From an optimization exercise on the open Yosys and OpenROAD flow, aimed at small area, a short achievable clock period and few clock cycles per item; shortcuts taken in it are not production practice. In this exercise RTL edits were held to simulation tests only and were not proved equivalent to the original. Not every run is shown, and edits may drop behaviour that the tests do not exercise.

## flow/design.v in outline (module list and top-level ports)
// module fa: 4 lines
// module ha: 4 lines
// module reciprocal: 38 lines
// module imc: 1300 lines
module imc
  #(parameter INPUT_W = 16,
    parameter OUTPUT_W = 16)
(
    input  logic                   clk,
    input  logic                   rst_n,
    input  logic                   start,
    input  logic [INPUT_W-1:0]     aIn,
    input  logic [INPUT_W-1:0]     bIn,
    input  logic [INPUT_W-1:0]     cIn,
    input  logic [INPUT_W-1:0]     dIn,
    output logic                   ready,
    output logic [OUTPUT_W-1:0]    aOut,
    output logic [OUTPUT_W-1:0]    bOut,
    output logic [OUTPUT_W-1:0]    cOut,
    output logic [OUTPUT_W-1:0]    dOut,
    output logic                   aOut_sign,
    output logic                   bOut_sign,
    output logic                   cOut_sign,
    output logic                   dOut_sign
);
  // ...
==> flow/flow/run.sh <==
#!/bin/bash
# The standard layout (standard.sh, all ORFS steps from synthesis
# to finish), except that buffer_ports puts a buf_2 on every input and
# output port instead of the cell it picks on its own (a slow delay cell,
# clkdlybuf4s50_1). Timing repair still resizes port buffers as it needs.
# make's output goes to flow_make.log; ORFS keeps each step's log under
# orfs/logs.
set -euo pipefail
bash standard.sh "BUFFER_PORTS_ARGS=-buffer_cell sky130_fd_sc_hd__buf_2" finish > flow_make.log 2>&1
==> flow/standard.sh <==
#!/bin/bash
# synth_recipe.tcl (not shown) runs the flow's synth.tcl, then flattens the netlist and writes it again
# the make line also repeats each setting of config.mk as NAME=value (left out here)
make -C /OpenROAD-flow-scripts/flow DESIGN_CONFIG=/design/flow/config.mk WORK_HOME=/design/flow/orfs CLKGATE_MAP_FILE= SYNTH_SCRIPT=/design/flow/synth_recipe.tcl "${@:-finish}"
==> flow/config.mk <==
export PLATFORM = sky130hd
export DESIGN_NAME = imc
export DESIGN_NICKNAME = imc
export VERILOG_FILES = /design/flow/design.v
export SDC_FILE = /design/flow/constraint.sdc
export NUM_CORES = 4
export LEC_CHECK = 0
export CAP_MARGIN = 20
export CORE_MARGIN = 2
export CORE_UTILIZATION = 60
export SETUP_SLACK_MARGIN = 3
export SLEW_MARGIN = 20
export SYNTH_HIERARCHICAL = 1
==> flow/constraint.sdc <==
create_clock -name core_clock -period 11.0 [get_ports {clk}]
set_input_delay 2.2000 -clock core_clock [delete_from_list [all_inputs] [get_ports {clk}]]
set_output_delay 2.2000 -clock core_clock [all_outputs]
set_load 0.01 [all_outputs]
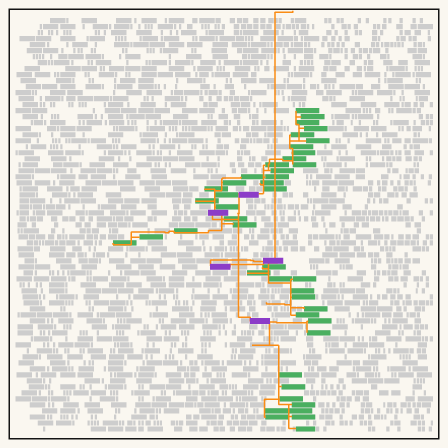
Run 1: routed clock nets over the placement
Key: orange = clock wires [length 642 um]; green = flip-flops [count 45]; purple = cells driving clock nets [count 5]
There are 6 routed clock nets.

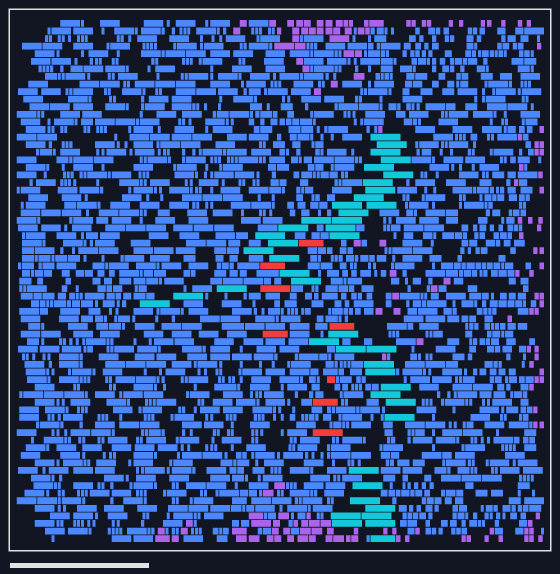
Run 1: placed cells, one colour a class
Scale bar: 50 um.
Key: purple = other buffers and delay cells [cells 145, share of their area 4.6%]; red = clock drivers and dummy loads [cells 8, share of their area 0.87%]; blue = all other logic [cells 2,076, share of their area 89%]; cyan = flops [cells 45, share of their area 6.0%]
CORE AREA: 35,570 um2
Final Core Density: 0.6425

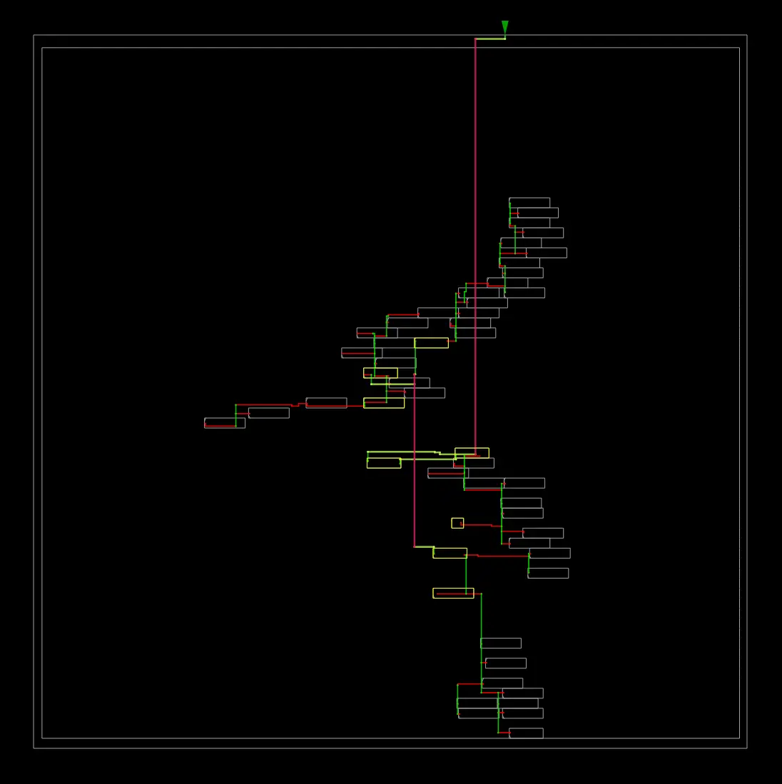
Run 1: clock wiring as the flow saved it
clkbuf count: 5
Num CTS Buffers: 5
seq_cells: 45
clk sinks: 45

==> qor.csv, run 1 <==
metric;value;unit
status;finished clean;
vias in the first global route;18120;
setup TNS;0;ns
HPWL after DPL;43960;um
CP Class;primary input to flop;
TritonRoute pass-1 iters;7;
sequential cell area;1346;um2
layout cells sized above 1;0.08223;
final setup vio count;0;
fin. max-slew vios;0;
DIE HEIGHT;193.9;um
final net count;3021;
CP max stage delay;0.62;ns
clock-cell share of area;0.008486;
initial drt markers;1422;
total number of vias;16640;
CP arrival;7.89;ns
YS warnings;8;
Die Wd;193.9;um
multi-input gate share of total cell area;0.8382;
Main synth FF type;edfxtp_1;
largest family of logic cells by synthesized area;adder cells;
Initial Util;0.6080;
final instance area;22850;um2
highest metal used;met5;
worst-margin pin slew;0.9945;ns
CTS Hold Bufs;0;
Row Count;69;
Cells after DPL;2726;
fin cells;2735;
Max clock buf depth;2;
I/O pins;136;
initial antenna violation count;0;
most frequent cell after synthesis;nand2_1;
Final WS setup;3.154;ns
Distinct cells, synth;71;
Final Hold Viols;0;
top post-synthesis cells by count;nand2_1, fa_1, inv_1, clkbuf_1, ha_1;
asr flop ratio synth;0.02222;
Tapcells;461;
commonest non-fill, non-tap cell in the layout;nand2_1;
CP startpoint kind;primary input;
ant diodes;0;
Final Critical Period;7.846;ns
Simple-Gate Fraction of Synth Area;0.1652;
area of the multi-input gates;19160;um2
clock transition at the registers of the reported paths;0.07;ns
CP required;11.04;ns
CP Max Fanout;18;
commonest non-fill, non-tap cells in the layout;nand2_1, fa_1, inv_1;
Buffers excl. clock;145;
Multi-In Gates;1926;
area share of the largest cell type after synthesis;0.5184;
placed inst area;22350;um2
most used cell, CP;fa_1;
Testbench counts for the RTL of run 1, summed over its fixed seeds: cycles 3,200, items 3,200.
Run 1, gate-type map:
Scale bar: 50 um.
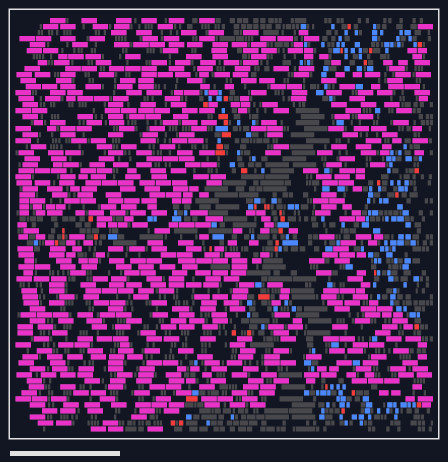

==> run 1 -> run 2 <==
--- a/flow/design.v
+++ b/flow/design.v
@@ -1062,7 +1062,13 @@
   assign dxv      = {1'b1, dx[15], dx[14], dx[13], dx[12], dx[11], dx[10], dx[9], dx[8], dx[7], dx[6], dx[5], dx[4], dx[3], dx[2], dx[1], dx[0]};
   assign dyv      = {dy[16], dy[15], dy[14], dy[13], dy[12], dy[11], dy[10], dy[9], dy[8], dy[7], dy[6], dy[5], dy[4], dy[3], dy[2], dy[1], ~dy[0]};
   assign diff     = dxv + dyv + {16'd0, cp};
-  assign det_sign = diff[16];
+  logic        c4, ghi, phi;
+  logic [12:0] shi;
+  assign c4       = diff[4] ^ dxv[4] ^ dyv[4];
+  assign shi      = {1'b0, dxv[15:4]} + {1'b0, dyv[15:4]};
+  assign ghi      = shi[12];
+  assign phi      = &(dxv[15:4] | dyv[15:4]);
+  assign det_sign = dxv[16] ^ dyv[16] ^ (ghi | (phi & c4));
   logic [16:4] dvw, yvw, pw;
   logic        up0, up1;
   assign dvw = dxv[16:4];
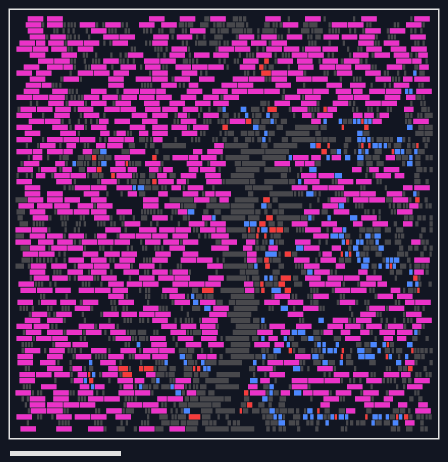
Run 2: gate-type map
Scale bar: 50 um.
Key: blue = inverting AOI/OAI gates [cells 167, most used o21ai_0]; red = NOR gates [cells 72, most used nor2_1, where spread over the die]; magenta = adder and majority cells [cells 681, most used fa_1, where spread over the die]
multi-input gate share of total cell area: 0.8323
fin cells: 2,719
commonest non-fill, non-tap cell in the layout: nand2_1

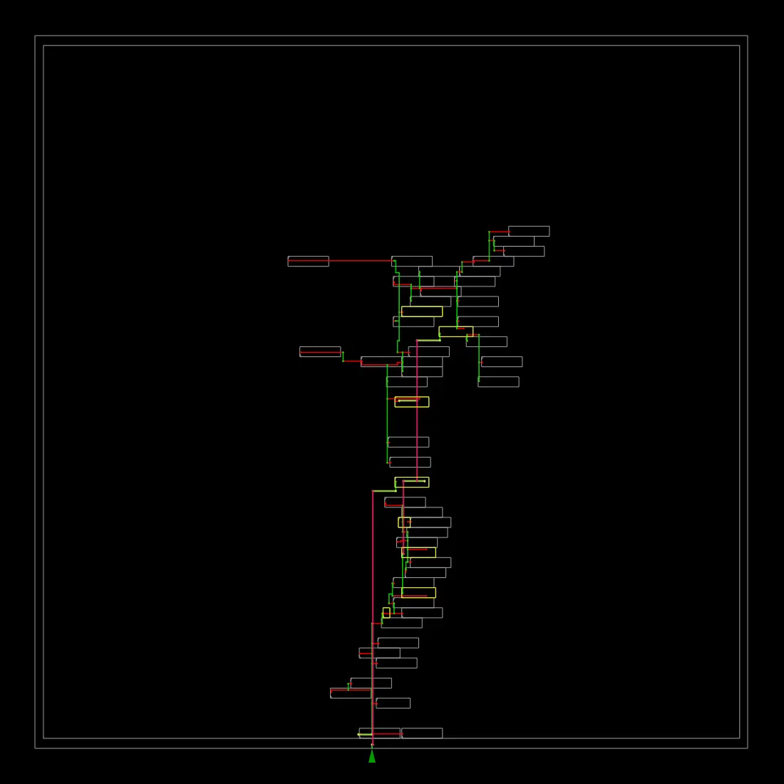
Run 2: clock wiring as the flow saved it

==> run 2 against run 1 <==
  * Non-clock buffer count rose by 9
  * Area after synthesis fell by 0.83%
  * Still clean on timing, DRC and antenna
  * Global-route usage fell by 1.4 points
  * Critical endpoint unchanged
  * Sequential share of layout area barely moved
  * Critical path depth rose by 4
  * Flip-flop and latch count did not move
  * Die area fell by 0.82%
==> qor.csv, run 2 <==
metric;value;unit;change
status;finished clean;;
CP required;11.03;ns;about the same
clkbuf count;5;;unchanged
largest family of logic cells by synthesized area;adder cells;;
Layout area overhead;6.586;%;
most frequent cell after synthesis;nand2_1;;
FMAX;0.1276;GHz;
ant diodes;0;;unchanged
most used cell, CP;fa_1;;
commonest non-fill, non-tap cells in the layout;nand2_1, fa_1, inv_1;;
Main synth FF type;edfxtp_1;;
clk sinks;45;;unchanged
Final Critical Period;7.837;ns;-0.008850 ns
CTS Hold Bufs;0;;unchanged
register bit total from synthesis;45;;
first-pass GRT wire length;90980;um;
root buffer cell;clkbuf_16;;
DIE HEIGHT;193.1;um;-0.41%
Seq/Total Area, Yosys;0.06277;;
level count of the clock H-tree;2;;
placed inst area;22230;um2;-0.52%
CP Max Fanout;17;;-1
Initial Util;0.6059;;-0.002124
Post-CTS Setup Bufs;1;;
final setup vio count;0;;unchanged
Final WS setup;3.163;ns;+0.008850 ns
post-cts sizing count;43;;
layout cells sized above 1;0.08902;;+0.006783
Tapcells;461;;unchanged
seq_cells;45;;unchanged
grt ovf;0;;
initial antenna violation count;0;;unchanged
sequential cell area;1346;um2;unchanged
HPWL after DPL;42860;um;-2.5%
met2 routed WL;27480;um;
CORE AREA;35400;um2;-0.49%
Die Wd;193.1;um;-0.41%
fin crit share;0.7125;;
Distinct cells, synth;67;;-5.6%
final net count;3005;;-0.53%
Routed WL per cell;20.84;um;
crit path buf inv count;5;;
setup TNS;0;ns;unchanged
met1 usage;0.4643;;
Max clock buf depth;2;;unchanged
TritonRoute pass-1 iters;6;;-1
area of the multi-input gates;19030;um2;-0.68%
average size of a mapped cell;9.617;um2;
CP startpoint kind;primary input;;
Simple-Gate Fraction of Synth Area;0.1626;;-0.002637
WL met1;24290;um;
post-route ant nets;0;;
CP max stage delay;0.55;ns;-0.07 ns
Port Buffer Count;135;;
Max-cap violations;0;;
Synth Area in XOR/XNOR;0.03465;;
number of flops mapped to enable cells by yosys;44;;
largest net degree at the start of global routing;45;;
Place WS;2.459;ns;
synthesized area;21450;um2;
I/O pins;136;;unchanged
non-clock inverter count;149;;
met3 usage;0.03403;;
fin. max-slew vios;0;;unchanged
Hold WS;1.674;ns;
DR vias/cell;6.010;;
clock-cell share of area;0.007389;;-0.001097
CP Class;primary input to flop;;
vias in the first global route;17030;;-6.0%
all-layer global routing usage;0.3147;;
Synth Instances;2230;;
met2 Resource Use GR;0.5076;;
clock transition at the registers of the reported paths;0.07;ns;about the same
Num CTS Buffers;5;;unchanged
initial drt markers;1261;;-11%
family with the most delay on the worst path;adder cells;;
area share of the largest cell type after synthesis;0.5227;;+0.004355
top cells by area, synth;fa_1, nand2_1, ha_1;;
total number of vias;16340;;-1.8%
hold crit path type;primary input to asynchronous set/reset pin;;
YS warnings;8;;unchanged
Final Hold Viols;0;;unchanged
CP arrival;7.87;ns;-0.02 ns
GPL Wtd Cong;0.8967;;
Cells after DPL;2702;;-0.88%
Buffers excl. clock;154;;+6.2%
worst-margin pin slew;0.9664;ns;-0.02802 ns
GRT Max-Usage Layer;met2;;
top cell category;multi-input combinational cells;;
Row Count;69;;unchanged
slew margin rel.;0.3557;;
highest metal used;met4;;
asr flop ratio synth;0.02222;;unchanged
top post-synthesis cells by count;nand2_1, fa_1, inv_1, clkbuf_1, ha_1;;
leading area contributor after synthesis;fa_1;;
Multi-In Gates;1902;;-1.2%
Testbench counts for the RTL of run 2, summed over its fixed seeds: cycles 3,200, items 3,200.
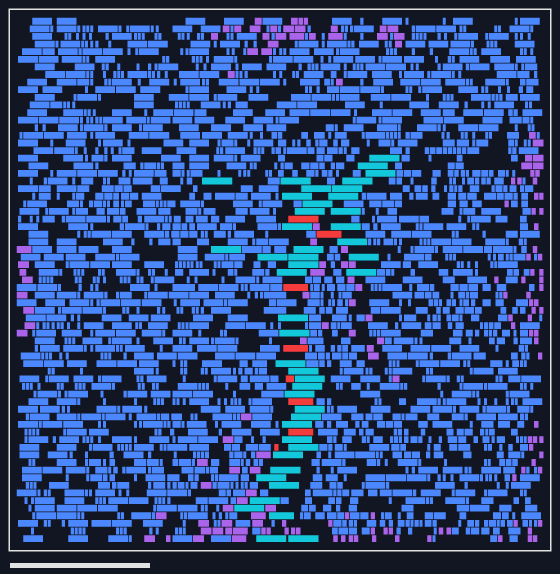
Run 2: placed cells, one colour a class
Scale bar: 50 um.
Key: cyan = flops [cells 45, share of their area 6.0%]; purple = other buffers and delay cells [cells 154, share of their area 5.3%]; red = clock drivers and dummy loads [cells 8, share of their area 0.76%]; blue = all other logic [cells 2,051, share of their area 88%]
Final Core Density: 0.6458
sequential share of cell area: 0.05889
final instance area: 22,860 um2

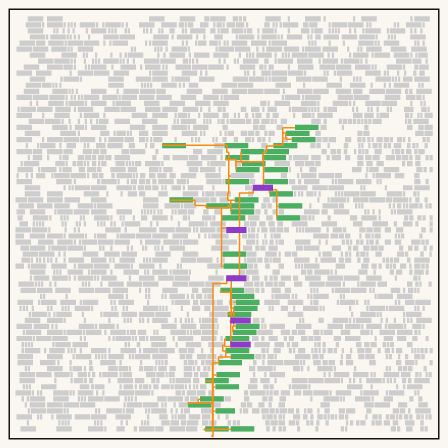
Run 2: routed clock nets over the placement
Key: purple = cells driving clock nets [count 5]; orange = clock wires [length 529 um]; green = flip-flops [count 45]
There are 6 routed clock nets.

==> run 2 -> run 3 <==
==> flow/flow/run.sh (replaced) <==
#!/bin/bash
# The standard layout (standard.sh, all ORFS steps from synthesis
# to finish), except that buffer_ports puts a buf_1 on every input and
# output port instead of the cell it picks on its own (a slow delay cell,
# clkdlybuf4s50_1). Timing repair still resizes port buffers as it needs.
# make's output goes to flow_make.log; ORFS keeps each step's log under
# orfs/logs.
set -euo pipefail
bash standard.sh "BUFFER_PORTS_ARGS=-buffer_cell sky130_fd_sc_hd__buf_1" finish > flow_make.log 2>&1
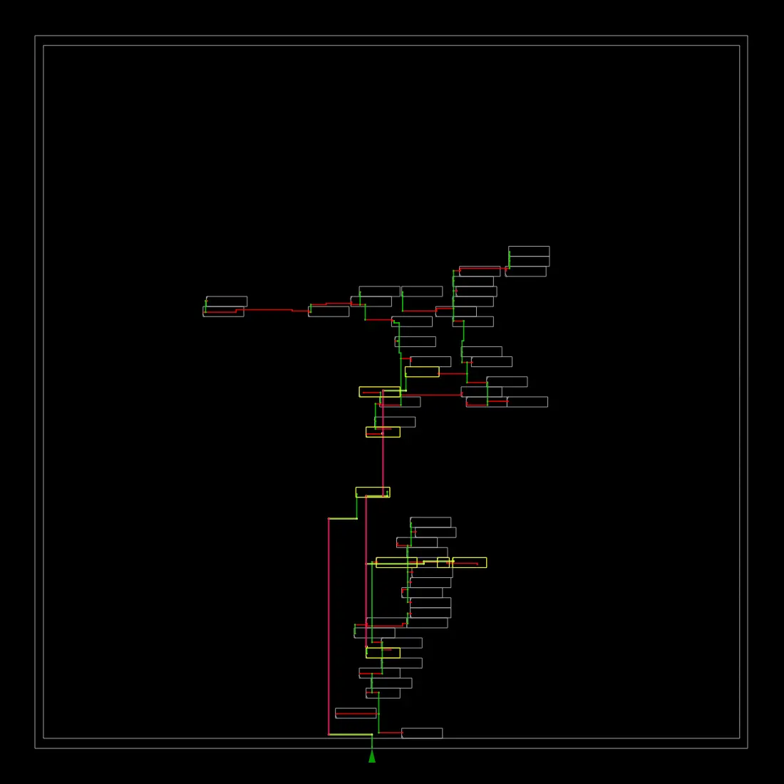
Run 3: clock wiring as the flow saved it

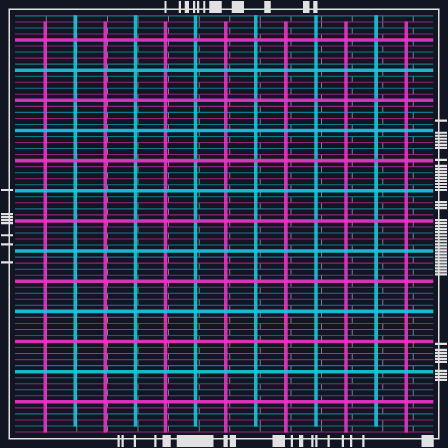
Run 3: floorplan with the power grid
Pins as bars on the die edge. Tap cells in grey.
Key: magenta = VSS; cyan = VDD
136 signal pins sit on the boundary. 13 straps on met5. 461 tap cells. The core has 69 rows. 70 met1 rails follow the rows.
CORE AREA: 35,400 um2
DIE HEIGHT: 193.1 um
Die Wd: 193.1 um

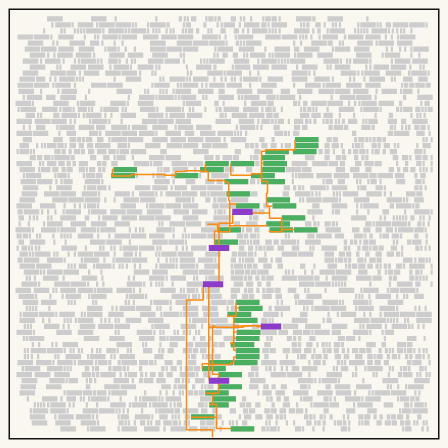
Run 3: routed clock nets over the placement
Key: orange = clock wires [length 606 um]; green = flip-flops [count 45]; purple = cells driving clock nets [count 5]
There are 6 routed clock nets.

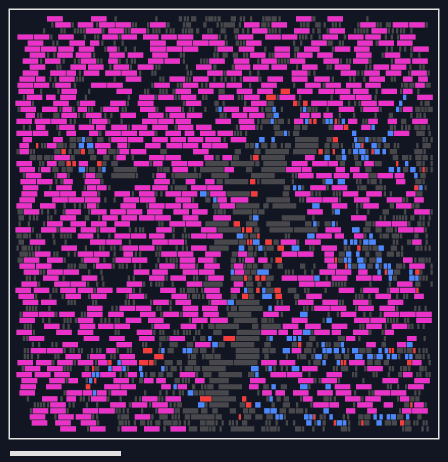
Run 3: gate-type map
Scale bar: 50 um.
Key: blue = inverting AOI/OAI gates [cells 167, most used o21ai_0]; red = NOR gates [cells 72, most used nor2_1, where spread over the die]; magenta = adder and majority cells [cells 681, most used fa_1, where spread over the die]
fin cells: 2,751
multi-input gate share of total cell area: 0.8348

==> run 3 against run 2 <==
  * Still clean on timing, DRC and antenna
  * Final cell count up 1.2%
  * Clock-buffer cell count stayed put
  * Die area did not move
  * Synthesized cell count unchanged
  * Routed wire length rose by 0.14%
  * Flip-flop and latch count is the same
  * First-iteration DRC count decreased by 11%
  * Critical path type unchanged
  * Largest cell class unchanged
==> qor.csv, run 3 <==
metric;value;unit;change
Initial Util;0.6059;;unchanged
commonest non-fill, non-tap cell in the layout;nand2_1;;
initial drt markers;1123;;-11%
Synth Area in XOR/XNOR;0.03465;;unchanged
CTS tree;done;;
Main synth FF type;edfxtp_1;;
seq_cells;45;;unchanged
Row Count;69;;unchanged
CP startpoint kind;primary input;;
DRC Markers;0;;
synthesized area;21450;um2;unchanged
top cells by area, synth;fa_1, nand2_1, ha_1;;
vias in the first global route;17280;;+1.4%
first-pass GRT wire length;90650;um;-0.36%
area of the multi-input gates;19020;um2;about the same
number of flops mapped to enable cells by yosys;44;;unchanged
Multi-In Gates;1902;;unchanged
Max clock buf depth;2;;unchanged
Hold WS;1.663;ns;-0.01128 ns
clock-cell share of area;0.008510;;+0.001121
average size of a mapped cell;9.617;um2;unchanged
area share of fa/ha/maj cells after synthesis;0.5933;;
leading area contributor after synthesis;fa_1;;
highest metal used;met4;;
layout cells sized above 1;0.05764;;-0.03137
I/O pins;136;;unchanged
Simple-Gate Fraction of Synth Area;0.1626;;unchanged
fin. max-slew vios;0;;unchanged
Final Hold Viols;0;;unchanged
post-route ant nets;0;;unchanged
Cells after DPL;2731;;+1.1%
YS warnings;8;;unchanged
Setup crit end kind;flop;;
clk sinks;45;;unchanged
clock transition at the registers of the reported paths;0.07;ns;about the same
sequential share of cell area;0.05908;;+0.0001843
level count of the clock H-tree;2;;unchanged
non-clock inverter count;149;;unchanged
initial antenna violation count;0;;unchanged
Port Buffer Count;135;;unchanged
ant diodes;0;;unchanged
slowest CP cell;fa_2;;
asr flop ratio synth;0.02222;;unchanged
met2 Resource Use GR;0.5305;;+0.02294
final setup vio count;0;;unchanged
Routed WL per cell;20.62;um;-1.0%
WP depth;22;;
CP max stage delay;0.56;ns;about the same
top cell category;multi-input combinational cells;;
post-cts sizing count;144;;+230%
root buffer cell;clkbuf_16;;
Die ar.;37270;um2;
Distinct cells, synth;67;;unchanged
register bit total from synthesis;45;;unchanged
Num CTS Buffers;5;;unchanged
met1 usage;0.4344;;-0.02987
slew margin rel.;0.3421;;-0.01357
CP Max Fanout;17;;unchanged
family with the most delay on the worst path;adder cells;;
DR vias/cell;5.985;;-0.41%
final instance area;22790;um2;-0.31%
Synth Instances;2230;;unchanged
WL met3;3688;um;
area share of the largest cell type after synthesis;0.5227;;unchanged
all-layer global routing usage;0.3132;;-0.001510
clkbuf count;5;;unchanged
most frequent cell after synthesis;nand2_1;;
Tapcells;461;;unchanged
placed inst area;22280;um2;+0.24%
commonest non-fill, non-tap cells in the layout;nand2_1, fa_1, inv_1;;
CP Class;primary input to flop;;
most used cell, CP;fa_1;;
Layout area overhead;6.254;%;
CP required;11.05;ns;+0.02 ns
GRT Max-Usage Layer;met2;;
Max-cap violations;0;;unchanged
HPWL after DPL;42400;um;-1.1%
FMAX;0.1264;GHz;-0.95%
Seq/Total Area, Yosys;0.06277;;unchanged
TritonRoute pass-1 iters;6;;unchanged
total number of vias;16470;;+0.76%
top post-synthesis cells by count;nand2_1, fa_1, inv_1, clkbuf_1, ha_1;;
Final WS setup;3.088;ns;-0.07488 ns
status;finished clean;;
Buffers excl. clock;186;;+21%
WL met1;22900;um;-5.7%
Final Core Density;0.6438;;-0.002015
RSZ-0062 raised after global routing;true;;
sequential cell area;1346;um2;unchanged
Place WS;1.978;ns;-0.4811 ns
grt ovf;0;;unchanged
largest net degree at the start of global routing;45;;unchanged
CTS Hold Bufs;0;;unchanged
GPL Wtd Cong;0.8983;;+0.18%
setup TNS;0;ns;unchanged
Final Critical Period;7.912;ns;+0.07488 ns
largest family of logic cells by synthesized area;adder cells;;
fin crit share;0.7193;;+0.006807
crit path buf inv count;2;;-3
CP arrival;7.96;ns;+0.09 ns
met3 usage;0.02498;;-0.009050
worst-margin pin slew;0.9868;ns;+0.02036 ns
Post-CTS Setup Bufs;3;;+2
hold crit path type;primary input to asynchronous set/reset pin;;
final net count;3037;;+1.1%
met2 routed WL;28560;um;+3.9%
Run 3, placed cells, one colour a class:
Scale bar: 50 um.
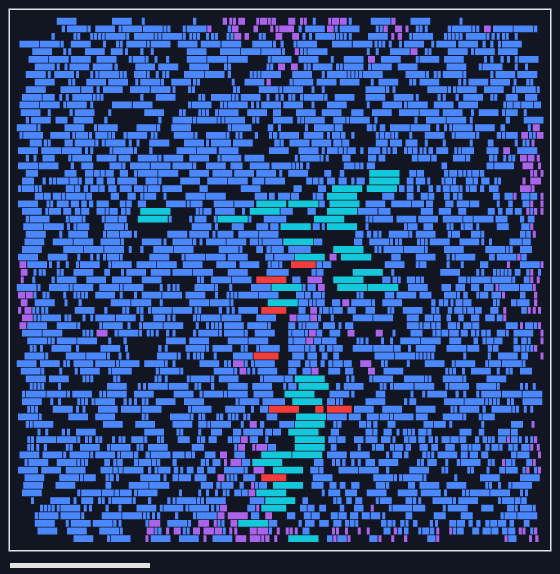

==> run 3 -> run 4 <==
--- a/flow/design.v
+++ b/flow/design.v
@@ -277,8 +277,35 @@
   fa u_t207 (.a(t178), .b(t179), .c(t151), .s(t207), .co(t208));
   wire t209, t210;
   fa u_t209 (.a(t180), .b(t155), .c(t181), .s(t209), .co(t210));
-  wire [16:0] tcy_ad_s = {1'b0, {~t208, ~t206, ~t204, ~t202, ~t200, ~t198, ~t196, ~t194, ~t192, ~t190, ~t188, ~t186, ~t184, ~t183, (aIn[0] & dIn[1]), (aIn[0] & dIn[0])}} + {1'b0, {~t209, ~t207, ~t205, ~t203, ~t201, ~t199, ~t197, ~t195, ~t193, ~t191, ~t189, ~t187, ~t185, (aIn[2] & dIn[0]), (aIn[1] & dIn[0]), 1'b0}};
-  wire tcy_ad = tcy_ad_s[16];
+  wire [15:0] tcy_ad_p = {~t208, ~t206, ~t204, ~t202, ~t200, ~t198, ~t196, ~t194, ~t192, ~t190, ~t188, ~t186, ~t184, ~t183, (aIn[0] & dIn[1]), (aIn[0] & dIn[0])} | {~t209, ~t207, ~t205, ~t203, ~t201, ~t199, ~t197, ~t195, ~t193, ~t191, ~t189, ~t187, ~t185, (aIn[2] & dIn[0]), (aIn[1] & dIn[0]), 1'b0};
+  wire [15:0] tcy_ad_g = {~t208, ~t206, ~t204, ~t202, ~t200, ~t198, ~t196, ~t194, ~t192, ~t190, ~t188, ~t186, ~t184, ~t183, (aIn[0] & dIn[1]), (aIn[0] & dIn[0])} & {~t209, ~t207, ~t205, ~t203, ~t201, ~t199, ~t197, ~t195, ~t193, ~t191, ~t189, ~t187, ~t185, (aIn[2] & dIn[0]), (aIn[1] & dIn[0]), 1'b0};
+  wire tcy_ad_G1_0 = tcy_ad_g[1] | (tcy_ad_p[1] & tcy_ad_g[0]);
+  wire tcy_ad_G3_2 = tcy_ad_g[3] | (tcy_ad_p[3] & tcy_ad_g[2]);
+  wire tcy_ad_P3_2 = tcy_ad_p[3] & tcy_ad_p[2];
+  wire tcy_ad_G3_0 = tcy_ad_G3_2 | (tcy_ad_P3_2 & tcy_ad_G1_0);
+  wire tcy_ad_G5_4 = tcy_ad_g[5] | (tcy_ad_p[5] & tcy_ad_g[4]);
+  wire tcy_ad_P5_4 = tcy_ad_p[5] & tcy_ad_p[4];
+  wire tcy_ad_G7_6 = tcy_ad_g[7] | (tcy_ad_p[7] & tcy_ad_g[6]);
+  wire tcy_ad_P7_6 = tcy_ad_p[7] & tcy_ad_p[6];
+  wire tcy_ad_G7_4 = tcy_ad_G7_6 | (tcy_ad_P7_6 & tcy_ad_G5_4);
+  wire tcy_ad_P7_4 = tcy_ad_P7_6 & tcy_ad_P5_4;
+  wire tcy_ad_G7_0 = tcy_ad_G7_4 | (tcy_ad_P7_4 & tcy_ad_G3_0);
+  wire tcy_ad_G9_8 = tcy_ad_g[9] | (tcy_ad_p[9] & tcy_ad_g[8]);
+  wire tcy_ad_P9_8 = tcy_ad_p[9] & tcy_ad_p[8];
+  wire tcy_ad_G11_10 = tcy_ad_g[11] | (tcy_ad_p[11] & tcy_ad_g[10]);
+  wire tcy_ad_P11_10 = tcy_ad_p[11] & tcy_ad_p[10];
+  wire tcy_ad_G11_8 = tcy_ad_G11_10 | (tcy_ad_P11_10 & tcy_ad_G9_8);
+  wire tcy_ad_P11_8 = tcy_ad_P11_10 & tcy_ad_P9_8;
+  wire tcy_ad_G13_12 = tcy_ad_g[13] | (tcy_ad_p[13] & tcy_ad_g[12]);
+  wire tcy_ad_P13_12 = tcy_ad_p[13] & tcy_ad_p[12];
+  wire tcy_ad_G15_14 = tcy_ad_g[15] | (tcy_ad_p[15] & tcy_ad_g[14]);
+  wire tcy_ad_P15_14 = tcy_ad_p[15] & tcy_ad_p[14];
+  wire tcy_ad_G15_12 = tcy_ad_G15_14 | (tcy_ad_P15_14 & tcy_ad_G13_12);
+  wire tcy_ad_P15_12 = tcy_ad_P15_14 & tcy_ad_P13_12;
+  wire tcy_ad_G15_8 = tcy_ad_G15_12 | (tcy_ad_P15_12 & tcy_ad_G11_8);
+  wire tcy_ad_P15_8 = tcy_ad_P15_12 & tcy_ad_P11_8;
+  wire tcy_ad_G15_0 = tcy_ad_G15_8 | (tcy_ad_P15_8 & tcy_ad_G7_0);
+  wire tcy_ad = tcy_ad_G15_0;
   wire t211, t212;
   fa u_t211 (.a(~(bIn[0] & cIn[13])), .b(~(bIn[1] & cIn[12])), .c(1'b1), .s(t211), .co(t212));
   wire t213, t214;
@@ -489,8 +516,35 @@
   fa u_t417 (.a(t388), .b(t389), .c(t361), .s(t417), .co(t418));
   wire t419, t420;
   fa u_t419 (.a(t390), .b(t365), .c(t391), .s(t419), .co(t420));
-  wire [16:0] tcy_bc_s = {1'b0, {~t418, ~t416, ~t414, ~t412, ~t410, ~t408, ~t406, ~t404, ~t402, ~t400, ~t398, ~t396, ~t394, ~t393, (bIn[0] & cIn[1]), (bIn[0] & cIn[0])}} + {1'b0, {~t419, ~t417, ~t415, ~t413, ~t411, ~t409, ~t407, ~t405, ~t403, ~t401, ~t399, ~t397, ~t395, (bIn[2] & cIn[0]), (bIn[1] & cIn[0]), 1'b0}};
-  wire tcy_bc = tcy_bc_s[16];
+  wire [15:0] tcy_bc_p = {~t418, ~t416, ~t414, ~t412, ~t410, ~t408, ~t406, ~t404, ~t402, ~t400, ~t398, ~t396, ~t394, ~t393, (bIn[0] & cIn[1]), (bIn[0] & cIn[0])} | {~t419, ~t417, ~t415, ~t413, ~t411, ~t409, ~t407, ~t405, ~t403, ~t401, ~t399, ~t397, ~t395, (bIn[2] & cIn[0]), (bIn[1] & cIn[0]), 1'b0};
+  wire [15:0] tcy_bc_g = {~t418, ~t416, ~t414, ~t412, ~t410, ~t408, ~t406, ~t404, ~t402, ~t400, ~t398, ~t396, ~t394, ~t393, (bIn[0] & cIn[1]), (bIn[0] & cIn[0])} & {~t419, ~t417, ~t415, ~t413, ~t411, ~t409, ~t407, ~t405, ~t403, ~t401, ~t399, ~t397, ~t395, (bIn[2] & cIn[0]), (bIn[1] & cIn[0]), 1'b0};
+  wire tcy_bc_G1_0 = tcy_bc_g[1] | (tcy_bc_p[1] & tcy_bc_g[0]);
+  wire tcy_bc_G3_2 = tcy_bc_g[3] | (tcy_bc_p[3] & tcy_bc_g[2]);
+  wire tcy_bc_P3_2 = tcy_bc_p[3] & tcy_bc_p[2];
+  wire tcy_bc_G3_0 = tcy_bc_G3_2 | (tcy_bc_P3_2 & tcy_bc_G1_0);
+  wire tcy_bc_G5_4 = tcy_bc_g[5] | (tcy_bc_p[5] & tcy_bc_g[4]);
+  wire tcy_bc_P5_4 = tcy_bc_p[5] & tcy_bc_p[4];
+  wire tcy_bc_G7_6 = tcy_bc_g[7] | (tcy_bc_p[7] & tcy_bc_g[6]);
+  wire tcy_bc_P7_6 = tcy_bc_p[7] & tcy_bc_p[6];
+  wire tcy_bc_G7_4 = tcy_bc_G7_6 | (tcy_bc_P7_6 & tcy_bc_G5_4);
+  wire tcy_bc_P7_4 = tcy_bc_P7_6 & tcy_bc_P5_4;
+  wire tcy_bc_G7_0 = tcy_bc_G7_4 | (tcy_bc_P7_4 & tcy_bc_G3_0);
+  wire tcy_bc_G9_8 = tcy_bc_g[9] | (tcy_bc_p[9] & tcy_bc_g[8]);
+  wire tcy_bc_P9_8 = tcy_bc_p[9] & tcy_bc_p[8];
+  wire tcy_bc_G11_10 = tcy_bc_g[11] | (tcy_bc_p[11] & tcy_bc_g[10]);
+  wire tcy_bc_P11_10 = tcy_bc_p[11] & tcy_bc_p[10];
+  wire tcy_bc_G11_8 = tcy_bc_G11_10 | (tcy_bc_P11_10 & tcy_bc_G9_8);
+  wire tcy_bc_P11_8 = tcy_bc_P11_10 & tcy_bc_P9_8;
+  wire tcy_bc_G13_12 = tcy_bc_g[13] | (tcy_bc_p[13] & tcy_bc_g[12]);
+  wire tcy_bc_P13_12 = tcy_bc_p[13] & tcy_bc_p[12];
+  wire tcy_bc_G15_14 = tcy_bc_g[15] | (tcy_bc_p[15] & tcy_bc_g[14]);
+  wire tcy_bc_P15_14 = tcy_bc_p[15] & tcy_bc_p[14];
+  wire tcy_bc_G15_12 = tcy_bc_G15_14 | (tcy_bc_P15_14 & tcy_bc_G13_12);
+  wire tcy_bc_P15_12 = tcy_bc_P15_14 & tcy_bc_P13_12;
+  wire tcy_bc_G15_8 = tcy_bc_G15_12 | (tcy_bc_P15_12 & tcy_bc_G11_8);
+  wire tcy_bc_P15_8 = tcy_bc_P15_12 & tcy_bc_P11_8;
+  wire tcy_bc_G15_0 = tcy_bc_G15_8 | (tcy_bc_P15_8 & tcy_bc_G7_0);
+  wire tcy_bc = tcy_bc_G15_0;
   wire t421, t422;
   fa u_t421 (.a(~(aIn[1] & dIn[15])), .b(~(aIn[2] & dIn[14])), .c(~(aIn[3] & dIn[13])), .s(t421), .co(t422));
   wire t423, t424;
@@ -1336,10 +1390,166 @@
   assign odx = {od_55, od_54, od_53, od_47, od_45, od_42, od_40, od_38, od_36, od_34, od_32, od_52, od_50, od_49};
   assign ody = {1'b0, 1'b0, od_48, od_46, od_44, od_43, od_41, od_39, od_37, od_35, od_33, od_31, od_51, 1'b0};
   logic [13:0] pa, pb, pc, pd;
-  assign pa = ~({oax[13], oax[12], oax[11], oax[10], oax[9], oax[8], oax[7], oax[6], oax[5], oax[4], oax[3], oax[2], oax[1], oax[0]} + {1'b1, 1'b1, oay[11], oay[10], oay[9], oay[8], oay[7], oay[6], oay[5], oay[4], oay[3], oay[2], oay[1], 1'b1} + 14'd1);
-  assign pb = ~({obx[13], obx[12], obx[11], obx[10], obx[9], obx[8], obx[7], obx[6], obx[5], obx[4], obx[3], obx[2], obx[1], obx[0]} + {1'b1, 1'b1, oby[11], oby[10], oby[9], oby[8], oby[7], oby[6], oby[5], oby[4], oby[3], oby[2], oby[1], 1'b1} + 14'd1);
-  assign pc = ~({ocx[13], ocx[12], ocx[11], ocx[10], ocx[9], ocx[8], ocx[7], ocx[6], ocx[5], ocx[4], ocx[3], ocx[2], ocx[1], ocx[0]} + {1'b1, 1'b1, ocy[11], ocy[10], ocy[9], ocy[8], ocy[7], ocy[6], ocy[5], ocy[4], ocy[3], ocy[2], ocy[1], 1'b1} + 14'd1);
-  assign pd = ~({odx[13], odx[12], odx[11], odx[10], odx[9], odx[8], odx[7], odx[6], odx[5], odx[4], odx[3], odx[2], odx[1], odx[0]} + {1'b1, 1'b1, ody[11], ody[10], ody[9], ody[8], ody[7], ody[6], ody[5], ody[4], ody[3], ody[2], ody[1], 1'b1} + 14'd1);
+  wire [13:0] sa_p = {oax[13], oax[12], oax[11], oax[10], oax[9], oax[8], oax[7], oax[6], oax[5], oax[4], oax[3], oax[2], oax[1], oax[0]} ^ {1'b1, 1'b1, oay[11], oay[10], oay[9], oay[8], oay[7], oay[6], oay[5], oay[4], oay[3], oay[2], oay[1], 1'b1};
+  wire [13:0] sa_g = {oax[13], oax[12], oax[11], oax[10], oax[9], oax[8], oax[7], oax[6], oax[5], oax[4], oax[3], oax[2], oax[1], oax[0]} & {1'b1, 1'b1, oay[11], oay[10], oay[9], oay[8], oay[7], oay[6], oay[5], oay[4], oay[3], oay[2], oay[1], 1'b1};
+  wire sa_G1_0 = sa_g[1] | (sa_p[1] & (sa_g[0] | sa_p[0]));
+  wire sa_G3_2 = sa_g[3] | (sa_p[3] & sa_g[2]);
+  wire sa_P3_2 = sa_p[3] & sa_p[2];
+  wire sa_G5_4 = sa_g[5] | (sa_p[5] & sa_g[4]);
+  wire sa_P5_4 = sa_p[5] & sa_p[4];
+  wire sa_G7_6 = sa_g[7] | (sa_p[7] & sa_g[6]);
+  wire sa_P7_6 = sa_p[7] & sa_p[6];
+  wire sa_G9_8 = sa_g[9] | (sa_p[9] & sa_g[8]);
+  wire sa_P9_8 = sa_p[9] & sa_p[8];
+  wire sa_G11_10 = sa_g[11] | (sa_p[11] & sa_g[10]);
+  wire sa_P11_10 = sa_p[11] & sa_p[10];
+  wire sa_G13_12 = sa_g[13] | (sa_p[13] & sa_g[12]);
+  wire sa_P13_12 = sa_p[13] & sa_p[12];
+  wire sa_G2_0 = sa_g[2] | (sa_p[2] & sa_G1_0);
+  wire sa_G3_0 = sa_G3_2 | (sa_P3_2 & sa_G1_0);
+  wire sa_G6_4 = sa_g[6] | (sa_p[6] & sa_G5_4);
+  wire sa_P6_4 = sa_p[6] & sa_P5_4;
+  wire sa_G7_4 = sa_G7_6 | (sa_P7_6 & sa_G5_4);
+  wire sa_P7_4 = sa_P7_6 & sa_P5_4;
+  wire sa_G10_8 = sa_g[10] | (sa_p[10] & sa_G9_8);
+  wire sa_P10_8 = sa_p[10] & sa_P9_8;
+  wire sa_G11_8 = sa_G11_10 | (sa_P11_10 & sa_G9_8);
+  wire sa_P11_8 = sa_P11_10 & sa_P9_8;
+  wire sa_G4_0 = sa_g[4] | (sa_p[4] & sa_G3_0);
+  wire sa_G5_0 = sa_G5_4 | (sa_P5_4 & sa_G3_0);
+  wire sa_G6_0 = sa_G6_4 | (sa_P6_4 & sa_G3_0);
+  wire sa_G7_0 = sa_G7_4 | (sa_P7_4 & sa_G3_0);
+  wire sa_G12_8 = sa_g[12] | (sa_p[12] & sa_G11_8);
+  wire sa_P12_8 = sa_p[12] & sa_P11_8;
+  wire sa_G13_8 = sa_G13_12 | (sa_P13_12 & sa_G11_8);
+  wire sa_P13_8 = sa_P13_12 & sa_P11_8;
+  wire sa_G8_0 = sa_g[8] | (sa_p[8] & sa_G7_0);
+  wire sa_G9_0 = sa_G9_8 | (sa_P9_8 & sa_G7_0);
+  wire sa_G10_0 = sa_G10_8 | (sa_P10_8 & sa_G7_0);
+  wire sa_G11_0 = sa_G11_8 | (sa_P11_8 & sa_G7_0);
+  wire sa_G12_0 = sa_G12_8 | (sa_P12_8 & sa_G7_0);
+  wire sa_G13_0 = sa_G13_8 | (sa_P13_8 & sa_G7_0);
+  assign pa = ~{(sa_p[13] ^ sa_G12_0), (sa_p[12] ^ sa_G11_0), (sa_p[11] ^ sa_G10_0), (sa_p[10] ^ sa_G9_0), (sa_p[9] ^ sa_G8_0), (sa_p[8] ^ sa_G7_0), (sa_p[7] ^ sa_G6_0), (sa_p[6] ^ sa_G5_0), (sa_p[5] ^ sa_G4_0), (sa_p[4] ^ sa_G3_0), (sa_p[3] ^ sa_G2_0), (sa_p[2] ^ sa_G1_0), (sa_p[1] ^ (sa_g[0] | sa_p[0])), (sa_p[0] ^ 1'b1)};
+  wire [13:0] sb_p = {obx[13], obx[12], obx[11], obx[10], obx[9], obx[8], obx[7], obx[6], obx[5], obx[4], obx[3], obx[2], obx[1], obx[0]} ^ {1'b1, 1'b1, oby[11], oby[10], oby[9], oby[8], oby[7], oby[6], oby[5], oby[4], oby[3], oby[2], oby[1], 1'b1};
+  wire [13:0] sb_g = {obx[13], obx[12], obx[11], obx[10], obx[9], obx[8], obx[7], obx[6], obx[5], obx[4], obx[3], obx[2], obx[1], obx[0]} & {1'b1, 1'b1, oby[11], oby[10], oby[9], oby[8], oby[7], oby[6], oby[5], oby[4], oby[3], oby[2], oby[1], 1'b1};
+  wire sb_G1_0 = sb_g[1] | (sb_p[1] & (sb_g[0] | sb_p[0]));
+  wire sb_G3_2 = sb_g[3] | (sb_p[3] & sb_g[2]);
+  wire sb_P3_2 = sb_p[3] & sb_p[2];
+  wire sb_G5_4 = sb_g[5] | (sb_p[5] & sb_g[4]);
+  wire sb_P5_4 = sb_p[5] & sb_p[4];
+  wire sb_G7_6 = sb_g[7] | (sb_p[7] & sb_g[6]);
+  wire sb_P7_6 = sb_p[7] & sb_p[6];
+  wire sb_G9_8 = sb_g[9] | (sb_p[9] & sb_g[8]);
+  wire sb_P9_8 = sb_p[9] & sb_p[8];
+  wire sb_G11_10 = sb_g[11] | (sb_p[11] & sb_g[10]);
+  wire sb_P11_10 = sb_p[11] & sb_p[10];
+  wire sb_G13_12 = sb_g[13] | (sb_p[13] & sb_g[12]);
+  wire sb_P13_12 = sb_p[13] & sb_p[12];
+  wire sb_G2_0 = sb_g[2] | (sb_p[2] & sb_G1_0);
+  wire sb_G3_0 = sb_G3_2 | (sb_P3_2 & sb_G1_0);
+  wire sb_G6_4 = sb_g[6] | (sb_p[6] & sb_G5_4);
+  wire sb_P6_4 = sb_p[6] & sb_P5_4;
+  wire sb_G7_4 = sb_G7_6 | (sb_P7_6 & sb_G5_4);
+  wire sb_P7_4 = sb_P7_6 & sb_P5_4;
+  wire sb_G10_8 = sb_g[10] | (sb_p[10] & sb_G9_8);
+  wire sb_P10_8 = sb_p[10] & sb_P9_8;
+  wire sb_G11_8 = sb_G11_10 | (sb_P11_10 & sb_G9_8);
+  wire sb_P11_8 = sb_P11_10 & sb_P9_8;
+  wire sb_G4_0 = sb_g[4] | (sb_p[4] & sb_G3_0);
+  wire sb_G5_0 = sb_G5_4 | (sb_P5_4 & sb_G3_0);
+  wire sb_G6_0 = sb_G6_4 | (sb_P6_4 & sb_G3_0);
+  wire sb_G7_0 = sb_G7_4 | (sb_P7_4 & sb_G3_0);
+  wire sb_G12_8 = sb_g[12] | (sb_p[12] & sb_G11_8);
+  wire sb_P12_8 = sb_p[12] & sb_P11_8;
+  wire sb_G13_8 = sb_G13_12 | (sb_P13_12 & sb_G11_8);
+  wire sb_P13_8 = sb_P13_12 & sb_P11_8;
+  wire sb_G8_0 = sb_g[8] | (sb_p[8] & sb_G7_0);
+  wire sb_G9_0 = sb_G9_8 | (sb_P9_8 & sb_G7_0);
+  wire sb_G10_0 = sb_G10_8 | (sb_P10_8 & sb_G7_0);
+  wire sb_G11_0 = sb_G11_8 | (sb_P11_8 & sb_G7_0);
+  wire sb_G12_0 = sb_G12_8 | (sb_P12_8 & sb_G7_0);
+  wire sb_G13_0 = sb_G13_8 | (sb_P13_8 & sb_G7_0);
+  assign pb = ~{(sb_p[13] ^ sb_G12_0), (sb_p[12] ^ sb_G11_0), (sb_p[11] ^ sb_G10_0), (sb_p[10] ^ sb_G9_0), (sb_p[9] ^ sb_G8_0), (sb_p[8] ^ sb_G7_0), (sb_p[7] ^ sb_G6_0), (sb_p[6] ^ sb_G5_0), (sb_p[5] ^ sb_G4_0), (sb_p[4] ^ sb_G3_0), (sb_p[3] ^ sb_G2_0), (sb_p[2] ^ sb_G1_0), (sb_p[1] ^ (sb_g[0] | sb_p[0])), (sb_p[0] ^ 1'b1)};
+  wire [13:0] sc_p = {ocx[13], ocx[12], ocx[11], ocx[10], ocx[9], ocx[8], ocx[7], ocx[6], ocx[5], ocx[4], ocx[3], ocx[2], ocx[1], ocx[0]} ^ {1'b1, 1'b1, ocy[11], ocy[10], ocy[9], ocy[8], ocy[7], ocy[6], ocy[5], ocy[4], ocy[3], ocy[2], ocy[1], 1'b1};
+  wire [13:0] sc_g = {ocx[13], ocx[12], ocx[11], ocx[10], ocx[9], ocx[8], ocx[7], ocx[6], ocx[5], ocx[4], ocx[3], ocx[2], ocx[1], ocx[0]} & {1'b1, 1'b1, ocy[11], ocy[10], ocy[9], ocy[8], ocy[7], ocy[6], ocy[5], ocy[4], ocy[3], ocy[2], ocy[1], 1'b1};
+  wire sc_G1_0 = sc_g[1] | (sc_p[1] & (sc_g[0] | sc_p[0]));
+  wire sc_G3_2 = sc_g[3] | (sc_p[3] & sc_g[2]);
+  wire sc_P3_2 = sc_p[3] & sc_p[2];
+  wire sc_G5_4 = sc_g[5] | (sc_p[5] & sc_g[4]);
+  wire sc_P5_4 = sc_p[5] & sc_p[4];
+  wire sc_G7_6 = sc_g[7] | (sc_p[7] & sc_g[6]);
+  wire sc_P7_6 = sc_p[7] & sc_p[6];
+  wire sc_G9_8 = sc_g[9] | (sc_p[9] & sc_g[8]);
+  wire sc_P9_8 = sc_p[9] & sc_p[8];
+  wire sc_G11_10 = sc_g[11] | (sc_p[11] & sc_g[10]);
+  wire sc_P11_10 = sc_p[11] & sc_p[10];
+  wire sc_G13_12 = sc_g[13] | (sc_p[13] & sc_g[12]);
+  wire sc_P13_12 = sc_p[13] & sc_p[12];
+  wire sc_G2_0 = sc_g[2] | (sc_p[2] & sc_G1_0);
+  wire sc_G3_0 = sc_G3_2 | (sc_P3_2 & sc_G1_0);
+  wire sc_G6_4 = sc_g[6] | (sc_p[6] & sc_G5_4);
+  wire sc_P6_4 = sc_p[6] & sc_P5_4;
+  wire sc_G7_4 = sc_G7_6 | (sc_P7_6 & sc_G5_4);
+  wire sc_P7_4 = sc_P7_6 & sc_P5_4;
+  wire sc_G10_8 = sc_g[10] | (sc_p[10] & sc_G9_8);
+  wire sc_P10_8 = sc_p[10] & sc_P9_8;
+  wire sc_G11_8 = sc_G11_10 | (sc_P11_10 & sc_G9_8);
+  wire sc_P11_8 = sc_P11_10 & sc_P9_8;
+  wire sc_G4_0 = sc_g[4] | (sc_p[4] & sc_G3_0);
+  wire sc_G5_0 = sc_G5_4 | (sc_P5_4 & sc_G3_0);
+  wire sc_G6_0 = sc_G6_4 | (sc_P6_4 & sc_G3_0);
+  wire sc_G7_0 = sc_G7_4 | (sc_P7_4 & sc_G3_0);
+  wire sc_G12_8 = sc_g[12] | (sc_p[12] & sc_G11_8);
+  wire sc_P12_8 = sc_p[12] & sc_P11_8;
+  wire sc_G13_8 = sc_G13_12 | (sc_P13_12 & sc_G11_8);
+  wire sc_P13_8 = sc_P13_12 & sc_P11_8;
+  wire sc_G8_0 = sc_g[8] | (sc_p[8] & sc_G7_0);
+  wire sc_G9_0 = sc_G9_8 | (sc_P9_8 & sc_G7_0);
+  wire sc_G10_0 = sc_G10_8 | (sc_P10_8 & sc_G7_0);
+  wire sc_G11_0 = sc_G11_8 | (sc_P11_8 & sc_G7_0);
+  wire sc_G12_0 = sc_G12_8 | (sc_P12_8 & sc_G7_0);
+  wire sc_G13_0 = sc_G13_8 | (sc_P13_8 & sc_G7_0);
+  assign pc = ~{(sc_p[13] ^ sc_G12_0), (sc_p[12] ^ sc_G11_0), (sc_p[11] ^ sc_G10_0), (sc_p[10] ^ sc_G9_0), (sc_p[9] ^ sc_G8_0), (sc_p[8] ^ sc_G7_0), (sc_p[7] ^ sc_G6_0), (sc_p[6] ^ sc_G5_0), (sc_p[5] ^ sc_G4_0), (sc_p[4] ^ sc_G3_0), (sc_p[3] ^ sc_G2_0), (sc_p[2] ^ sc_G1_0), (sc_p[1] ^ (sc_g[0] | sc_p[0])), (sc_p[0] ^ 1'b1)};
+  wire [13:0] sd_p = {odx[13], odx[12], odx[11], odx[10], odx[9], odx[8], odx[7], odx[6], odx[5], odx[4], odx[3], odx[2], odx[1], odx[0]} ^ {1'b1, 1'b1, ody[11], ody[10], ody[9], ody[8], ody[7], ody[6], ody[5], ody[4], ody[3], ody[2], ody[1], 1'b1};
+  wire [13:0] sd_g = {odx[13], odx[12], odx[11], odx[10], odx[9], odx[8], odx[7], odx[6], odx[5], odx[4], odx[3], odx[2], odx[1], odx[0]} & {1'b1, 1'b1, ody[11], ody[10], ody[9], ody[8], ody[7], ody[6], ody[5], ody[4], ody[3], ody[2], ody[1], 1'b1};
+  wire sd_G1_0 = sd_g[1] | (sd_p[1] & (sd_g[0] | sd_p[0]));
+  wire sd_G3_2 = sd_g[3] | (sd_p[3] & sd_g[2]);
+  wire sd_P3_2 = sd_p[3] & sd_p[2];
+  wire sd_G5_4 = sd_g[5] | (sd_p[5] & sd_g[4]);
+  wire sd_P5_4 = sd_p[5] & sd_p[4];
+  wire sd_G7_6 = sd_g[7] | (sd_p[7] & sd_g[6]);
+  wire sd_P7_6 = sd_p[7] & sd_p[6];
+  wire sd_G9_8 = sd_g[9] | (sd_p[9] & sd_g[8]);
+  wire sd_P9_8 = sd_p[9] & sd_p[8];
+  wire sd_G11_10 = sd_g[11] | (sd_p[11] & sd_g[10]);
+  wire sd_P11_10 = sd_p[11] & sd_p[10];
+  wire sd_G13_12 = sd_g[13] | (sd_p[13] & sd_g[12]);
+  wire sd_P13_12 = sd_p[13] & sd_p[12];
+  wire sd_G2_0 = sd_g[2] | (sd_p[2] & sd_G1_0);
+  wire sd_G3_0 = sd_G3_2 | (sd_P3_2 & sd_G1_0);
+  wire sd_G6_4 = sd_g[6] | (sd_p[6] & sd_G5_4);
+  wire sd_P6_4 = sd_p[6] & sd_P5_4;
+  wire sd_G7_4 = sd_G7_6 | (sd_P7_6 & sd_G5_4);
+  wire sd_P7_4 = sd_P7_6 & sd_P5_4;
+  wire sd_G10_8 = sd_g[10] | (sd_p[10] & sd_G9_8);
+  wire sd_P10_8 = sd_p[10] & sd_P9_8;
+  wire sd_G11_8 = sd_G11_10 | (sd_P11_10 & sd_G9_8);
+  wire sd_P11_8 = sd_P11_10 & sd_P9_8;
+  wire sd_G4_0 = sd_g[4] | (sd_p[4] & sd_G3_0);
+  wire sd_G5_0 = sd_G5_4 | (sd_P5_4 & sd_G3_0);
+  wire sd_G6_0 = sd_G6_4 | (sd_P6_4 & sd_G3_0);
+  wire sd_G7_0 = sd_G7_4 | (sd_P7_4 & sd_G3_0);
+  wire sd_G12_8 = sd_g[12] | (sd_p[12] & sd_G11_8);
+  wire sd_P12_8 = sd_p[12] & sd_P11_8;
+  wire sd_G13_8 = sd_G13_12 | (sd_P13_12 & sd_G11_8);
+  wire sd_P13_8 = sd_P13_12 & sd_P11_8;
+  wire sd_G8_0 = sd_g[8] | (sd_p[8] & sd_G7_0);
+  wire sd_G9_0 = sd_G9_8 | (sd_P9_8 & sd_G7_0);
+  wire sd_G10_0 = sd_G10_8 | (sd_P10_8 & sd_G7_0);
+  wire sd_G11_0 = sd_G11_8 | (sd_P11_8 & sd_G7_0);
+  wire sd_G12_0 = sd_G12_8 | (sd_P12_8 & sd_G7_0);
+  wire sd_G13_0 = sd_G13_8 | (sd_P13_8 & sd_G7_0);
+  assign pd = ~{(sd_p[13] ^ sd_G12_0), (sd_p[12] ^ sd_G11_0), (sd_p[11] ^ sd_G10_0), (sd_p[10] ^ sd_G9_0), (sd_p[9] ^ sd_G8_0), (sd_p[8] ^ sd_G7_0), (sd_p[7] ^ sd_G6_0), (sd_p[6] ^ sd_G5_0), (sd_p[5] ^ sd_G4_0), (sd_p[4] ^ sd_G3_0), (sd_p[3] ^ sd_G2_0), (sd_p[2] ^ sd_G1_0), (sd_p[1] ^ (sd_g[0] | sd_p[0])), (sd_p[0] ^ 1'b1)};
   assign aOut = {2'b00, pa} | ({16{r[8]}} & {mA_r, 8'd0}) | ({16{r[7]}} & {1'b0, mA_r, 7'd0});
   assign bOut = {2'b00, pb} | ({16{r[8]}} & {mB_r, 8'd0}) | ({16{r[7]}} & {1'b0, mB_r, 7'd0});
   assign cOut = {2'b00, pc} | ({16{r[8]}} & {mC_r, 8'd0}) | ({16{r[7]}} & {1'b0, mC_r, 7'd0});
==> flow/flow/run.sh (replaced) <==
#!/bin/bash
# The standard layout (standard.sh, all ORFS steps from synthesis
# to finish), except that buffer_ports puts a buf_2 on every input and
# output port instead of the cell it picks on its own (a slow delay cell,
# clkdlybuf4s50_1). Timing repair still resizes port buffers as it needs.
# make's output goes to flow_make.log; ORFS keeps each step's log under
# orfs/logs.
set -euo pipefail
bash standard.sh "BUFFER_PORTS_ARGS=-buffer_cell sky130_fd_sc_hd__buf_2" finish > flow_make.log 2>&1
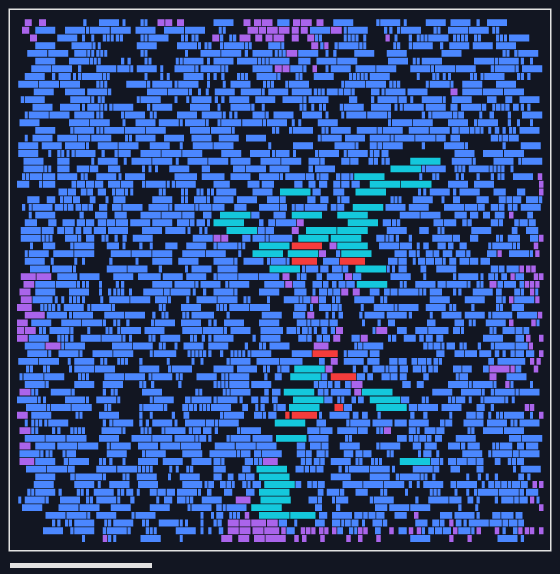
Run 4: placed cells, one colour a class
Scale bar: 50 um.
Key: red = clock drivers and dummy loads [cells 8, share of their area 0.77%]; blue = all other logic [cells 1,947, share of their area 87%]; cyan = flops [cells 45, share of their area 6.1%]; purple = other buffers and delay cells [cells 162, share of their area 5.7%]
CORE AREA: 34,460 um2
Row Count: 68
sequential share of cell area: 0.05994
Final Core Density: 0.6519

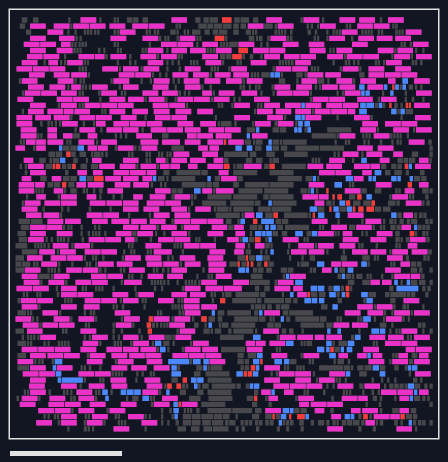
Run 4: gate-type map
Scale bar: 50 um.
Key: magenta = adder and majority cells [cells 663, most used fa_1, where spread over the die]; blue = inverting AOI/OAI gates [cells 169, most used o21ai_0]; red = NOR gates [cells 62, most used nor2_1]
multi-input gate share of total cell area: 0.8358
fin cells: 2,617

==> run 4 against run 3 <==
  * Largest cell class unchanged
  * Die area decreased by 2.4%
  * Clock-buffer cell count unchanged
  * Still clean on timing, DRC and antenna
==> qor.csv, run 4 <==
metric;value;unit;change
area share of the largest cell type after synthesis;0.5433;;+0.02056
WL met3;3953;um;+7.2%
vias in the first global route;17280;;+0.023%
post-synthesis compound-gate area fraction;0.08082;;
area of the multi-input gates;18770;um2;-1.3%
setup TNS;0;ns;unchanged
met3 usage;0.03754;;+0.01256
layout cells sized above 1;0.09621;;+0.03857
Num CTS Buffers;5;;unchanged
final net count;2889;;-4.9%
area share of fa/ha/maj cells after synthesis;0.5998;;+0.006518
Post-CTS Setup Bufs;5;;+2
GRT Max-Usage Layer;met2;;
CP Max Fanout;17;;unchanged
register bit total from synthesis;45;;unchanged
first-pass GRT wire length;91580;um;+1.0%
top cell category;multi-input combinational cells;;
met2 Resource Use GR;0.5366;;+0.006155
total number of vias;16030;;-2.7%
CTS tree;done;;
Routed Wire Length;56540;um;
Final Critical Period;7.891;ns;-0.02112 ns
placed inst area;21670;um2;-2.8%
sequential cell area;1346;um2;unchanged
TritonRoute pass-1 iters;6;;unchanged
Synth Instances;2135;;-4.3%
status;finished clean;;
fin crit share;0.7174;;-0.001920
I/O pins;136;;unchanged
Seq/Total Area, Yosys;0.06432;;+0.001550
Distinct cells, synth;71;;+6.0%
met1 usage;0.4540;;+0.01962
GPL Wtd Cong;0.8934;;-0.55%
CP arrival;7.93;ns;-0.03 ns
fin. max-slew vios;0;;unchanged
RSZ-0062 raised after global routing;true;;
Die ar.;36390;um2;-2.4%
synthesized area;20930;um2;-2.4%
NonClk Buf Share;0.05604;;
YS warnings;8;;unchanged
clock transition at the registers of the reported paths;0.06;ns;about the same
root buffer cell;clkbuf_16;;
CP max stage delay;0.58;ns;+0.02 ns
highest metal used;met4;;
Cells after DPL;2592;;-5.1%
Setup crit end kind;flop;;
Max clock buf depth;2;;unchanged
worst-margin pin slew;0.9892;ns;+0.002346 ns
met2 routed WL;28320;um;-0.85%
clkbuf count;5;;unchanged
commonest non-fill, non-tap cells in the layout;nand2_1, fa_1, ha_1;;
Synth Area in XOR/XNOR;0.03216;;-0.002492
grt ovf;0;;unchanged
CP startpoint kind;primary input;;
post-cts sizing count;56;;-61%
Final WS setup;3.109;ns;+0.02112 ns
Max-cap violations;0;;unchanged
CP required;11.04;ns;about the same
Main synth FF type;edfxtp_1;;
number of flops mapped to enable cells by yosys;44;;unchanged
CTS Hold Bufs;0;;unchanged
largest family of logic cells by synthesized area;adder cells;;
top cells by area, synth;fa_1, nand2_1, edfxtp_1;;
slowest CP cell;fa_2;;
Fillers;2829;;
Port Buffer Count;135;;unchanged
CP Class;primary input to flop;;
non-clock inverter count;92;;-38%
level count of the clock H-tree;2;;unchanged
final instance area;22460;um2;-1.4%
Initial Util;0.6074;;+0.001504
slew margin rel.;0.3406;;-0.001564
leading area contributor after synthesis;fa_1;;
post-synthesis mux area share;0.002929;;
clock-cell share of area;0.007520;;-0.0009903
HPWL after DPL;42630;um;+0.54%
post-route ant nets;0;;unchanged
largest net degree at the start of global routing;45;;unchanged
seq_cells;45;;unchanged
FMAX;0.1267;GHz;+0.27%
initial drt markers;1223;;+8.9%
all-layer global routing usage;0.3223;;+0.009089
WP depth;21;;-4.5%
crit path cell chain;buf_6, nand2_1, fa_1, fa_1, fa_1, fa_2, fa_1, fa_2, o31ai_1, nand2_1, o221ai_4, a221oi_4, a22oi_2, fa_2, fa_2, a21o_1, a21oi_2, xnor2_2, xnor2_1, o21ai_1, xnor2_1;;
average size of a mapped cell;9.803;um2;+1.9%
DRC Markers;0;;unchanged
clk sinks;45;;unchanged
Hold WS;1.674;ns;+0.01048 ns
family with the most delay on the worst path;adder cells;;
Multi-In Gates;1855;;-2.5%
top post-synthesis cells by count;nand2_1, fa_1, clkbuf_1, ha_1, inv_1;;
Place WS;2.229;ns;+0.2515 ns
most frequent cell after synthesis;nand2_1;;
Layout area overhead;7.317;%;
asr flop ratio synth;0.02222;;unchanged
WL met1;22920;um;about the same
Routed WL per cell;21.60;um;+4.8%
DR vias/cell;6.125;;+2.3%
ant diodes;0;;unchanged
final setup vio count;0;;unchanged
commonest non-fill, non-tap cell in the layout;nand2_1;;
initial antenna violation count;0;;unchanged
Final Hold Viols;0;;unchanged
Simple-Gate Fraction of Synth Area;0.1654;;+0.002819
Tapcells;455;;-1.3%
crit path buf inv count;1;;-1
Buffers excl. clock;162;;-13%
hold crit path type;primary input to asynchronous set/reset pin;;
Testbench counts for the RTL of run 4, summed over its fixed seeds: cycles 3,200, items 3,200.
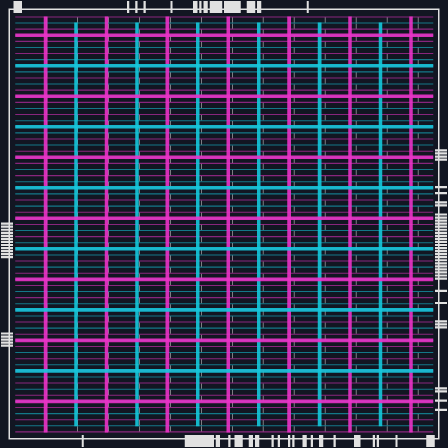
Run 4: floorplan with the power grid
Pins as bars on the die edge. Tap cells in grey.
Key: magenta = VSS; cyan = VDD
136 signal pins sit on the boundary. 13 straps on met4. The core has 68 rows. 455 tap cells.
DIE HEIGHT: 190.8 um
Die Wd: 190.8 um

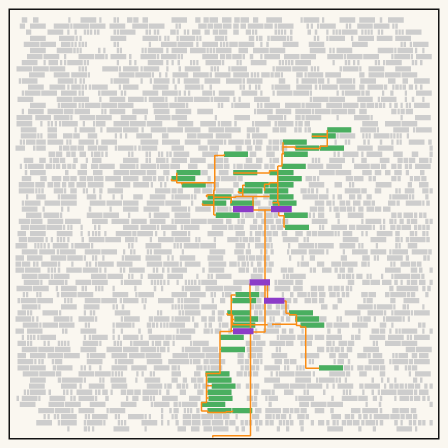
Run 4: routed clock nets over the placement
Key: green = flip-flops [count 45]; orange = clock wires [length 585 um]; purple = cells driving clock nets [count 5]
There are 6 routed clock nets.

Run 4, clock wiring as the flow saved it:
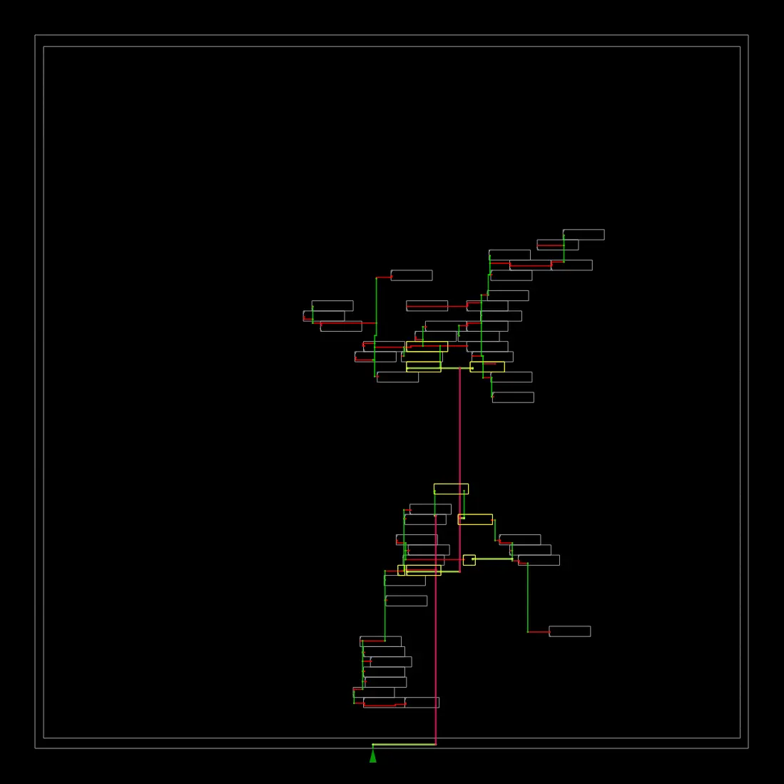

==> run 4 -> run 5 <==
--- a/flow/config.mk
+++ b/flow/config.mk
@@ -8,6 +8,7 @@
 export CAP_MARGIN = 20
 export CORE_MARGIN = 2
 export CORE_UTILIZATION = 60
+export PLACE_DENSITY = 0.75
 export SETUP_SLACK_MARGIN = 3
 export SLEW_MARGIN = 20
 export SYNTH_HIERARCHICAL = 1
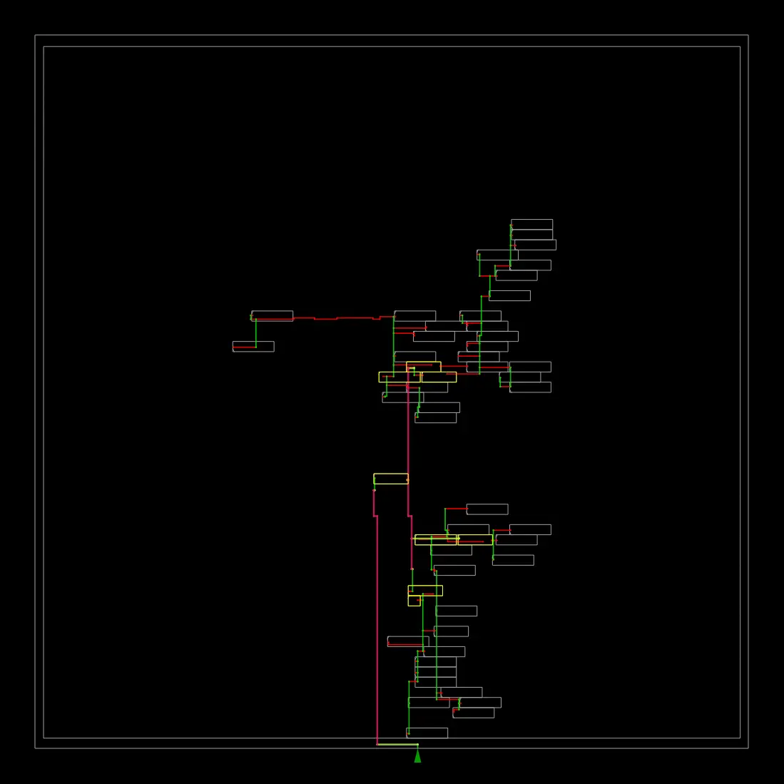
Run 5: clock wiring as the flow saved it

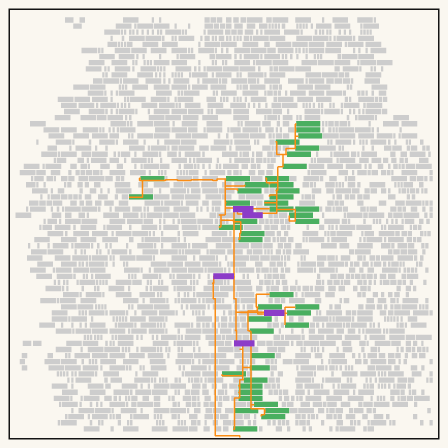
Run 5: routed clock nets over the placement
Key: orange = clock wires [length 568 um]; green = flip-flops [count 45]; purple = cells driving clock nets [count 5]
There are 6 routed clock nets.

==> run 5 against run 4 <==
  * Clock-buffer cell count unchanged
  * First-iteration DRC count increased by 50%
  * Still clean
  * Final area decreased by 0.60%
==> qor.csv, run 5 <==
metric;value;unit;change
CTS Hold Bufs;0;;unchanged
number of flops mapped to enable cells by yosys;44;;unchanged
post-synthesis mux area share;0.002929;;unchanged
CP Max Fanout;16;;-1
largest net degree at the start of global routing;45;;unchanged
clk sinks;45;;unchanged
I/O pins;136;;unchanged
setup TNS;0;ns;unchanged
fin. max-slew vios;0;;unchanged
Buffers excl. clock;161;;-0.62%
Max-cap violations;0;;unchanged
initial drt markers;1833;;+50%
Final WS setup;3.131;ns;+0.02176 ns
Main synth FF type;edfxtp_1;;
TritonRoute pass-1 iters;7;;+1
GRT Max-Usage Layer;met2;;
top cell category;multi-input combinational cells;;
Die ar.;36390;um2;unchanged
WL met3;5331;um;+35%
Tapcells;455;;unchanged
commonest non-fill, non-tap cells in the layout;nand2_1, fa_1, inv_1, ha_1, buf_2;;
Max clock buf depth;2;;unchanged
ant diodes;0;;unchanged
Layout area overhead;6.678;%;
initial antenna violation count;0;;unchanged
met2 routed WL;28280;um;-0.15%
area share of fa/ha/maj cells after synthesis;0.5998;;unchanged
hold crit path type;primary input to asynchronous set/reset pin;;
asr flop ratio synth;0.02222;;unchanged
first-pass GRT wire length;91710;um;+0.15%
CP arrival;7.91;ns;-0.02 ns
Post-CTS Setup Bufs;5;;unchanged
Place WS;2.157;ns;-0.07263 ns
CORE AREA;34460;um2;unchanged
commonest non-fill, non-tap cell in the layout;nand2_1;;
YS warnings;8;;unchanged
CP Class;primary input to flop;;
DRC Markers;0;;unchanged
Final Hold Viols;0;;unchanged
RSZ-0062 raised after global routing;false;;
Port Buffer Count;135;;unchanged
post-cts sizing count;40;;-29%
root buffer cell;clkbuf_16;;
GPL Wtd Cong;0.9659;;+8.1%
FMAX;0.1271;GHz;+0.28%
largest family of logic cells by synthesized area;adder cells;;
slowest CP cell;fa_2;;
status;finished clean;;
Hold WS;1.688;ns;+0.01463 ns
CP max stage delay;0.57;ns;about the same
Distinct cells, synth;71;;unchanged
family with the most delay on the worst path;adder cells;;
met1 usage;0.4433;;-0.01073
clkbuf count;5;;unchanged
sequential cell area;1346;um2;unchanged
DIE HEIGHT;190.8;um;unchanged
HPWL after DPL;42330;um;-0.71%
Die Wd;190.8;um;unchanged
CP startpoint kind;primary input;;
Final Core Density;0.6480;;-0.003885
Num CTS Buffers;5;;unchanged
fin crit share;0.7154;;-0.001978
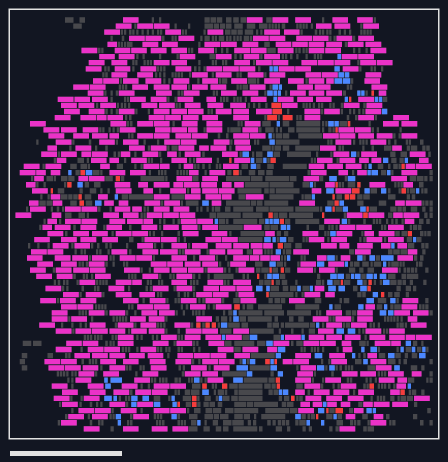
Run 5: gate-type map
Scale bar: 50 um.
Key: magenta = adder and majority cells [cells 663, most used fa_1, where spread over the die]; red = NOR gates [cells 62, most used nor2_1]; blue = inverting AOI/OAI gates [cells 169, most used o21ai_0]
multi-input gate share of total cell area: 0.8382
fin cells: 2,616

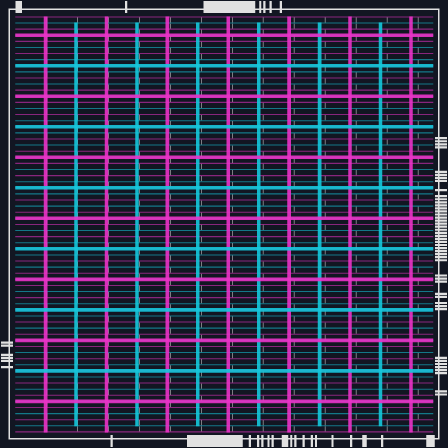
Run 5: floorplan with the power grid
Pins as bars on the die edge. Tap cells in grey.
Key: cyan = VDD; magenta = VSS
136 signal pins sit on the boundary. 13 straps on met5. The core has 68 rows. 455 tap cells. 69 met1 rails follow the rows.

Run 5, placed cells, one colour a class:
Scale bar: 50 um.
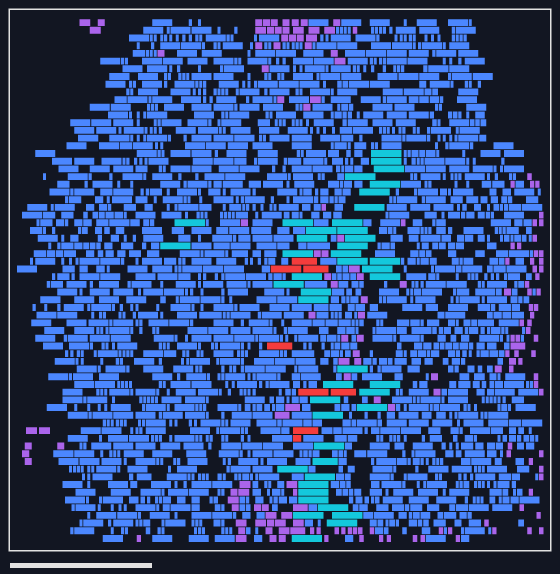

==> run 5 -> run 6 <==
--- a/flow/config.mk
+++ b/flow/config.mk
@@ -7,8 +7,7 @@
 export LEC_CHECK = 0
 export CAP_MARGIN = 20
 export CORE_MARGIN = 2
-export CORE_UTILIZATION = 60
-export PLACE_DENSITY = 0.75
+export CORE_UTILIZATION = 70
 export SETUP_SLACK_MARGIN = 3
 export SLEW_MARGIN = 20
 export SYNTH_HIERARCHICAL = 1
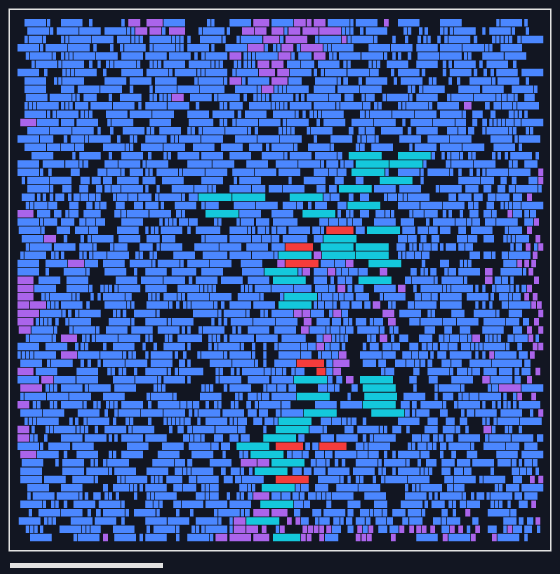
Run 6: placed cells, one colour a class
Scale bar: 50 um.
Key: cyan = flops [cells 45, share of their area 6.1%]; blue = all other logic [cells 1,947, share of their area 86%]; red = clock drivers and dummy loads [cells 8, share of their area 0.88%]; purple = other buffers and delay cells [cells 165, share of their area 6.6%]
Row Count: 63
CORE AREA: 29,560 um2
final instance area: 22,600 um2
Final Core Density: 0.7646

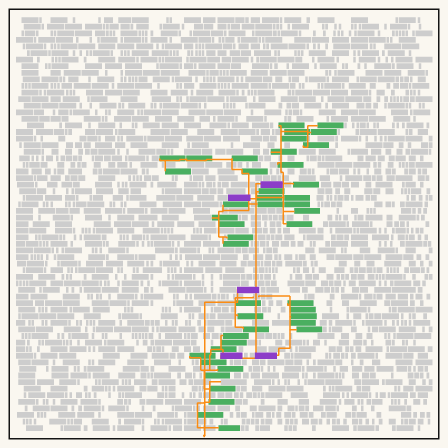
Run 6: routed clock nets over the placement
Key: purple = cells driving clock nets [count 5]; orange = clock wires [length 558 um]; green = flip-flops [count 45]
There are 6 routed clock nets.

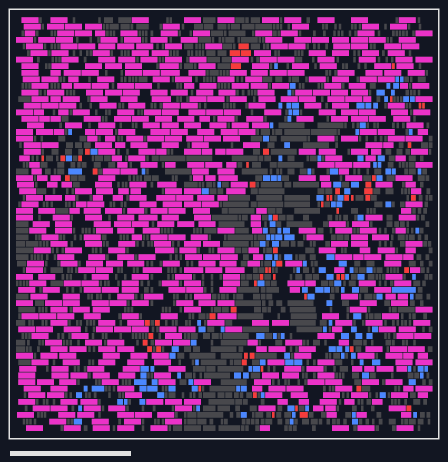
Run 6: gate-type map
Scale bar: 50 um.
Key: red = NOR gates [cells 62, most used nor2_1]; magenta = adder and majority cells [cells 663, most used fa_1, where spread over the die]; blue = inverting AOI/OAI gates [cells 169, most used o21ai_0]
multi-input gate share of total cell area: 0.8304
fin cells: 2,555

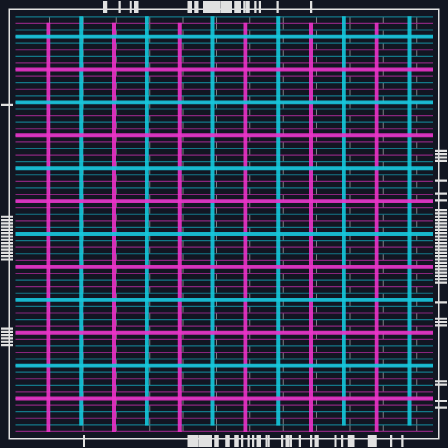
Run 6: floorplan with the power grid
Pins as bars on the die edge. Tap cells in grey.
Key: cyan = VDD; magenta = VSS
12 straps on met4. 136 signal pins sit on the boundary.
DIE HEIGHT: 176.9 um
Die Wd: 176.9 um

==> run 6 against run 5 <==
  * Sequential share of layout area is 0.073 points lower
  * Via count up 0.88%
  * Global-route usage is 4.6 points higher
  * First-iteration DRC count increased by 7.3%
  * Utilization up 12 points
  * Clock-buffer cell count did not move
  * Flip-flop and latch count unchanged
  * Hold slack worse by 0.019 ns
  * Die area fell by 14%
==> qor.csv, run 6 <==
metric;value;unit;change
Hold WS;1.669;ns;-0.01941 ns
Post-CTS Setup Bufs;0;;-5
placed inst area;21580;um2;
commonest non-fill, non-tap cells in the layout;nand2_1, fa_1, inv_1, ha_1, buf_2;;
top cell category;multi-input combinational cells;;
Synth Instances;2135;;
Final Hold Viols;0;;unchanged
clkbuf count;5;;unchanged
Num CTS Buffers;5;;unchanged
fin. max-slew vios;0;;unchanged
largest family of logic cells by synthesized area;adder cells;;
commonest non-fill, non-tap cell in the layout;nand2_1;;
setup TNS;0;ns;unchanged
DRC Markers;0;;unchanged
ant diodes;0;;unchanged
met1 usage;0.4922;;+0.04892
fin crit share;0.7118;;-0.003569
post-synthesis mux area share;0.002929;;unchanged
Port Buffer Count;135;;unchanged
HPWL after DPL;41930;um;-0.93%
leading area contributor after synthesis;fa_1;;
largest net degree at the start of global routing;45;;unchanged
Max-cap violations;0;;unchanged
GRT Max-Usage Layer;met2;;
I/O pins;136;;unchanged
Max clock buf depth;2;;unchanged
Simple-Gate Fraction of Synth Area;0.1654;;
most frequent cell after synthesis;nand2_1;;
level count of the clock H-tree;2;;
initial antenna violation count;0;;unchanged
post-cts sizing count;52;;+30%
Distinct cells, synth;71;;unchanged
Final WS setup;3.170;ns;+0.03926 ns
Die ar.;31300;um2;-14%
number of flops mapped to enable cells by yosys;44;;unchanged
area share of fa/ha/maj cells after synthesis;0.5998;;unchanged
met2 routed WL;28710;um;+1.5%
register bit total from synthesis;45;;
grt ovf;0;;
family with the most delay on the worst path;adder cells;;
Final Critical Period;7.830;ns;
CP Class;primary input to flop;;
RSZ-0062 raised after global routing;false;;
hold crit path type;primary input to asynchronous set/reset pin;;
Initial Util;0.7081;;
CP Max Fanout;18;;+2
DR vias/cell;6.494;;
top cells by area, synth;fa_1, nand2_1, edfxtp_1;;
CP startpoint kind;primary input;;
highest metal used;met4;;
CTS Hold Bufs;0;;unchanged
average size of a mapped cell;9.803;um2;
post-synthesis compound-gate area fraction;0.08082;;
CTS tree;done;;
area share of the largest cell type after synthesis;0.5433;;
Tapcells;390;;-14%
CP arrival;7.87;ns;-0.04 ns
Layout area overhead;7.987;%;
final setup vio count;0;;
Main synth FF type;edfxtp_1;;
synthesized area;20930;um2;
CP max stage delay;0.59;ns;+0.02 ns
FMAX;0.1277;GHz;+0.50%
sequential share of cell area;0.05957;;
TritonRoute pass-1 iters;9;;+2
sequential cell area;1346;um2;unchanged
most used cell, CP;fa_1;;
root buffer cell;clkbuf_16;;
Buffers excl. clock;165;;+2.5%
slowest CP cell;fa_1;;
worst-margin pin slew;0.9923;ns;
final net count;2892;;
post-route ant nets;0;;
top post-synthesis cells by count;nand2_1, fa_1, clkbuf_1, ha_1, inv_1;;
YS warnings;8;;unchanged
asr flop ratio synth;0.02222;;unchanged
total number of vias;16590;;
Place WS;2.423;ns;+0.2661 ns
clk sinks;45;;unchanged
GPL Wtd Cong;0.9298;;-3.7%
status;finished clean;;
first-pass GRT wire length;89490;um;-2.4%
initial drt markers;1966;;+7.3%
WL met3;5235;um;-1.8%
met2 Resource Use GR;0.6234;;
CP required;11.04;ns;
Run 6, clock wiring as the flow saved it:
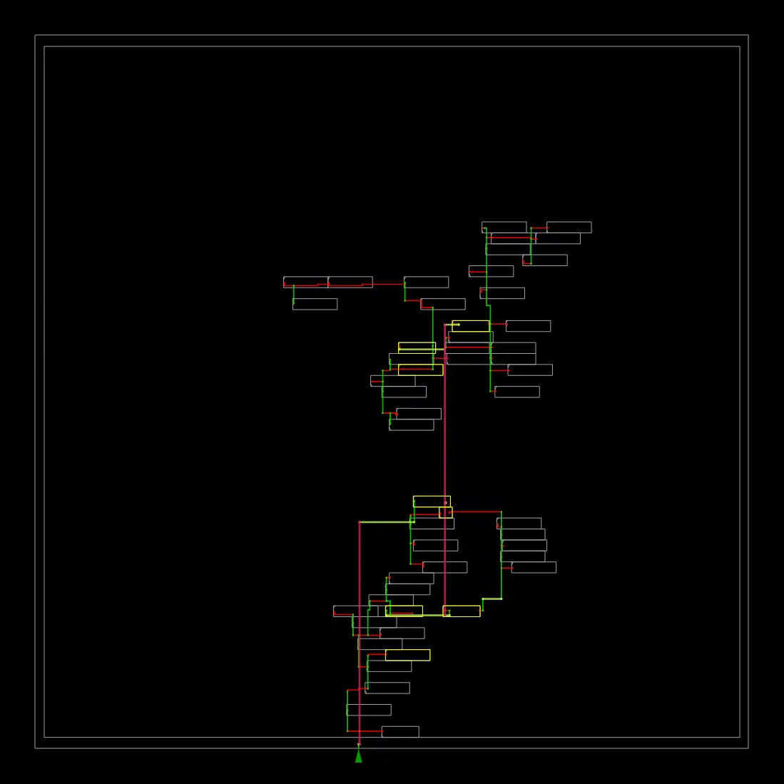

==> run 6 -> run 7 <==
--- a/flow/design.v
+++ b/flow/design.v
@@ -1106,11 +1106,22 @@
   assign dx = {1'b1, t977, t973, t972, t967, t966, t963, t958, t957, t952, t949, t946, t943, t940, t937, t934, t933};
   assign dy = {t978, t976, t975, t970, t969, t964, t961, t960, t955, t954, t951, t948, t945, t942, t939, t936, tcy_bc};
   assign cp = tcy_ad;
-  logic [15:0] nA, nB, nC, nD;
-  assign nA = -dIn;
-  assign nB = -bIn;
-  assign nC = -cIn;
-  assign nD = -aIn;
+  logic [7:0]  mA, mB, mC, mD;
+  logic [8:0]  cA, cB, cC, cD;
+  assign cA[0] = dIn[15] & ~|dIn[7:0];
+  assign cB[0] = bIn[15] & ~|bIn[7:0];
+  assign cC[0] = cIn[15] & ~|cIn[7:0];
+  assign cD[0] = aIn[15] & ~|aIn[7:0];
+  for (genvar i = 0; i < 8; i++) begin : g_mag
+    assign mA[i]   = dIn[8+i] ^ dIn[15] ^ cA[i];
+    assign cA[i+1] = cA[i] & ~dIn[8+i];
+    assign mB[i]   = bIn[8+i] ^ bIn[15] ^ cB[i];
+    assign cB[i+1] = cB[i] & ~bIn[8+i];
+    assign mC[i]   = cIn[8+i] ^ cIn[15] ^ cC[i];
+    assign cC[i+1] = cC[i] & ~cIn[8+i];
+    assign mD[i]   = aIn[8+i] ^ aIn[15] ^ cD[i];
+    assign cD[i+1] = cD[i] & ~aIn[8+i];
+  end
   logic [16:0] dxv, dyv, diff;
   logic        det_sign;
   assign dxv      = {1'b1, dx[15], dx[14], dx[13], dx[12], dx[11], dx[10], dx[9], dx[8], dx[7], dx[6], dx[5], dx[4], dx[3], dx[2], dx[1], dx[0]};
@@ -1145,10 +1156,10 @@
       up0_r   <= up0;
       up1_r   <= up1;
       dsign_r <= det_sign;
-      mA_r <= dIn[15] ? nA[15:8] : dIn[15:8];
-      mB_r <= bIn[15] ? nB[15:8] : bIn[15:8];
-      mC_r <= cIn[15] ? nC[15:8] : cIn[15:8];
-      mD_r <= aIn[15] ? nD[15:8] : aIn[15:8];
+      mA_r <= mA;
+      mB_r <= mB;
+      mC_r <= mC;
+      mD_r <= mD;
       sA_r <= dIn[15];
       sB_r <= bIn != 16'd0;
       sC_r <= cIn != 16'd0;
--- a/flow/config.mk
+++ b/flow/config.mk
@@ -7,7 +7,7 @@
 export LEC_CHECK = 0
 export CAP_MARGIN = 20
 export CORE_MARGIN = 2
-export CORE_UTILIZATION = 70
+export CORE_UTILIZATION = 60
 export SETUP_SLACK_MARGIN = 3
 export SLEW_MARGIN = 20
 export SYNTH_HIERARCHICAL = 1
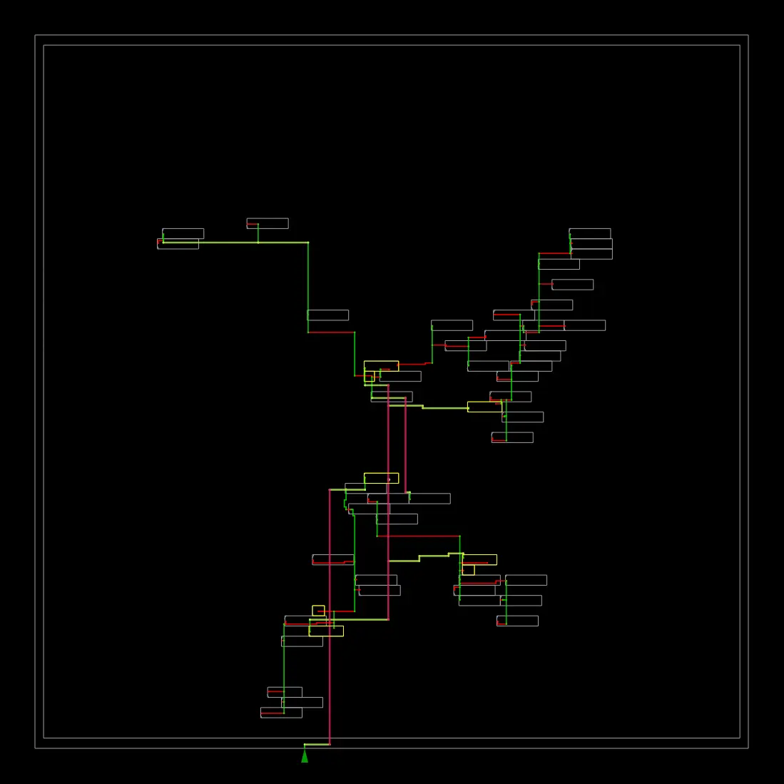
Run 7: clock wiring as the flow saved it

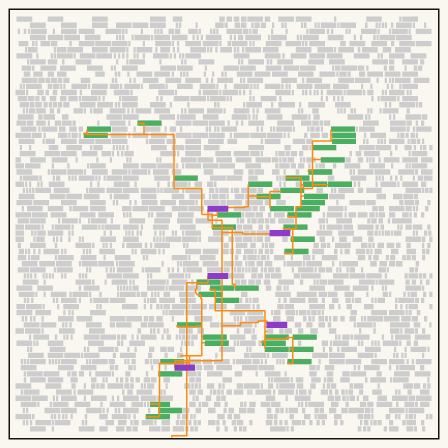
Run 7: routed clock nets over the placement
Key: purple = cells driving clock nets [count 5]; green = flip-flops [count 45]; orange = clock wires [length 748 um]
There are 6 routed clock nets.

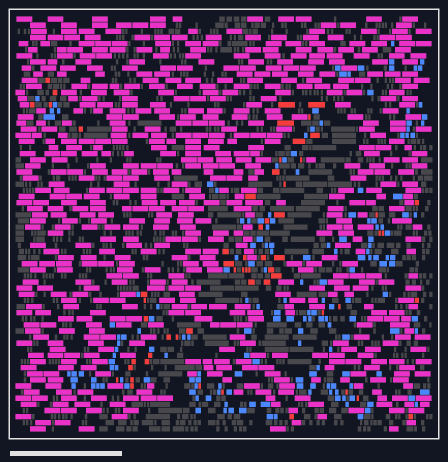
Run 7: gate-type map
Scale bar: 50 um.
Key: blue = inverting AOI/OAI gates [cells 177, where spread over the die]; red = NOR gates [cells 58, most used nor2_1]; magenta = adder and majority cells [cells 665, most used fa_1, where spread over the die]
multi-input gate share of total cell area: 0.8321
fin cells: 2,622

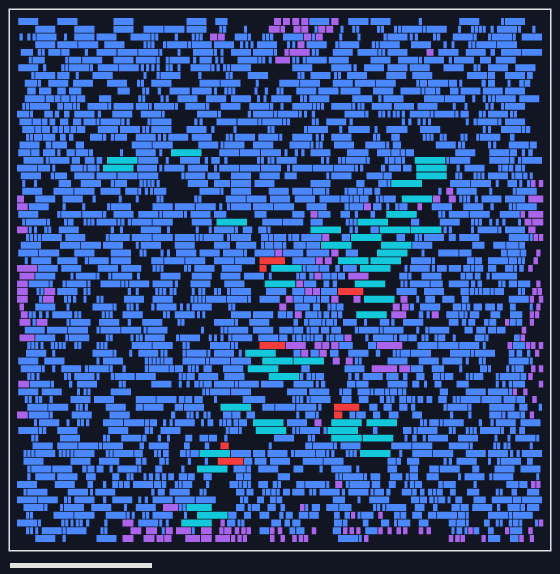
Run 7: placed cells, one colour a class
Scale bar: 50 um.
Key: purple = other buffers and delay cells [cells 171, share of their area 6.1%]; red = clock drivers and dummy loads [cells 8, share of their area 0.69%]; cyan = flops [cells 45, share of their area 6.1%]; blue = all other logic [cells 1,943, share of their area 87%]
Row Count: 68
Final Core Density: 0.6542
CORE AREA: 34,370 um2

==> run 7 against run 6 <==
  * Still clean
  * Setup slack worse by 0.078 ns
  * Hold slack got worse by 0.00094 ns
  * Via count decreased by 3.8%
  * Die area up 16%
  * Final area decreased by 0.51%
  * Largest cell class unchanged
==> qor.csv, run 7 <==
metric;value;unit;change
met1 usage;0.4523;;-0.03994
final net count;2896;;+0.14%
root buffer cell;clkbuf_16;;
highest metal used;met5;;
Initial Util;0.6064;;-0.1016
Cells after DPL;2588;;
crit path cell chain;buf_8, nand2_1, fa_1, fa_1, fa_1, fa_2, fa_1, fa_2, fa_1, inv_1, fa_1, fa_2, fa_2, a21o_1, a21oi_2, xnor2_2, xnor2_2, o221ai_2, xnor2_1;;
placed inst area;21640;um2;+0.24%
synthesized area;20840;um2;-0.41%
Routed WL per cell;21.63;um;
met2 Resource Use GR;0.5442;;-0.07918
Routed Wire Length;56710;um;
CTS tree;done;;
commonest non-fill, non-tap cell in the layout;nand2_1;;
Multi-In Gates;1841;;
area share of fa/ha/maj cells after synthesis;0.6035;;+0.003649
Die Wd;190.4;um;+7.6%
WL met3;3996;um;-24%
post-synthesis compound-gate area fraction;0.07755;;-0.003272
met2 routed WL;28240;um;-1.6%
Tapcells;455;;+17%
most frequent cell after synthesis;nand2_1;;
Seq/Total Area, Yosys;0.06459;;
CP arrival;7.97;ns;+0.10 ns
clock-cell share of area;0.006677;;
Layout area overhead;7.875;%;
slowest CP cell;fa_1;;
DR vias/cell;6.090;;-6.2%
GRT Max-Usage Layer;met2;;
all-layer global routing usage;0.3243;;
total number of vias;15970;;-3.8%
largest family of logic cells by synthesized area;adder cells;;
Distinct cells, synth;62;;-13%
Buffers excl. clock;171;;+3.6%
final instance area;22490;um2;-0.51%
Final Hold Viols;0;;unchanged
NonClk Buf Share;0.05904;;
top cells by area, synth;fa_1, nand2_1, edfxtp_1;;
Synth Area in XOR/XNOR;0.03607;;
clk sinks;45;;unchanged
commonest non-fill, non-tap cells in the layout;nand2_1, fa_1, inv_1;;
Max clock buf depth;2;;unchanged
top post-synthesis cells by count;nand2_1, fa_1, clkbuf_1, inv_1, ha_1;;
Num CTS Buffers;5;;unchanged
Hold WS;1.668;ns;-0.0009400 ns
met3 usage;0.03736;;
CTS Hold Bufs;0;;unchanged
I/O pins;136;;unchanged
first-pass GRT wire length;91070;um;+1.8%
WP depth;19;;
setup TNS;0;ns;unchanged
Port Buffer Count;135;;unchanged
largest net degree at the start of global routing;45;;unchanged
level count of the clock H-tree;2;;unchanged
initial antenna violation count;2;;+2
post-route ant nets;0;;unchanged
crit path buf inv count;2;;
CP required;11.06;ns;+0.02 ns
RSZ-0062 raised after global routing;true;;
WL met1;22930;um;
grt ovf;0;;unchanged
status;finished clean;;
vias in the first global route;16880;;
initial drt markers;1248;;-37%
sequential cell area;1346;um2;unchanged
CP Class;primary input to flop;;
Max-cap violations;0;;unchanged
TritonRoute pass-1 iters;9;;unchanged
Die ar.;36250;um2;+16%
YS warnings;8;;unchanged
leading area contributor after synthesis;fa_1;;
DRC Markers;0;;unchanged
Fillers;2836;;
Final Critical Period;7.908;ns;+0.07822 ns
HPWL after DPL;42430;um;+1.2%
Main synth FF type;edfxtp_1;;
Place WS;2.276;ns;-0.1470 ns
worst-margin pin slew;1.095;ns;+0.1025 ns
area of the multi-input gates;18710;um2;
clkbuf count;5;;unchanged
number of flops mapped to enable cells by yosys;44;;unchanged
ant diodes;0;;unchanged
non-clock inverter count;102;;
area share of the largest cell type after synthesis;0.5455;;+0.002217
fin. max-slew vios;0;;unchanged
Post-CTS Setup Bufs;18;;+18
slew margin rel.;0.2701;;
hold crit path type;primary input to asynchronous set/reset pin;;
final setup vio count;0;;unchanged
asr flop ratio synth;0.02222;;unchanged
Final WS setup;3.092;ns;-0.07822 ns
seq_cells;45;;
post-cts sizing count;57;;+9.6%
CP startpoint kind;primary input;;
Simple-Gate Fraction of Synth Area;0.1598;;-0.005627
DIE HEIGHT;190.4;um;+7.6%
fin crit share;0.7189;;+0.007111
family with the most delay on the worst path;adder cells;;
Synth Instances;2127;;-0.37%
GPL Wtd Cong;0.9048;;-2.7%
sequential share of cell area;0.05987;;+0.0003049
top cell category;multi-input combinational cells;;
CP Max Fanout;16;;-2
register bit total from synthesis;45;;unchanged
average size of a mapped cell;9.800;um2;about the same
clock transition at the registers of the reported paths;0.08;ns;
CP max stage delay;0.57;ns;-0.02 ns
Setup crit end kind;flop;;
layout cells sized above 1;0.1043;;
post-synthesis mux area share;0.003361;;+0.0004321
most used cell, CP;fa_1;;
FMAX;0.1265;GHz;-0.99%
Testbench counts for the RTL of run 7, summed over its fixed seeds: cycles 3,200, items 3,200.
Run 7, floorplan with the power grid:
Pins as bars on the die edge. Tap cells in grey.
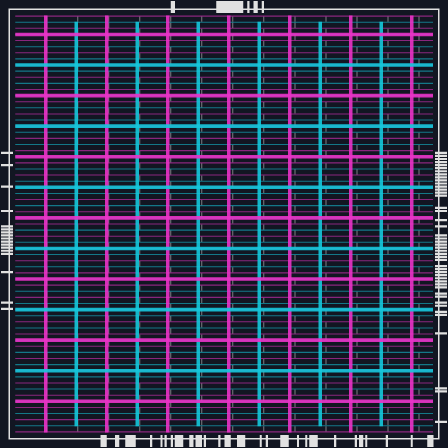

==> run 7 -> run 8 <==
--- a/flow/design.v
+++ b/flow/design.v
@@ -1126,12 +1126,39 @@
   logic        det_sign;
   assign dxv      = {1'b1, dx[15], dx[14], dx[13], dx[12], dx[11], dx[10], dx[9], dx[8], dx[7], dx[6], dx[5], dx[4], dx[3], dx[2], dx[1], dx[0]};
   assign dyv      = {dy[16], dy[15], dy[14], dy[13], dy[12], dy[11], dy[10], dy[9], dy[8], dy[7], dy[6], dy[5], dy[4], dy[3], dy[2], dy[1], ~dy[0]};
-  assign diff     = dxv + dyv + {16'd0, cp};
+  wire [4:0] dl_p = {dx[4], dx[3], dx[2], dx[1], dx[0]} ^ {dy[4], dy[3], dy[2], dy[1], ~dy[0]};
+  wire [4:0] dl_g = {dx[4], dx[3], dx[2], dx[1], dx[0]} & {dy[4], dy[3], dy[2], dy[1], ~dy[0]};
+  wire dl_G1_0 = dl_g[1] | (dl_p[1] & (dl_g[0] | (dl_p[0] & cp)));
+  wire dl_G3_2 = dl_g[3] | (dl_p[3] & dl_g[2]);
+  wire dl_P3_2 = dl_p[3] & dl_p[2];
+  wire dl_G2_0 = dl_g[2] | (dl_p[2] & dl_G1_0);
+  wire dl_G3_0 = dl_G3_2 | (dl_P3_2 & dl_G1_0);
+  wire dl_G4_0 = dl_g[4] | (dl_p[4] & dl_G3_0);
+  assign diff     = {12'd0, (dl_p[4] ^ dl_G3_0), (dl_p[3] ^ dl_G2_0), (dl_p[2] ^ dl_G1_0), (dl_p[1] ^ (dl_g[0] | (dl_p[0] & cp))), (dl_p[0] ^ cp)};
   logic        c4, ghi, phi;
-  logic [12:0] shi;
   assign c4       = diff[4] ^ dxv[4] ^ dyv[4];
-  assign shi      = {1'b0, dxv[15:4]} + {1'b0, dyv[15:4]};
-  assign ghi      = shi[12];
+  wire [11:0] gh_p = {dxv[15], dxv[14], dxv[13], dxv[12], dxv[11], dxv[10], dxv[9], dxv[8], dxv[7], dxv[6], dxv[5], dxv[4]} | {dyv[15], dyv[14], dyv[13], dyv[12], dyv[11], dyv[10], dyv[9], dyv[8], dyv[7], dyv[6], dyv[5], dyv[4]};
+  wire [11:0] gh_g = {dxv[15], dxv[14], dxv[13], dxv[12], dxv[11], dxv[10], dxv[9], dxv[8], dxv[7], dxv[6], dxv[5], dxv[4]} & {dyv[15], dyv[14], dyv[13], dyv[12], dyv[11], dyv[10], dyv[9], dyv[8], dyv[7], dyv[6], dyv[5], dyv[4]};
+  wire gh_G2_1 = gh_g[2] | (gh_p[2] & gh_g[1]);
+  wire gh_P2_1 = gh_p[2] & gh_p[1];
+  wire gh_G2_0 = gh_G2_1 | (gh_P2_1 & gh_g[0]);
+  wire gh_G5_4 = gh_g[5] | (gh_p[5] & gh_g[4]);
+  wire gh_P5_4 = gh_p[5] & gh_p[4];
+  wire gh_G5_3 = gh_G5_4 | (gh_P5_4 & gh_g[3]);
+  wire gh_P5_3 = gh_P5_4 & gh_p[3];
+  wire gh_G5_0 = gh_G5_3 | (gh_P5_3 & gh_G2_0);
+  wire gh_G8_7 = gh_g[8] | (gh_p[8] & gh_g[7]);
+  wire gh_P8_7 = gh_p[8] & gh_p[7];
+  wire gh_G8_6 = gh_G8_7 | (gh_P8_7 & gh_g[6]);
+  wire gh_P8_6 = gh_P8_7 & gh_p[6];
+  wire gh_G11_10 = gh_g[11] | (gh_p[11] & gh_g[10]);
+  wire gh_P11_10 = gh_p[11] & gh_p[10];
+  wire gh_G11_9 = gh_G11_10 | (gh_P11_10 & gh_g[9]);
+  wire gh_P11_9 = gh_P11_10 & gh_p[9];
+  wire gh_G11_6 = gh_G11_9 | (gh_P11_9 & gh_G8_6);
+  wire gh_P11_6 = gh_P11_9 & gh_P8_6;
+  wire gh_G11_0 = gh_G11_6 | (gh_P11_6 & gh_G5_0);
+  assign ghi      = gh_G11_0;
   assign phi      = &(dxv[15:4] | dyv[15:4]);
   assign det_sign = dxv[16] ^ dyv[16] ^ (ghi | (phi & c4));
   logic [16:4] dvw, yvw, pw;
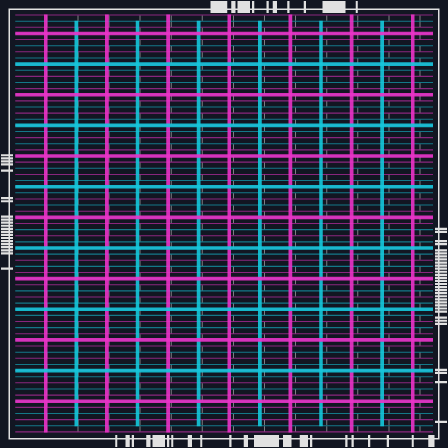
Run 8: floorplan with the power grid
Pins as bars on the die edge. Tap cells in grey.
Key: magenta = VSS; cyan = VDD
455 tap cells. 13 straps on met5.
Die Wd: 189.9 um
CORE AREA: 34,290 um2

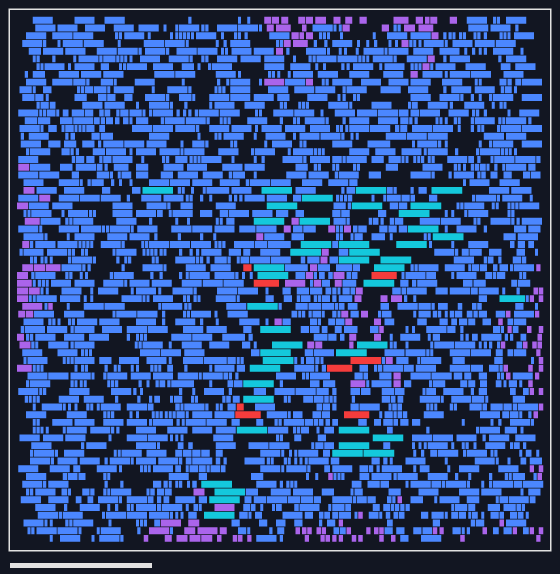
Run 8: placed cells, one colour a class
Scale bar: 50 um.
Key: cyan = flops [cells 45, share of their area 6.2%]; blue = all other logic [cells 1,932, share of their area 87%]; red = clock drivers and dummy loads [cells 8, share of their area 0.79%]; purple = other buffers and delay cells [cells 166, share of their area 6.0%]
Final Core Density: 0.6506
final instance area: 22,310 um2
sequential share of cell area: 0.06035

==> run 8 against run 7 <==
  * Sequential share of layout area about the same
  * Largest cell class unchanged
  * Area after synthesis fell by 0.50%
  * Highest routed layer is now met4
  * Critical path type unchanged
  * Clock-buffer cell count stayed put
  * Critical endpoint unchanged
==> qor.csv, run 8 <==
metric;value;unit;change
status;finished clean;;
DRC Markers;0;;unchanged
Buffers excl. clock;166;;-2.9%
CP arrival;8.17;ns;+0.20 ns
FMAX;0.1231;GHz;-2.6%
Layout area overhead;7.553;%;
family with the most delay on the worst path;adder cells;;
post-cts sizing count;118;;+110%
Routed Wire Length;56220;um;-0.86%
GPL Wtd Cong;0.9138;;+0.99%
root buffer cell;clkbuf_16;;
YS warnings;8;;unchanged
vias in the first global route;17230;;+2.0%
clock-cell share of area;0.007685;;+0.001007
area share of the largest cell type after synthesis;0.5473;;+0.001799
Initial Util;0.6049;;-0.001560
Place WS;2.219;ns;-0.05617 ns
Hold WS;1.655;ns;-0.01259 ns
largest net degree at the start of global routing;45;;unchanged
asr flop ratio synth;0.02222;;unchanged
average size of a mapped cell;9.801;um2;about the same
total number of vias;15840;;-0.78%
WP depth;19;;unchanged
slew margin rel.;0.5142;;+0.2441
highest metal used;met4;;
ant diodes;2;;+2
grt ovf;0;;unchanged
hold crit path type;primary input to asynchronous set/reset pin;;
met2 routed WL;27720;um;-1.9%
setup TNS;0;ns;unchanged
placed inst area;21550;um2;-0.38%
leading area contributor after synthesis;fa_1;;
Num CTS Buffers;5;;unchanged
RSZ-0062 raised after global routing;true;;
CP required;11.04;ns;-0.02 ns
layout cells sized above 1;0.09809;;-0.006198
crit path buf inv count;1;;-1
Max clock buf depth;2;;unchanged
Synth Area in XOR/XNOR;0.03396;;-0.002110
area share of fa/ha/maj cells after synthesis;0.6040;;about the same
Synth Instances;2116;;-0.52%
GRT Max-Usage Layer;met2;;
TritonRoute pass-1 iters;8;;-1
Die ar.;36070;um2;-0.49%
CP max stage delay;0.56;ns;about the same
Final Critical Period;8.123;ns;+0.2146 ns
Setup crit end kind;flop;;
Fillers;2860;;+0.85%
fin crit share;0.7384;;+0.01951
commonest non-fill, non-tap cells in the layout;nand2_1, fa_1, inv_1;;
WL met3;4482;um;+12%
level count of the clock H-tree;2;;unchanged
top post-synthesis cells by count;nand2_1, fa_1, clkbuf_1, inv_1, ha_1;;
Cells after DPL;2578;;-0.39%
CP Max Fanout;16;;unchanged
Distinct cells, synth;60;;-3.2%
top cells by area, synth;fa_1, nand2_1, edfxtp_1;;
synthesized area;20740;um2;-0.50%
Multi-In Gates;1830;;-0.60%
post-route ant nets;0;;unchanged
CP startpoint kind;primary input;;
Port Buffer Count;135;;unchanged
area of the multi-input gates;18530;um2;-0.94%
top cell category;multi-input combinational cells;;
HPWL after DPL;42030;um;-0.93%
clk sinks;45;;unchanged
commonest non-fill, non-tap cell in the layout;nand2_1;;
clkbuf count;5;;unchanged
post-synthesis mux area share;0.003378;;+0.00001703
most used cell, CP;fa_1;;
crit path cell chain;buf_8, nand2_1, fa_1, fa_1, fa_1, fa_2, fa_1, fa_1, a222oi_1, nand2_1, o31a_1, fa_2, fa_2, a21o_1, a21oi_4, xnor3_1, a221o_1, a221oi_2, xor2_1;;
DR vias/cell;6.075;;-0.25%
Routed WL per cell;21.56;um;-0.32%
most frequent cell after synthesis;nand2_1;;
post-synthesis compound-gate area fraction;0.08102;;+0.003470
I/O pins;136;;unchanged
seq_cells;45;;unchanged
Main synth FF type;edfxtp_1;;
initial drt markers;1435;;+15%
Simple-Gate Fraction of Synth Area;0.1577;;-0.002086
number of flops mapped to enable cells by yosys;44;;unchanged
register bit total from synthesis;45;;unchanged
Final WS setup;2.877;ns;-0.2146 ns
met2 Resource Use GR;0.5442;;about the same
initial antenna violation count;2;;unchanged
Seq/Total Area, Yosys;0.06491;;+0.0003273
all-layer global routing usage;0.3303;;+0.006043
first-pass GRT wire length;92400;um;+1.5%
Final Hold Viols;0;;unchanged
met3 usage;0.05497;;+0.01761
CP Class;primary input to flop;;
sequential cell area;1346;um2;unchanged
fin. max-slew vios;0;;unchanged
CTS tree;done;;
non-clock inverter count;102;;unchanged
worst-margin pin slew;0.7210;ns;-0.3738 ns
final setup vio count;0;;unchanged
WL met1;22440;um;-2.2%
slowest CP cell;fa_1;;
clock transition at the registers of the reported paths;0.08;ns;about the same
Row Count;68;;unchanged
largest family of logic cells by synthesized area;adder cells;;
CTS Hold Bufs;0;;unchanged
Post-CTS Setup Bufs;4;;-14
met1 usage;0.4547;;+0.002476
final net count;2878;;-0.62%
NonClk Buf Share;0.05817;;-0.0008693
Testbench counts for the RTL of run 8, summed over its fixed seeds: cycles 3,200, items 3,200.
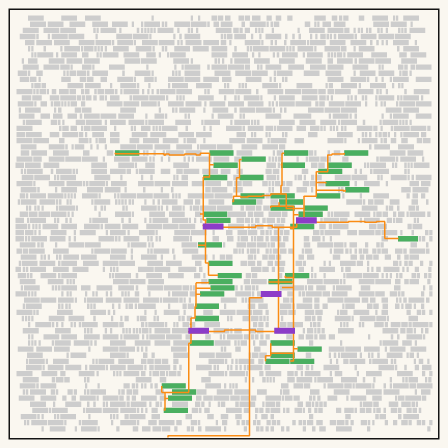
Run 8: routed clock nets over the placement
Key: green = flip-flops [count 45]; orange = clock wires [length 781 um]; purple = cells driving clock nets [count 5]
There are 6 routed clock nets.

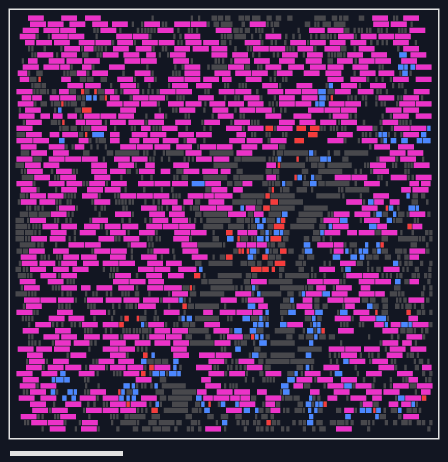
Run 8: gate-type map
Scale bar: 50 um.
Key: magenta = adder and majority cells [cells 661, most used fa_1, where spread over the die]; red = NOR gates [cells 60, most used nor2_1, where spread over the die]; blue = inverting AOI/OAI gates [cells 173, most used a21oi_1, where spread over the die]
fin cells: 2,608
multi-input gate share of total cell area: 0.8309

Run 8, clock wiring as the flow saved it:
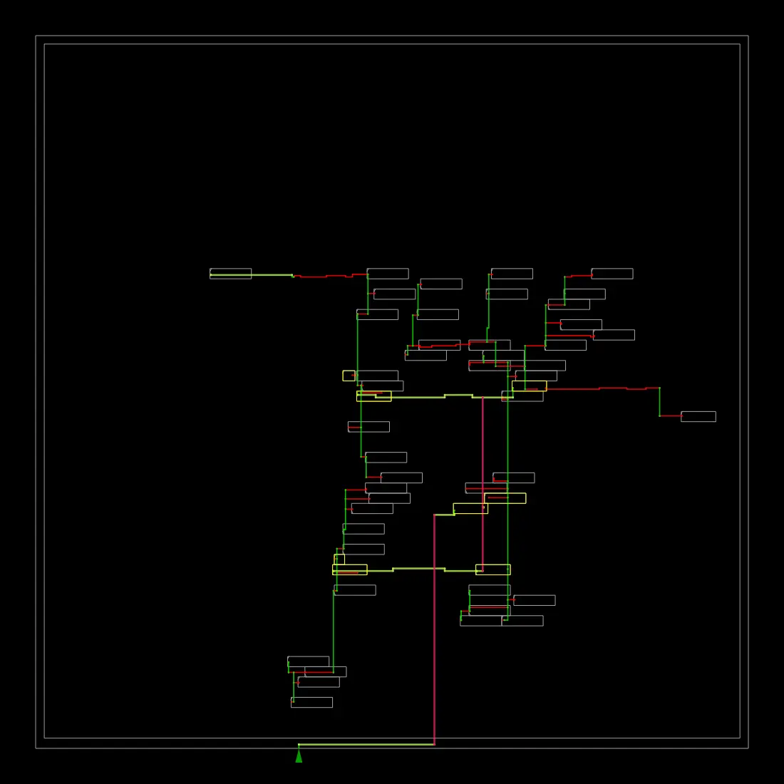

==> run 8 -> run 9 <==
--- a/flow/design.v
+++ b/flow/design.v
@@ -1136,7 +1136,7 @@
   wire dl_G4_0 = dl_g[4] | (dl_p[4] & dl_G3_0);
   assign diff     = {12'd0, (dl_p[4] ^ dl_G3_0), (dl_p[3] ^ dl_G2_0), (dl_p[2] ^ dl_G1_0), (dl_p[1] ^ (dl_g[0] | (dl_p[0] & cp))), (dl_p[0] ^ cp)};
   logic        c4, ghi, phi;
-  assign c4       = diff[4] ^ dxv[4] ^ dyv[4];
+  assign c4       = dl_G3_0;
   wire [11:0] gh_p = {dxv[15], dxv[14], dxv[13], dxv[12], dxv[11], dxv[10], dxv[9], dxv[8], dxv[7], dxv[6], dxv[5], dxv[4]} | {dyv[15], dyv[14], dyv[13], dyv[12], dyv[11], dyv[10], dyv[9], dyv[8], dyv[7], dyv[6], dyv[5], dyv[4]};
   wire [11:0] gh_g = {dxv[15], dxv[14], dxv[13], dxv[12], dxv[11], dxv[10], dxv[9], dxv[8], dxv[7], dxv[6], dxv[5], dxv[4]} & {dyv[15], dyv[14], dyv[13], dyv[12], dyv[11], dyv[10], dyv[9], dyv[8], dyv[7], dyv[6], dyv[5], dyv[4]};
   wire gh_G2_1 = gh_g[2] | (gh_p[2] & gh_g[1]);
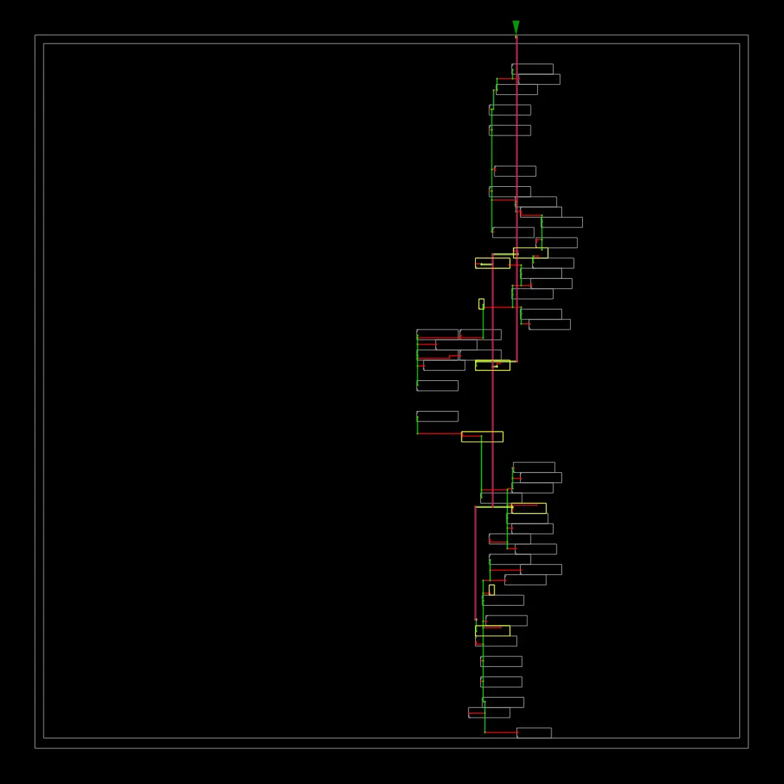
Run 9: clock wiring as the flow saved it
clkbuf count: 6

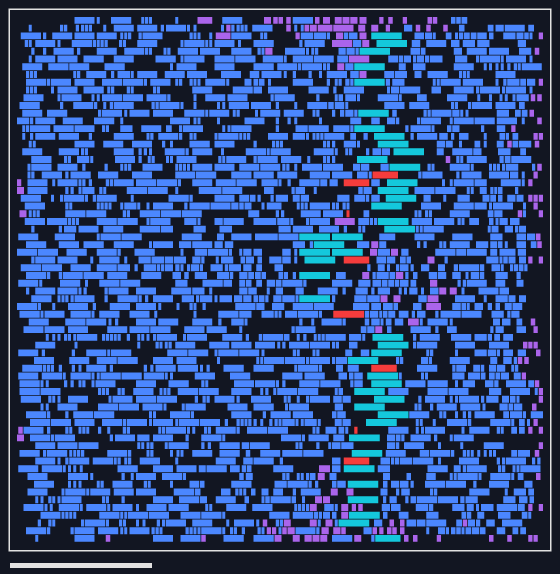
Run 9: placed cells, one colour a class
Scale bar: 50 um.
Key: red = clock drivers and dummy loads [cells 8, share of their area 0.76%]; blue = all other logic [cells 1,917, share of their area 88%]; purple = other buffers and delay cells [cells 151, share of their area 4.7%]; cyan = flops [cells 45, share of their area 6.3%]
sequential share of cell area: 0.06134
Final Core Density: 0.6401
final instance area: 21,950 um2

==> run 9 against run 8 <==
  * Largest cell class unchanged
  * Die area hardly changed
  * Area after synthesis hardly changed
  * Still clean
  * Via count is 1.3% lower
  * Sequential share of layout area is 0.099 points higher
  * Clock-buffer cell count is 1 higher
==> qor.csv, run 9 <==
metric;value;unit;change
status;finished clean;;
layout cells sized above 1;0.09807;;about the same
leading area contributor after synthesis;fa_1;;
CORE AREA;34290;um2;unchanged
asr flop ratio synth;0.02222;;unchanged
all-layer global routing usage;0.3262;;-0.004057
CP Class;primary input to flop;;
crit path buf inv count;1;;unchanged
RSZ-0062 raised after global routing;true;;
highest metal used;met4;;
area share of the largest cell type after synthesis;0.5470;;about the same
largest net degree at the start of global routing;45;;unchanged
post-synthesis mux area share;0.001447;;-0.001931
YS warnings;8;;unchanged
Row Count;68;;unchanged
Main synth FF type;edfxtp_1;;
top cell category;multi-input combinational cells;;
hold crit path type;primary input to asynchronous set/reset pin;;
clk sinks;45;;unchanged
post-synthesis compound-gate area fraction;0.07193;;-0.009093
TritonRoute pass-1 iters;8;;unchanged
Seq/Total Area, Yosys;0.06487;;about the same
fin. max-slew vios;0;;unchanged
initial antenna violation count;0;;-2
Final WS setup;3.083;ns;+0.2061 ns
met2 Resource Use GR;0.5351;;-0.009124
DR vias/cell;6.069;;-0.11%
Num CTS Buffers;5;;unchanged
FMAX;0.1263;GHz;+2.6%
setup TNS;0;ns;unchanged
CTS tree;done;;
post-cts sizing count;17;;-86%
GPL Wtd Cong;0.8929;;-2.3%
post-route ant nets;0;;unchanged
I/O pins;136;;unchanged
CTS Hold Bufs;0;;unchanged
Max clock buf depth;2;;unchanged
sequential cell area;1346;um2;unchanged
Post-CTS Setup Bufs;0;;-4
WL met1;22300;um;-0.62%
HPWL after DPL;41370;um;-1.6%
DRC Markers;0;;unchanged
Place WS;2.435;ns;+0.2151 ns
level count of the clock H-tree;2;;unchanged
Max-cap violations;0;;
Cells after DPL;2562;;-0.62%
NonClk Buf Share;0.04555;;-0.01262
met3 usage;0.04169;;-0.01328
Final Hold Viols;0;;unchanged
CP max stage delay;0.56;ns;about the same
Distinct cells, synth;66;;+10%
most frequent cell after synthesis;nand2_1;;
total number of vias;15630;;-1.3%
WP depth;22;;+3
top cells by area, synth;fa_1, nand2_1, edfxtp_1;;
placed inst area;21510;um2;-0.20%
grt ovf;0;;unchanged
synthesized area;20750;um2;about the same
initial drt markers;1307;;-8.9%
Simple-Gate Fraction of Synth Area;0.1653;;+0.007562
area of the multi-input gates;18520;um2;about the same
Layout area overhead;5.758;%;
top post-synthesis cells by count;nand2_1, fa_1, clkbuf_1, ha_1, inv_1;;
slowest CP cell;fa_1;;
final net count;2848;;-1.0%
seq_cells;45;;unchanged
vias in the first global route;16820;;-2.4%
clock-cell share of area;0.007411;;-0.0002733
number of flops mapped to enable cells by yosys;44;;unchanged
clock transition at the registers of the reported paths;0.06;ns;-0.02 ns
ant diodes;0;;-2
Final Critical Period;7.917;ns;-0.2061 ns
crit path cell chain;buf_12, nand2_2, fa_1, fa_1, fa_1, fa_2, fa_1, fa_1, a222oi_1, a21boi_2, nand3_2, o311ai_2, a221oi_2, fa_2, fa_2, a21o_1, a21oi_2, nor2_1, o21ai_1, a211o_1, a21oi_1, xnor2_1;;
Port Buffer Count;135;;unchanged
met2 routed WL;27190;um;-1.9%
CP arrival;7.96;ns;-0.21 ns
Buffers excl. clock;151;;-9.0%
most used cell, CP;fa_1;;
first-pass GRT wire length;91030;um;-1.5%
family with the most delay on the worst path;adder cells;;
final setup vio count;0;;unchanged
average size of a mapped cell;9.882;um2;+0.82%
largest family of logic cells by synthesized area;adder cells;;
Routed Wire Length;55640;um;-1.0%
Multi-In Gates;1824;;-0.33%
GRT Max-Usage Layer;met2;;
commonest non-fill, non-tap cell in the layout;nand2_1;;
DIE HEIGHT;190.0;um;
root buffer cell;clkbuf_16;;
CP startpoint kind;primary input;;
non-clock inverter count;93;;-8.8%
area share of fa/ha/maj cells after synthesis;0.6051;;+0.001083
commonest non-fill, non-tap cells in the layout;nand2_1, fa_1, ha_1;;
Tapcells;455;;
Synth Instances;2100;;-0.76%
fin crit share;0.7197;;-0.01874
Routed WL per cell;21.60;um;+0.19%
met1 usage;0.4604;;+0.005632
Synth Area in XOR/XNOR;0.03569;;+0.001728
Hold WS;1.674;ns;+0.01858 ns
Fillers;2843;;-0.59%
Setup crit end kind;flop;;
Die ar.;36090;um2;about the same
slew margin rel.;0.3615;;-0.1527
worst-margin pin slew;0.9577;ns;+0.2367 ns
register bit total from synthesis;45;;unchanged
CP Max Fanout;18;;+2
CP required;11.04;ns;about the same
Initial Util;0.6052;;about the same
Die Wd;190.0;um;about the same
WL met3;4571;um;+2.0%
Testbench counts for the RTL of run 9, summed over its fixed seeds: cycles 3,200, items 3,200.
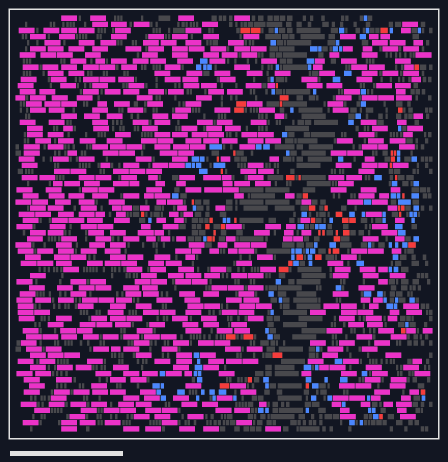
Run 9: gate-type map
Scale bar: 50 um.
Key: magenta = adder and majority cells [cells 664, most used fa_1, where spread over the die]; blue = inverting AOI/OAI gates [cells 152, most used o21ai_0]; red = NOR gates [cells 61, most used nor2_1]
multi-input gate share of total cell area: 0.8439
fin cells: 2,576

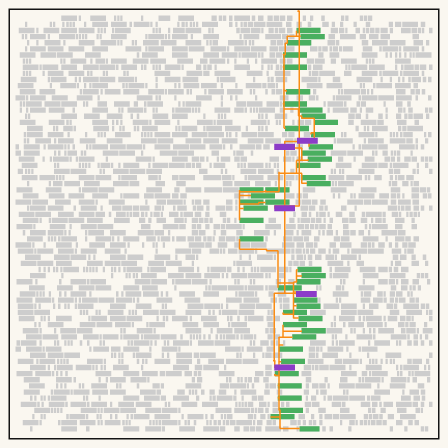
Run 9: routed clock nets over the placement
Key: orange = clock wires [length 580 um]; green = flip-flops [count 45]; purple = cells driving clock nets [count 5]
There are 6 routed clock nets.

-- re-timing with driven ports --
How much do the figures lean on ideal ports? The routed layouts below were timed once more, with nothing changed but the port constraints. Step 1 assumes that a clkbuf_16 drives the clock port and a buf_2 every other input. Step 2, shift: input delay + t, output delay - t, t = (earliest + latest rising clock arrival at the registers) / 2. This alone moves slack from input paths to output paths. Three values: no drivers, after step 1, after step 2; two values: the first two.
run | t, ns | setup slack, ns | hold slack, ns | worst setup path at the end | pins driven straight from the clock port
run 1 | 0.336 | 3.154 / 3.179 / 2.843 | 1.669 / 1.641 / 1.977 | input to register | 1
run 2 | 0.316 | 3.163 / 3.167 / 2.851 | 1.674 / 1.667 / 1.983 | input to register | 1
run 3 | 0.329 | 3.088 / 3.098 / 2.770 | 1.663 / 1.652 / 1.981 | input to register | 1
run 4 | 0.323 | 3.109 / 3.087 / 2.764 | 1.673 / 1.659 / 1.982 | input to register | 1
run 5 | 0.324 | 3.131 / 3.080 / 2.757 | 1.688 / 1.670 / 1.993 | input to register | 1
run 6 | 0.324 | 3.170 / 3.157 / 2.833 | 1.669 / 1.655 / 1.979 | input to register | 1
run 7 | 0.336 | 3.092 / 3.070 / 2.734 | 1.668 / 1.656 / 1.992 | input to register | 1
run 8 | 0.336 | 2.877 / 2.852 / 2.516 | 1.655 / 1.637 / 1.973 | input to register | 1
run 9 | 0.328 | 3.083 / 3.052 / 2.724 | 1.674 / 1.655 / 1.983 | input to register | 1
After both steps setup and hold are still met in every run listed. For run 5, which loses most, drivers alone change the setup slack by -0.051 ns; drivers and shift together by -0.374 ns.
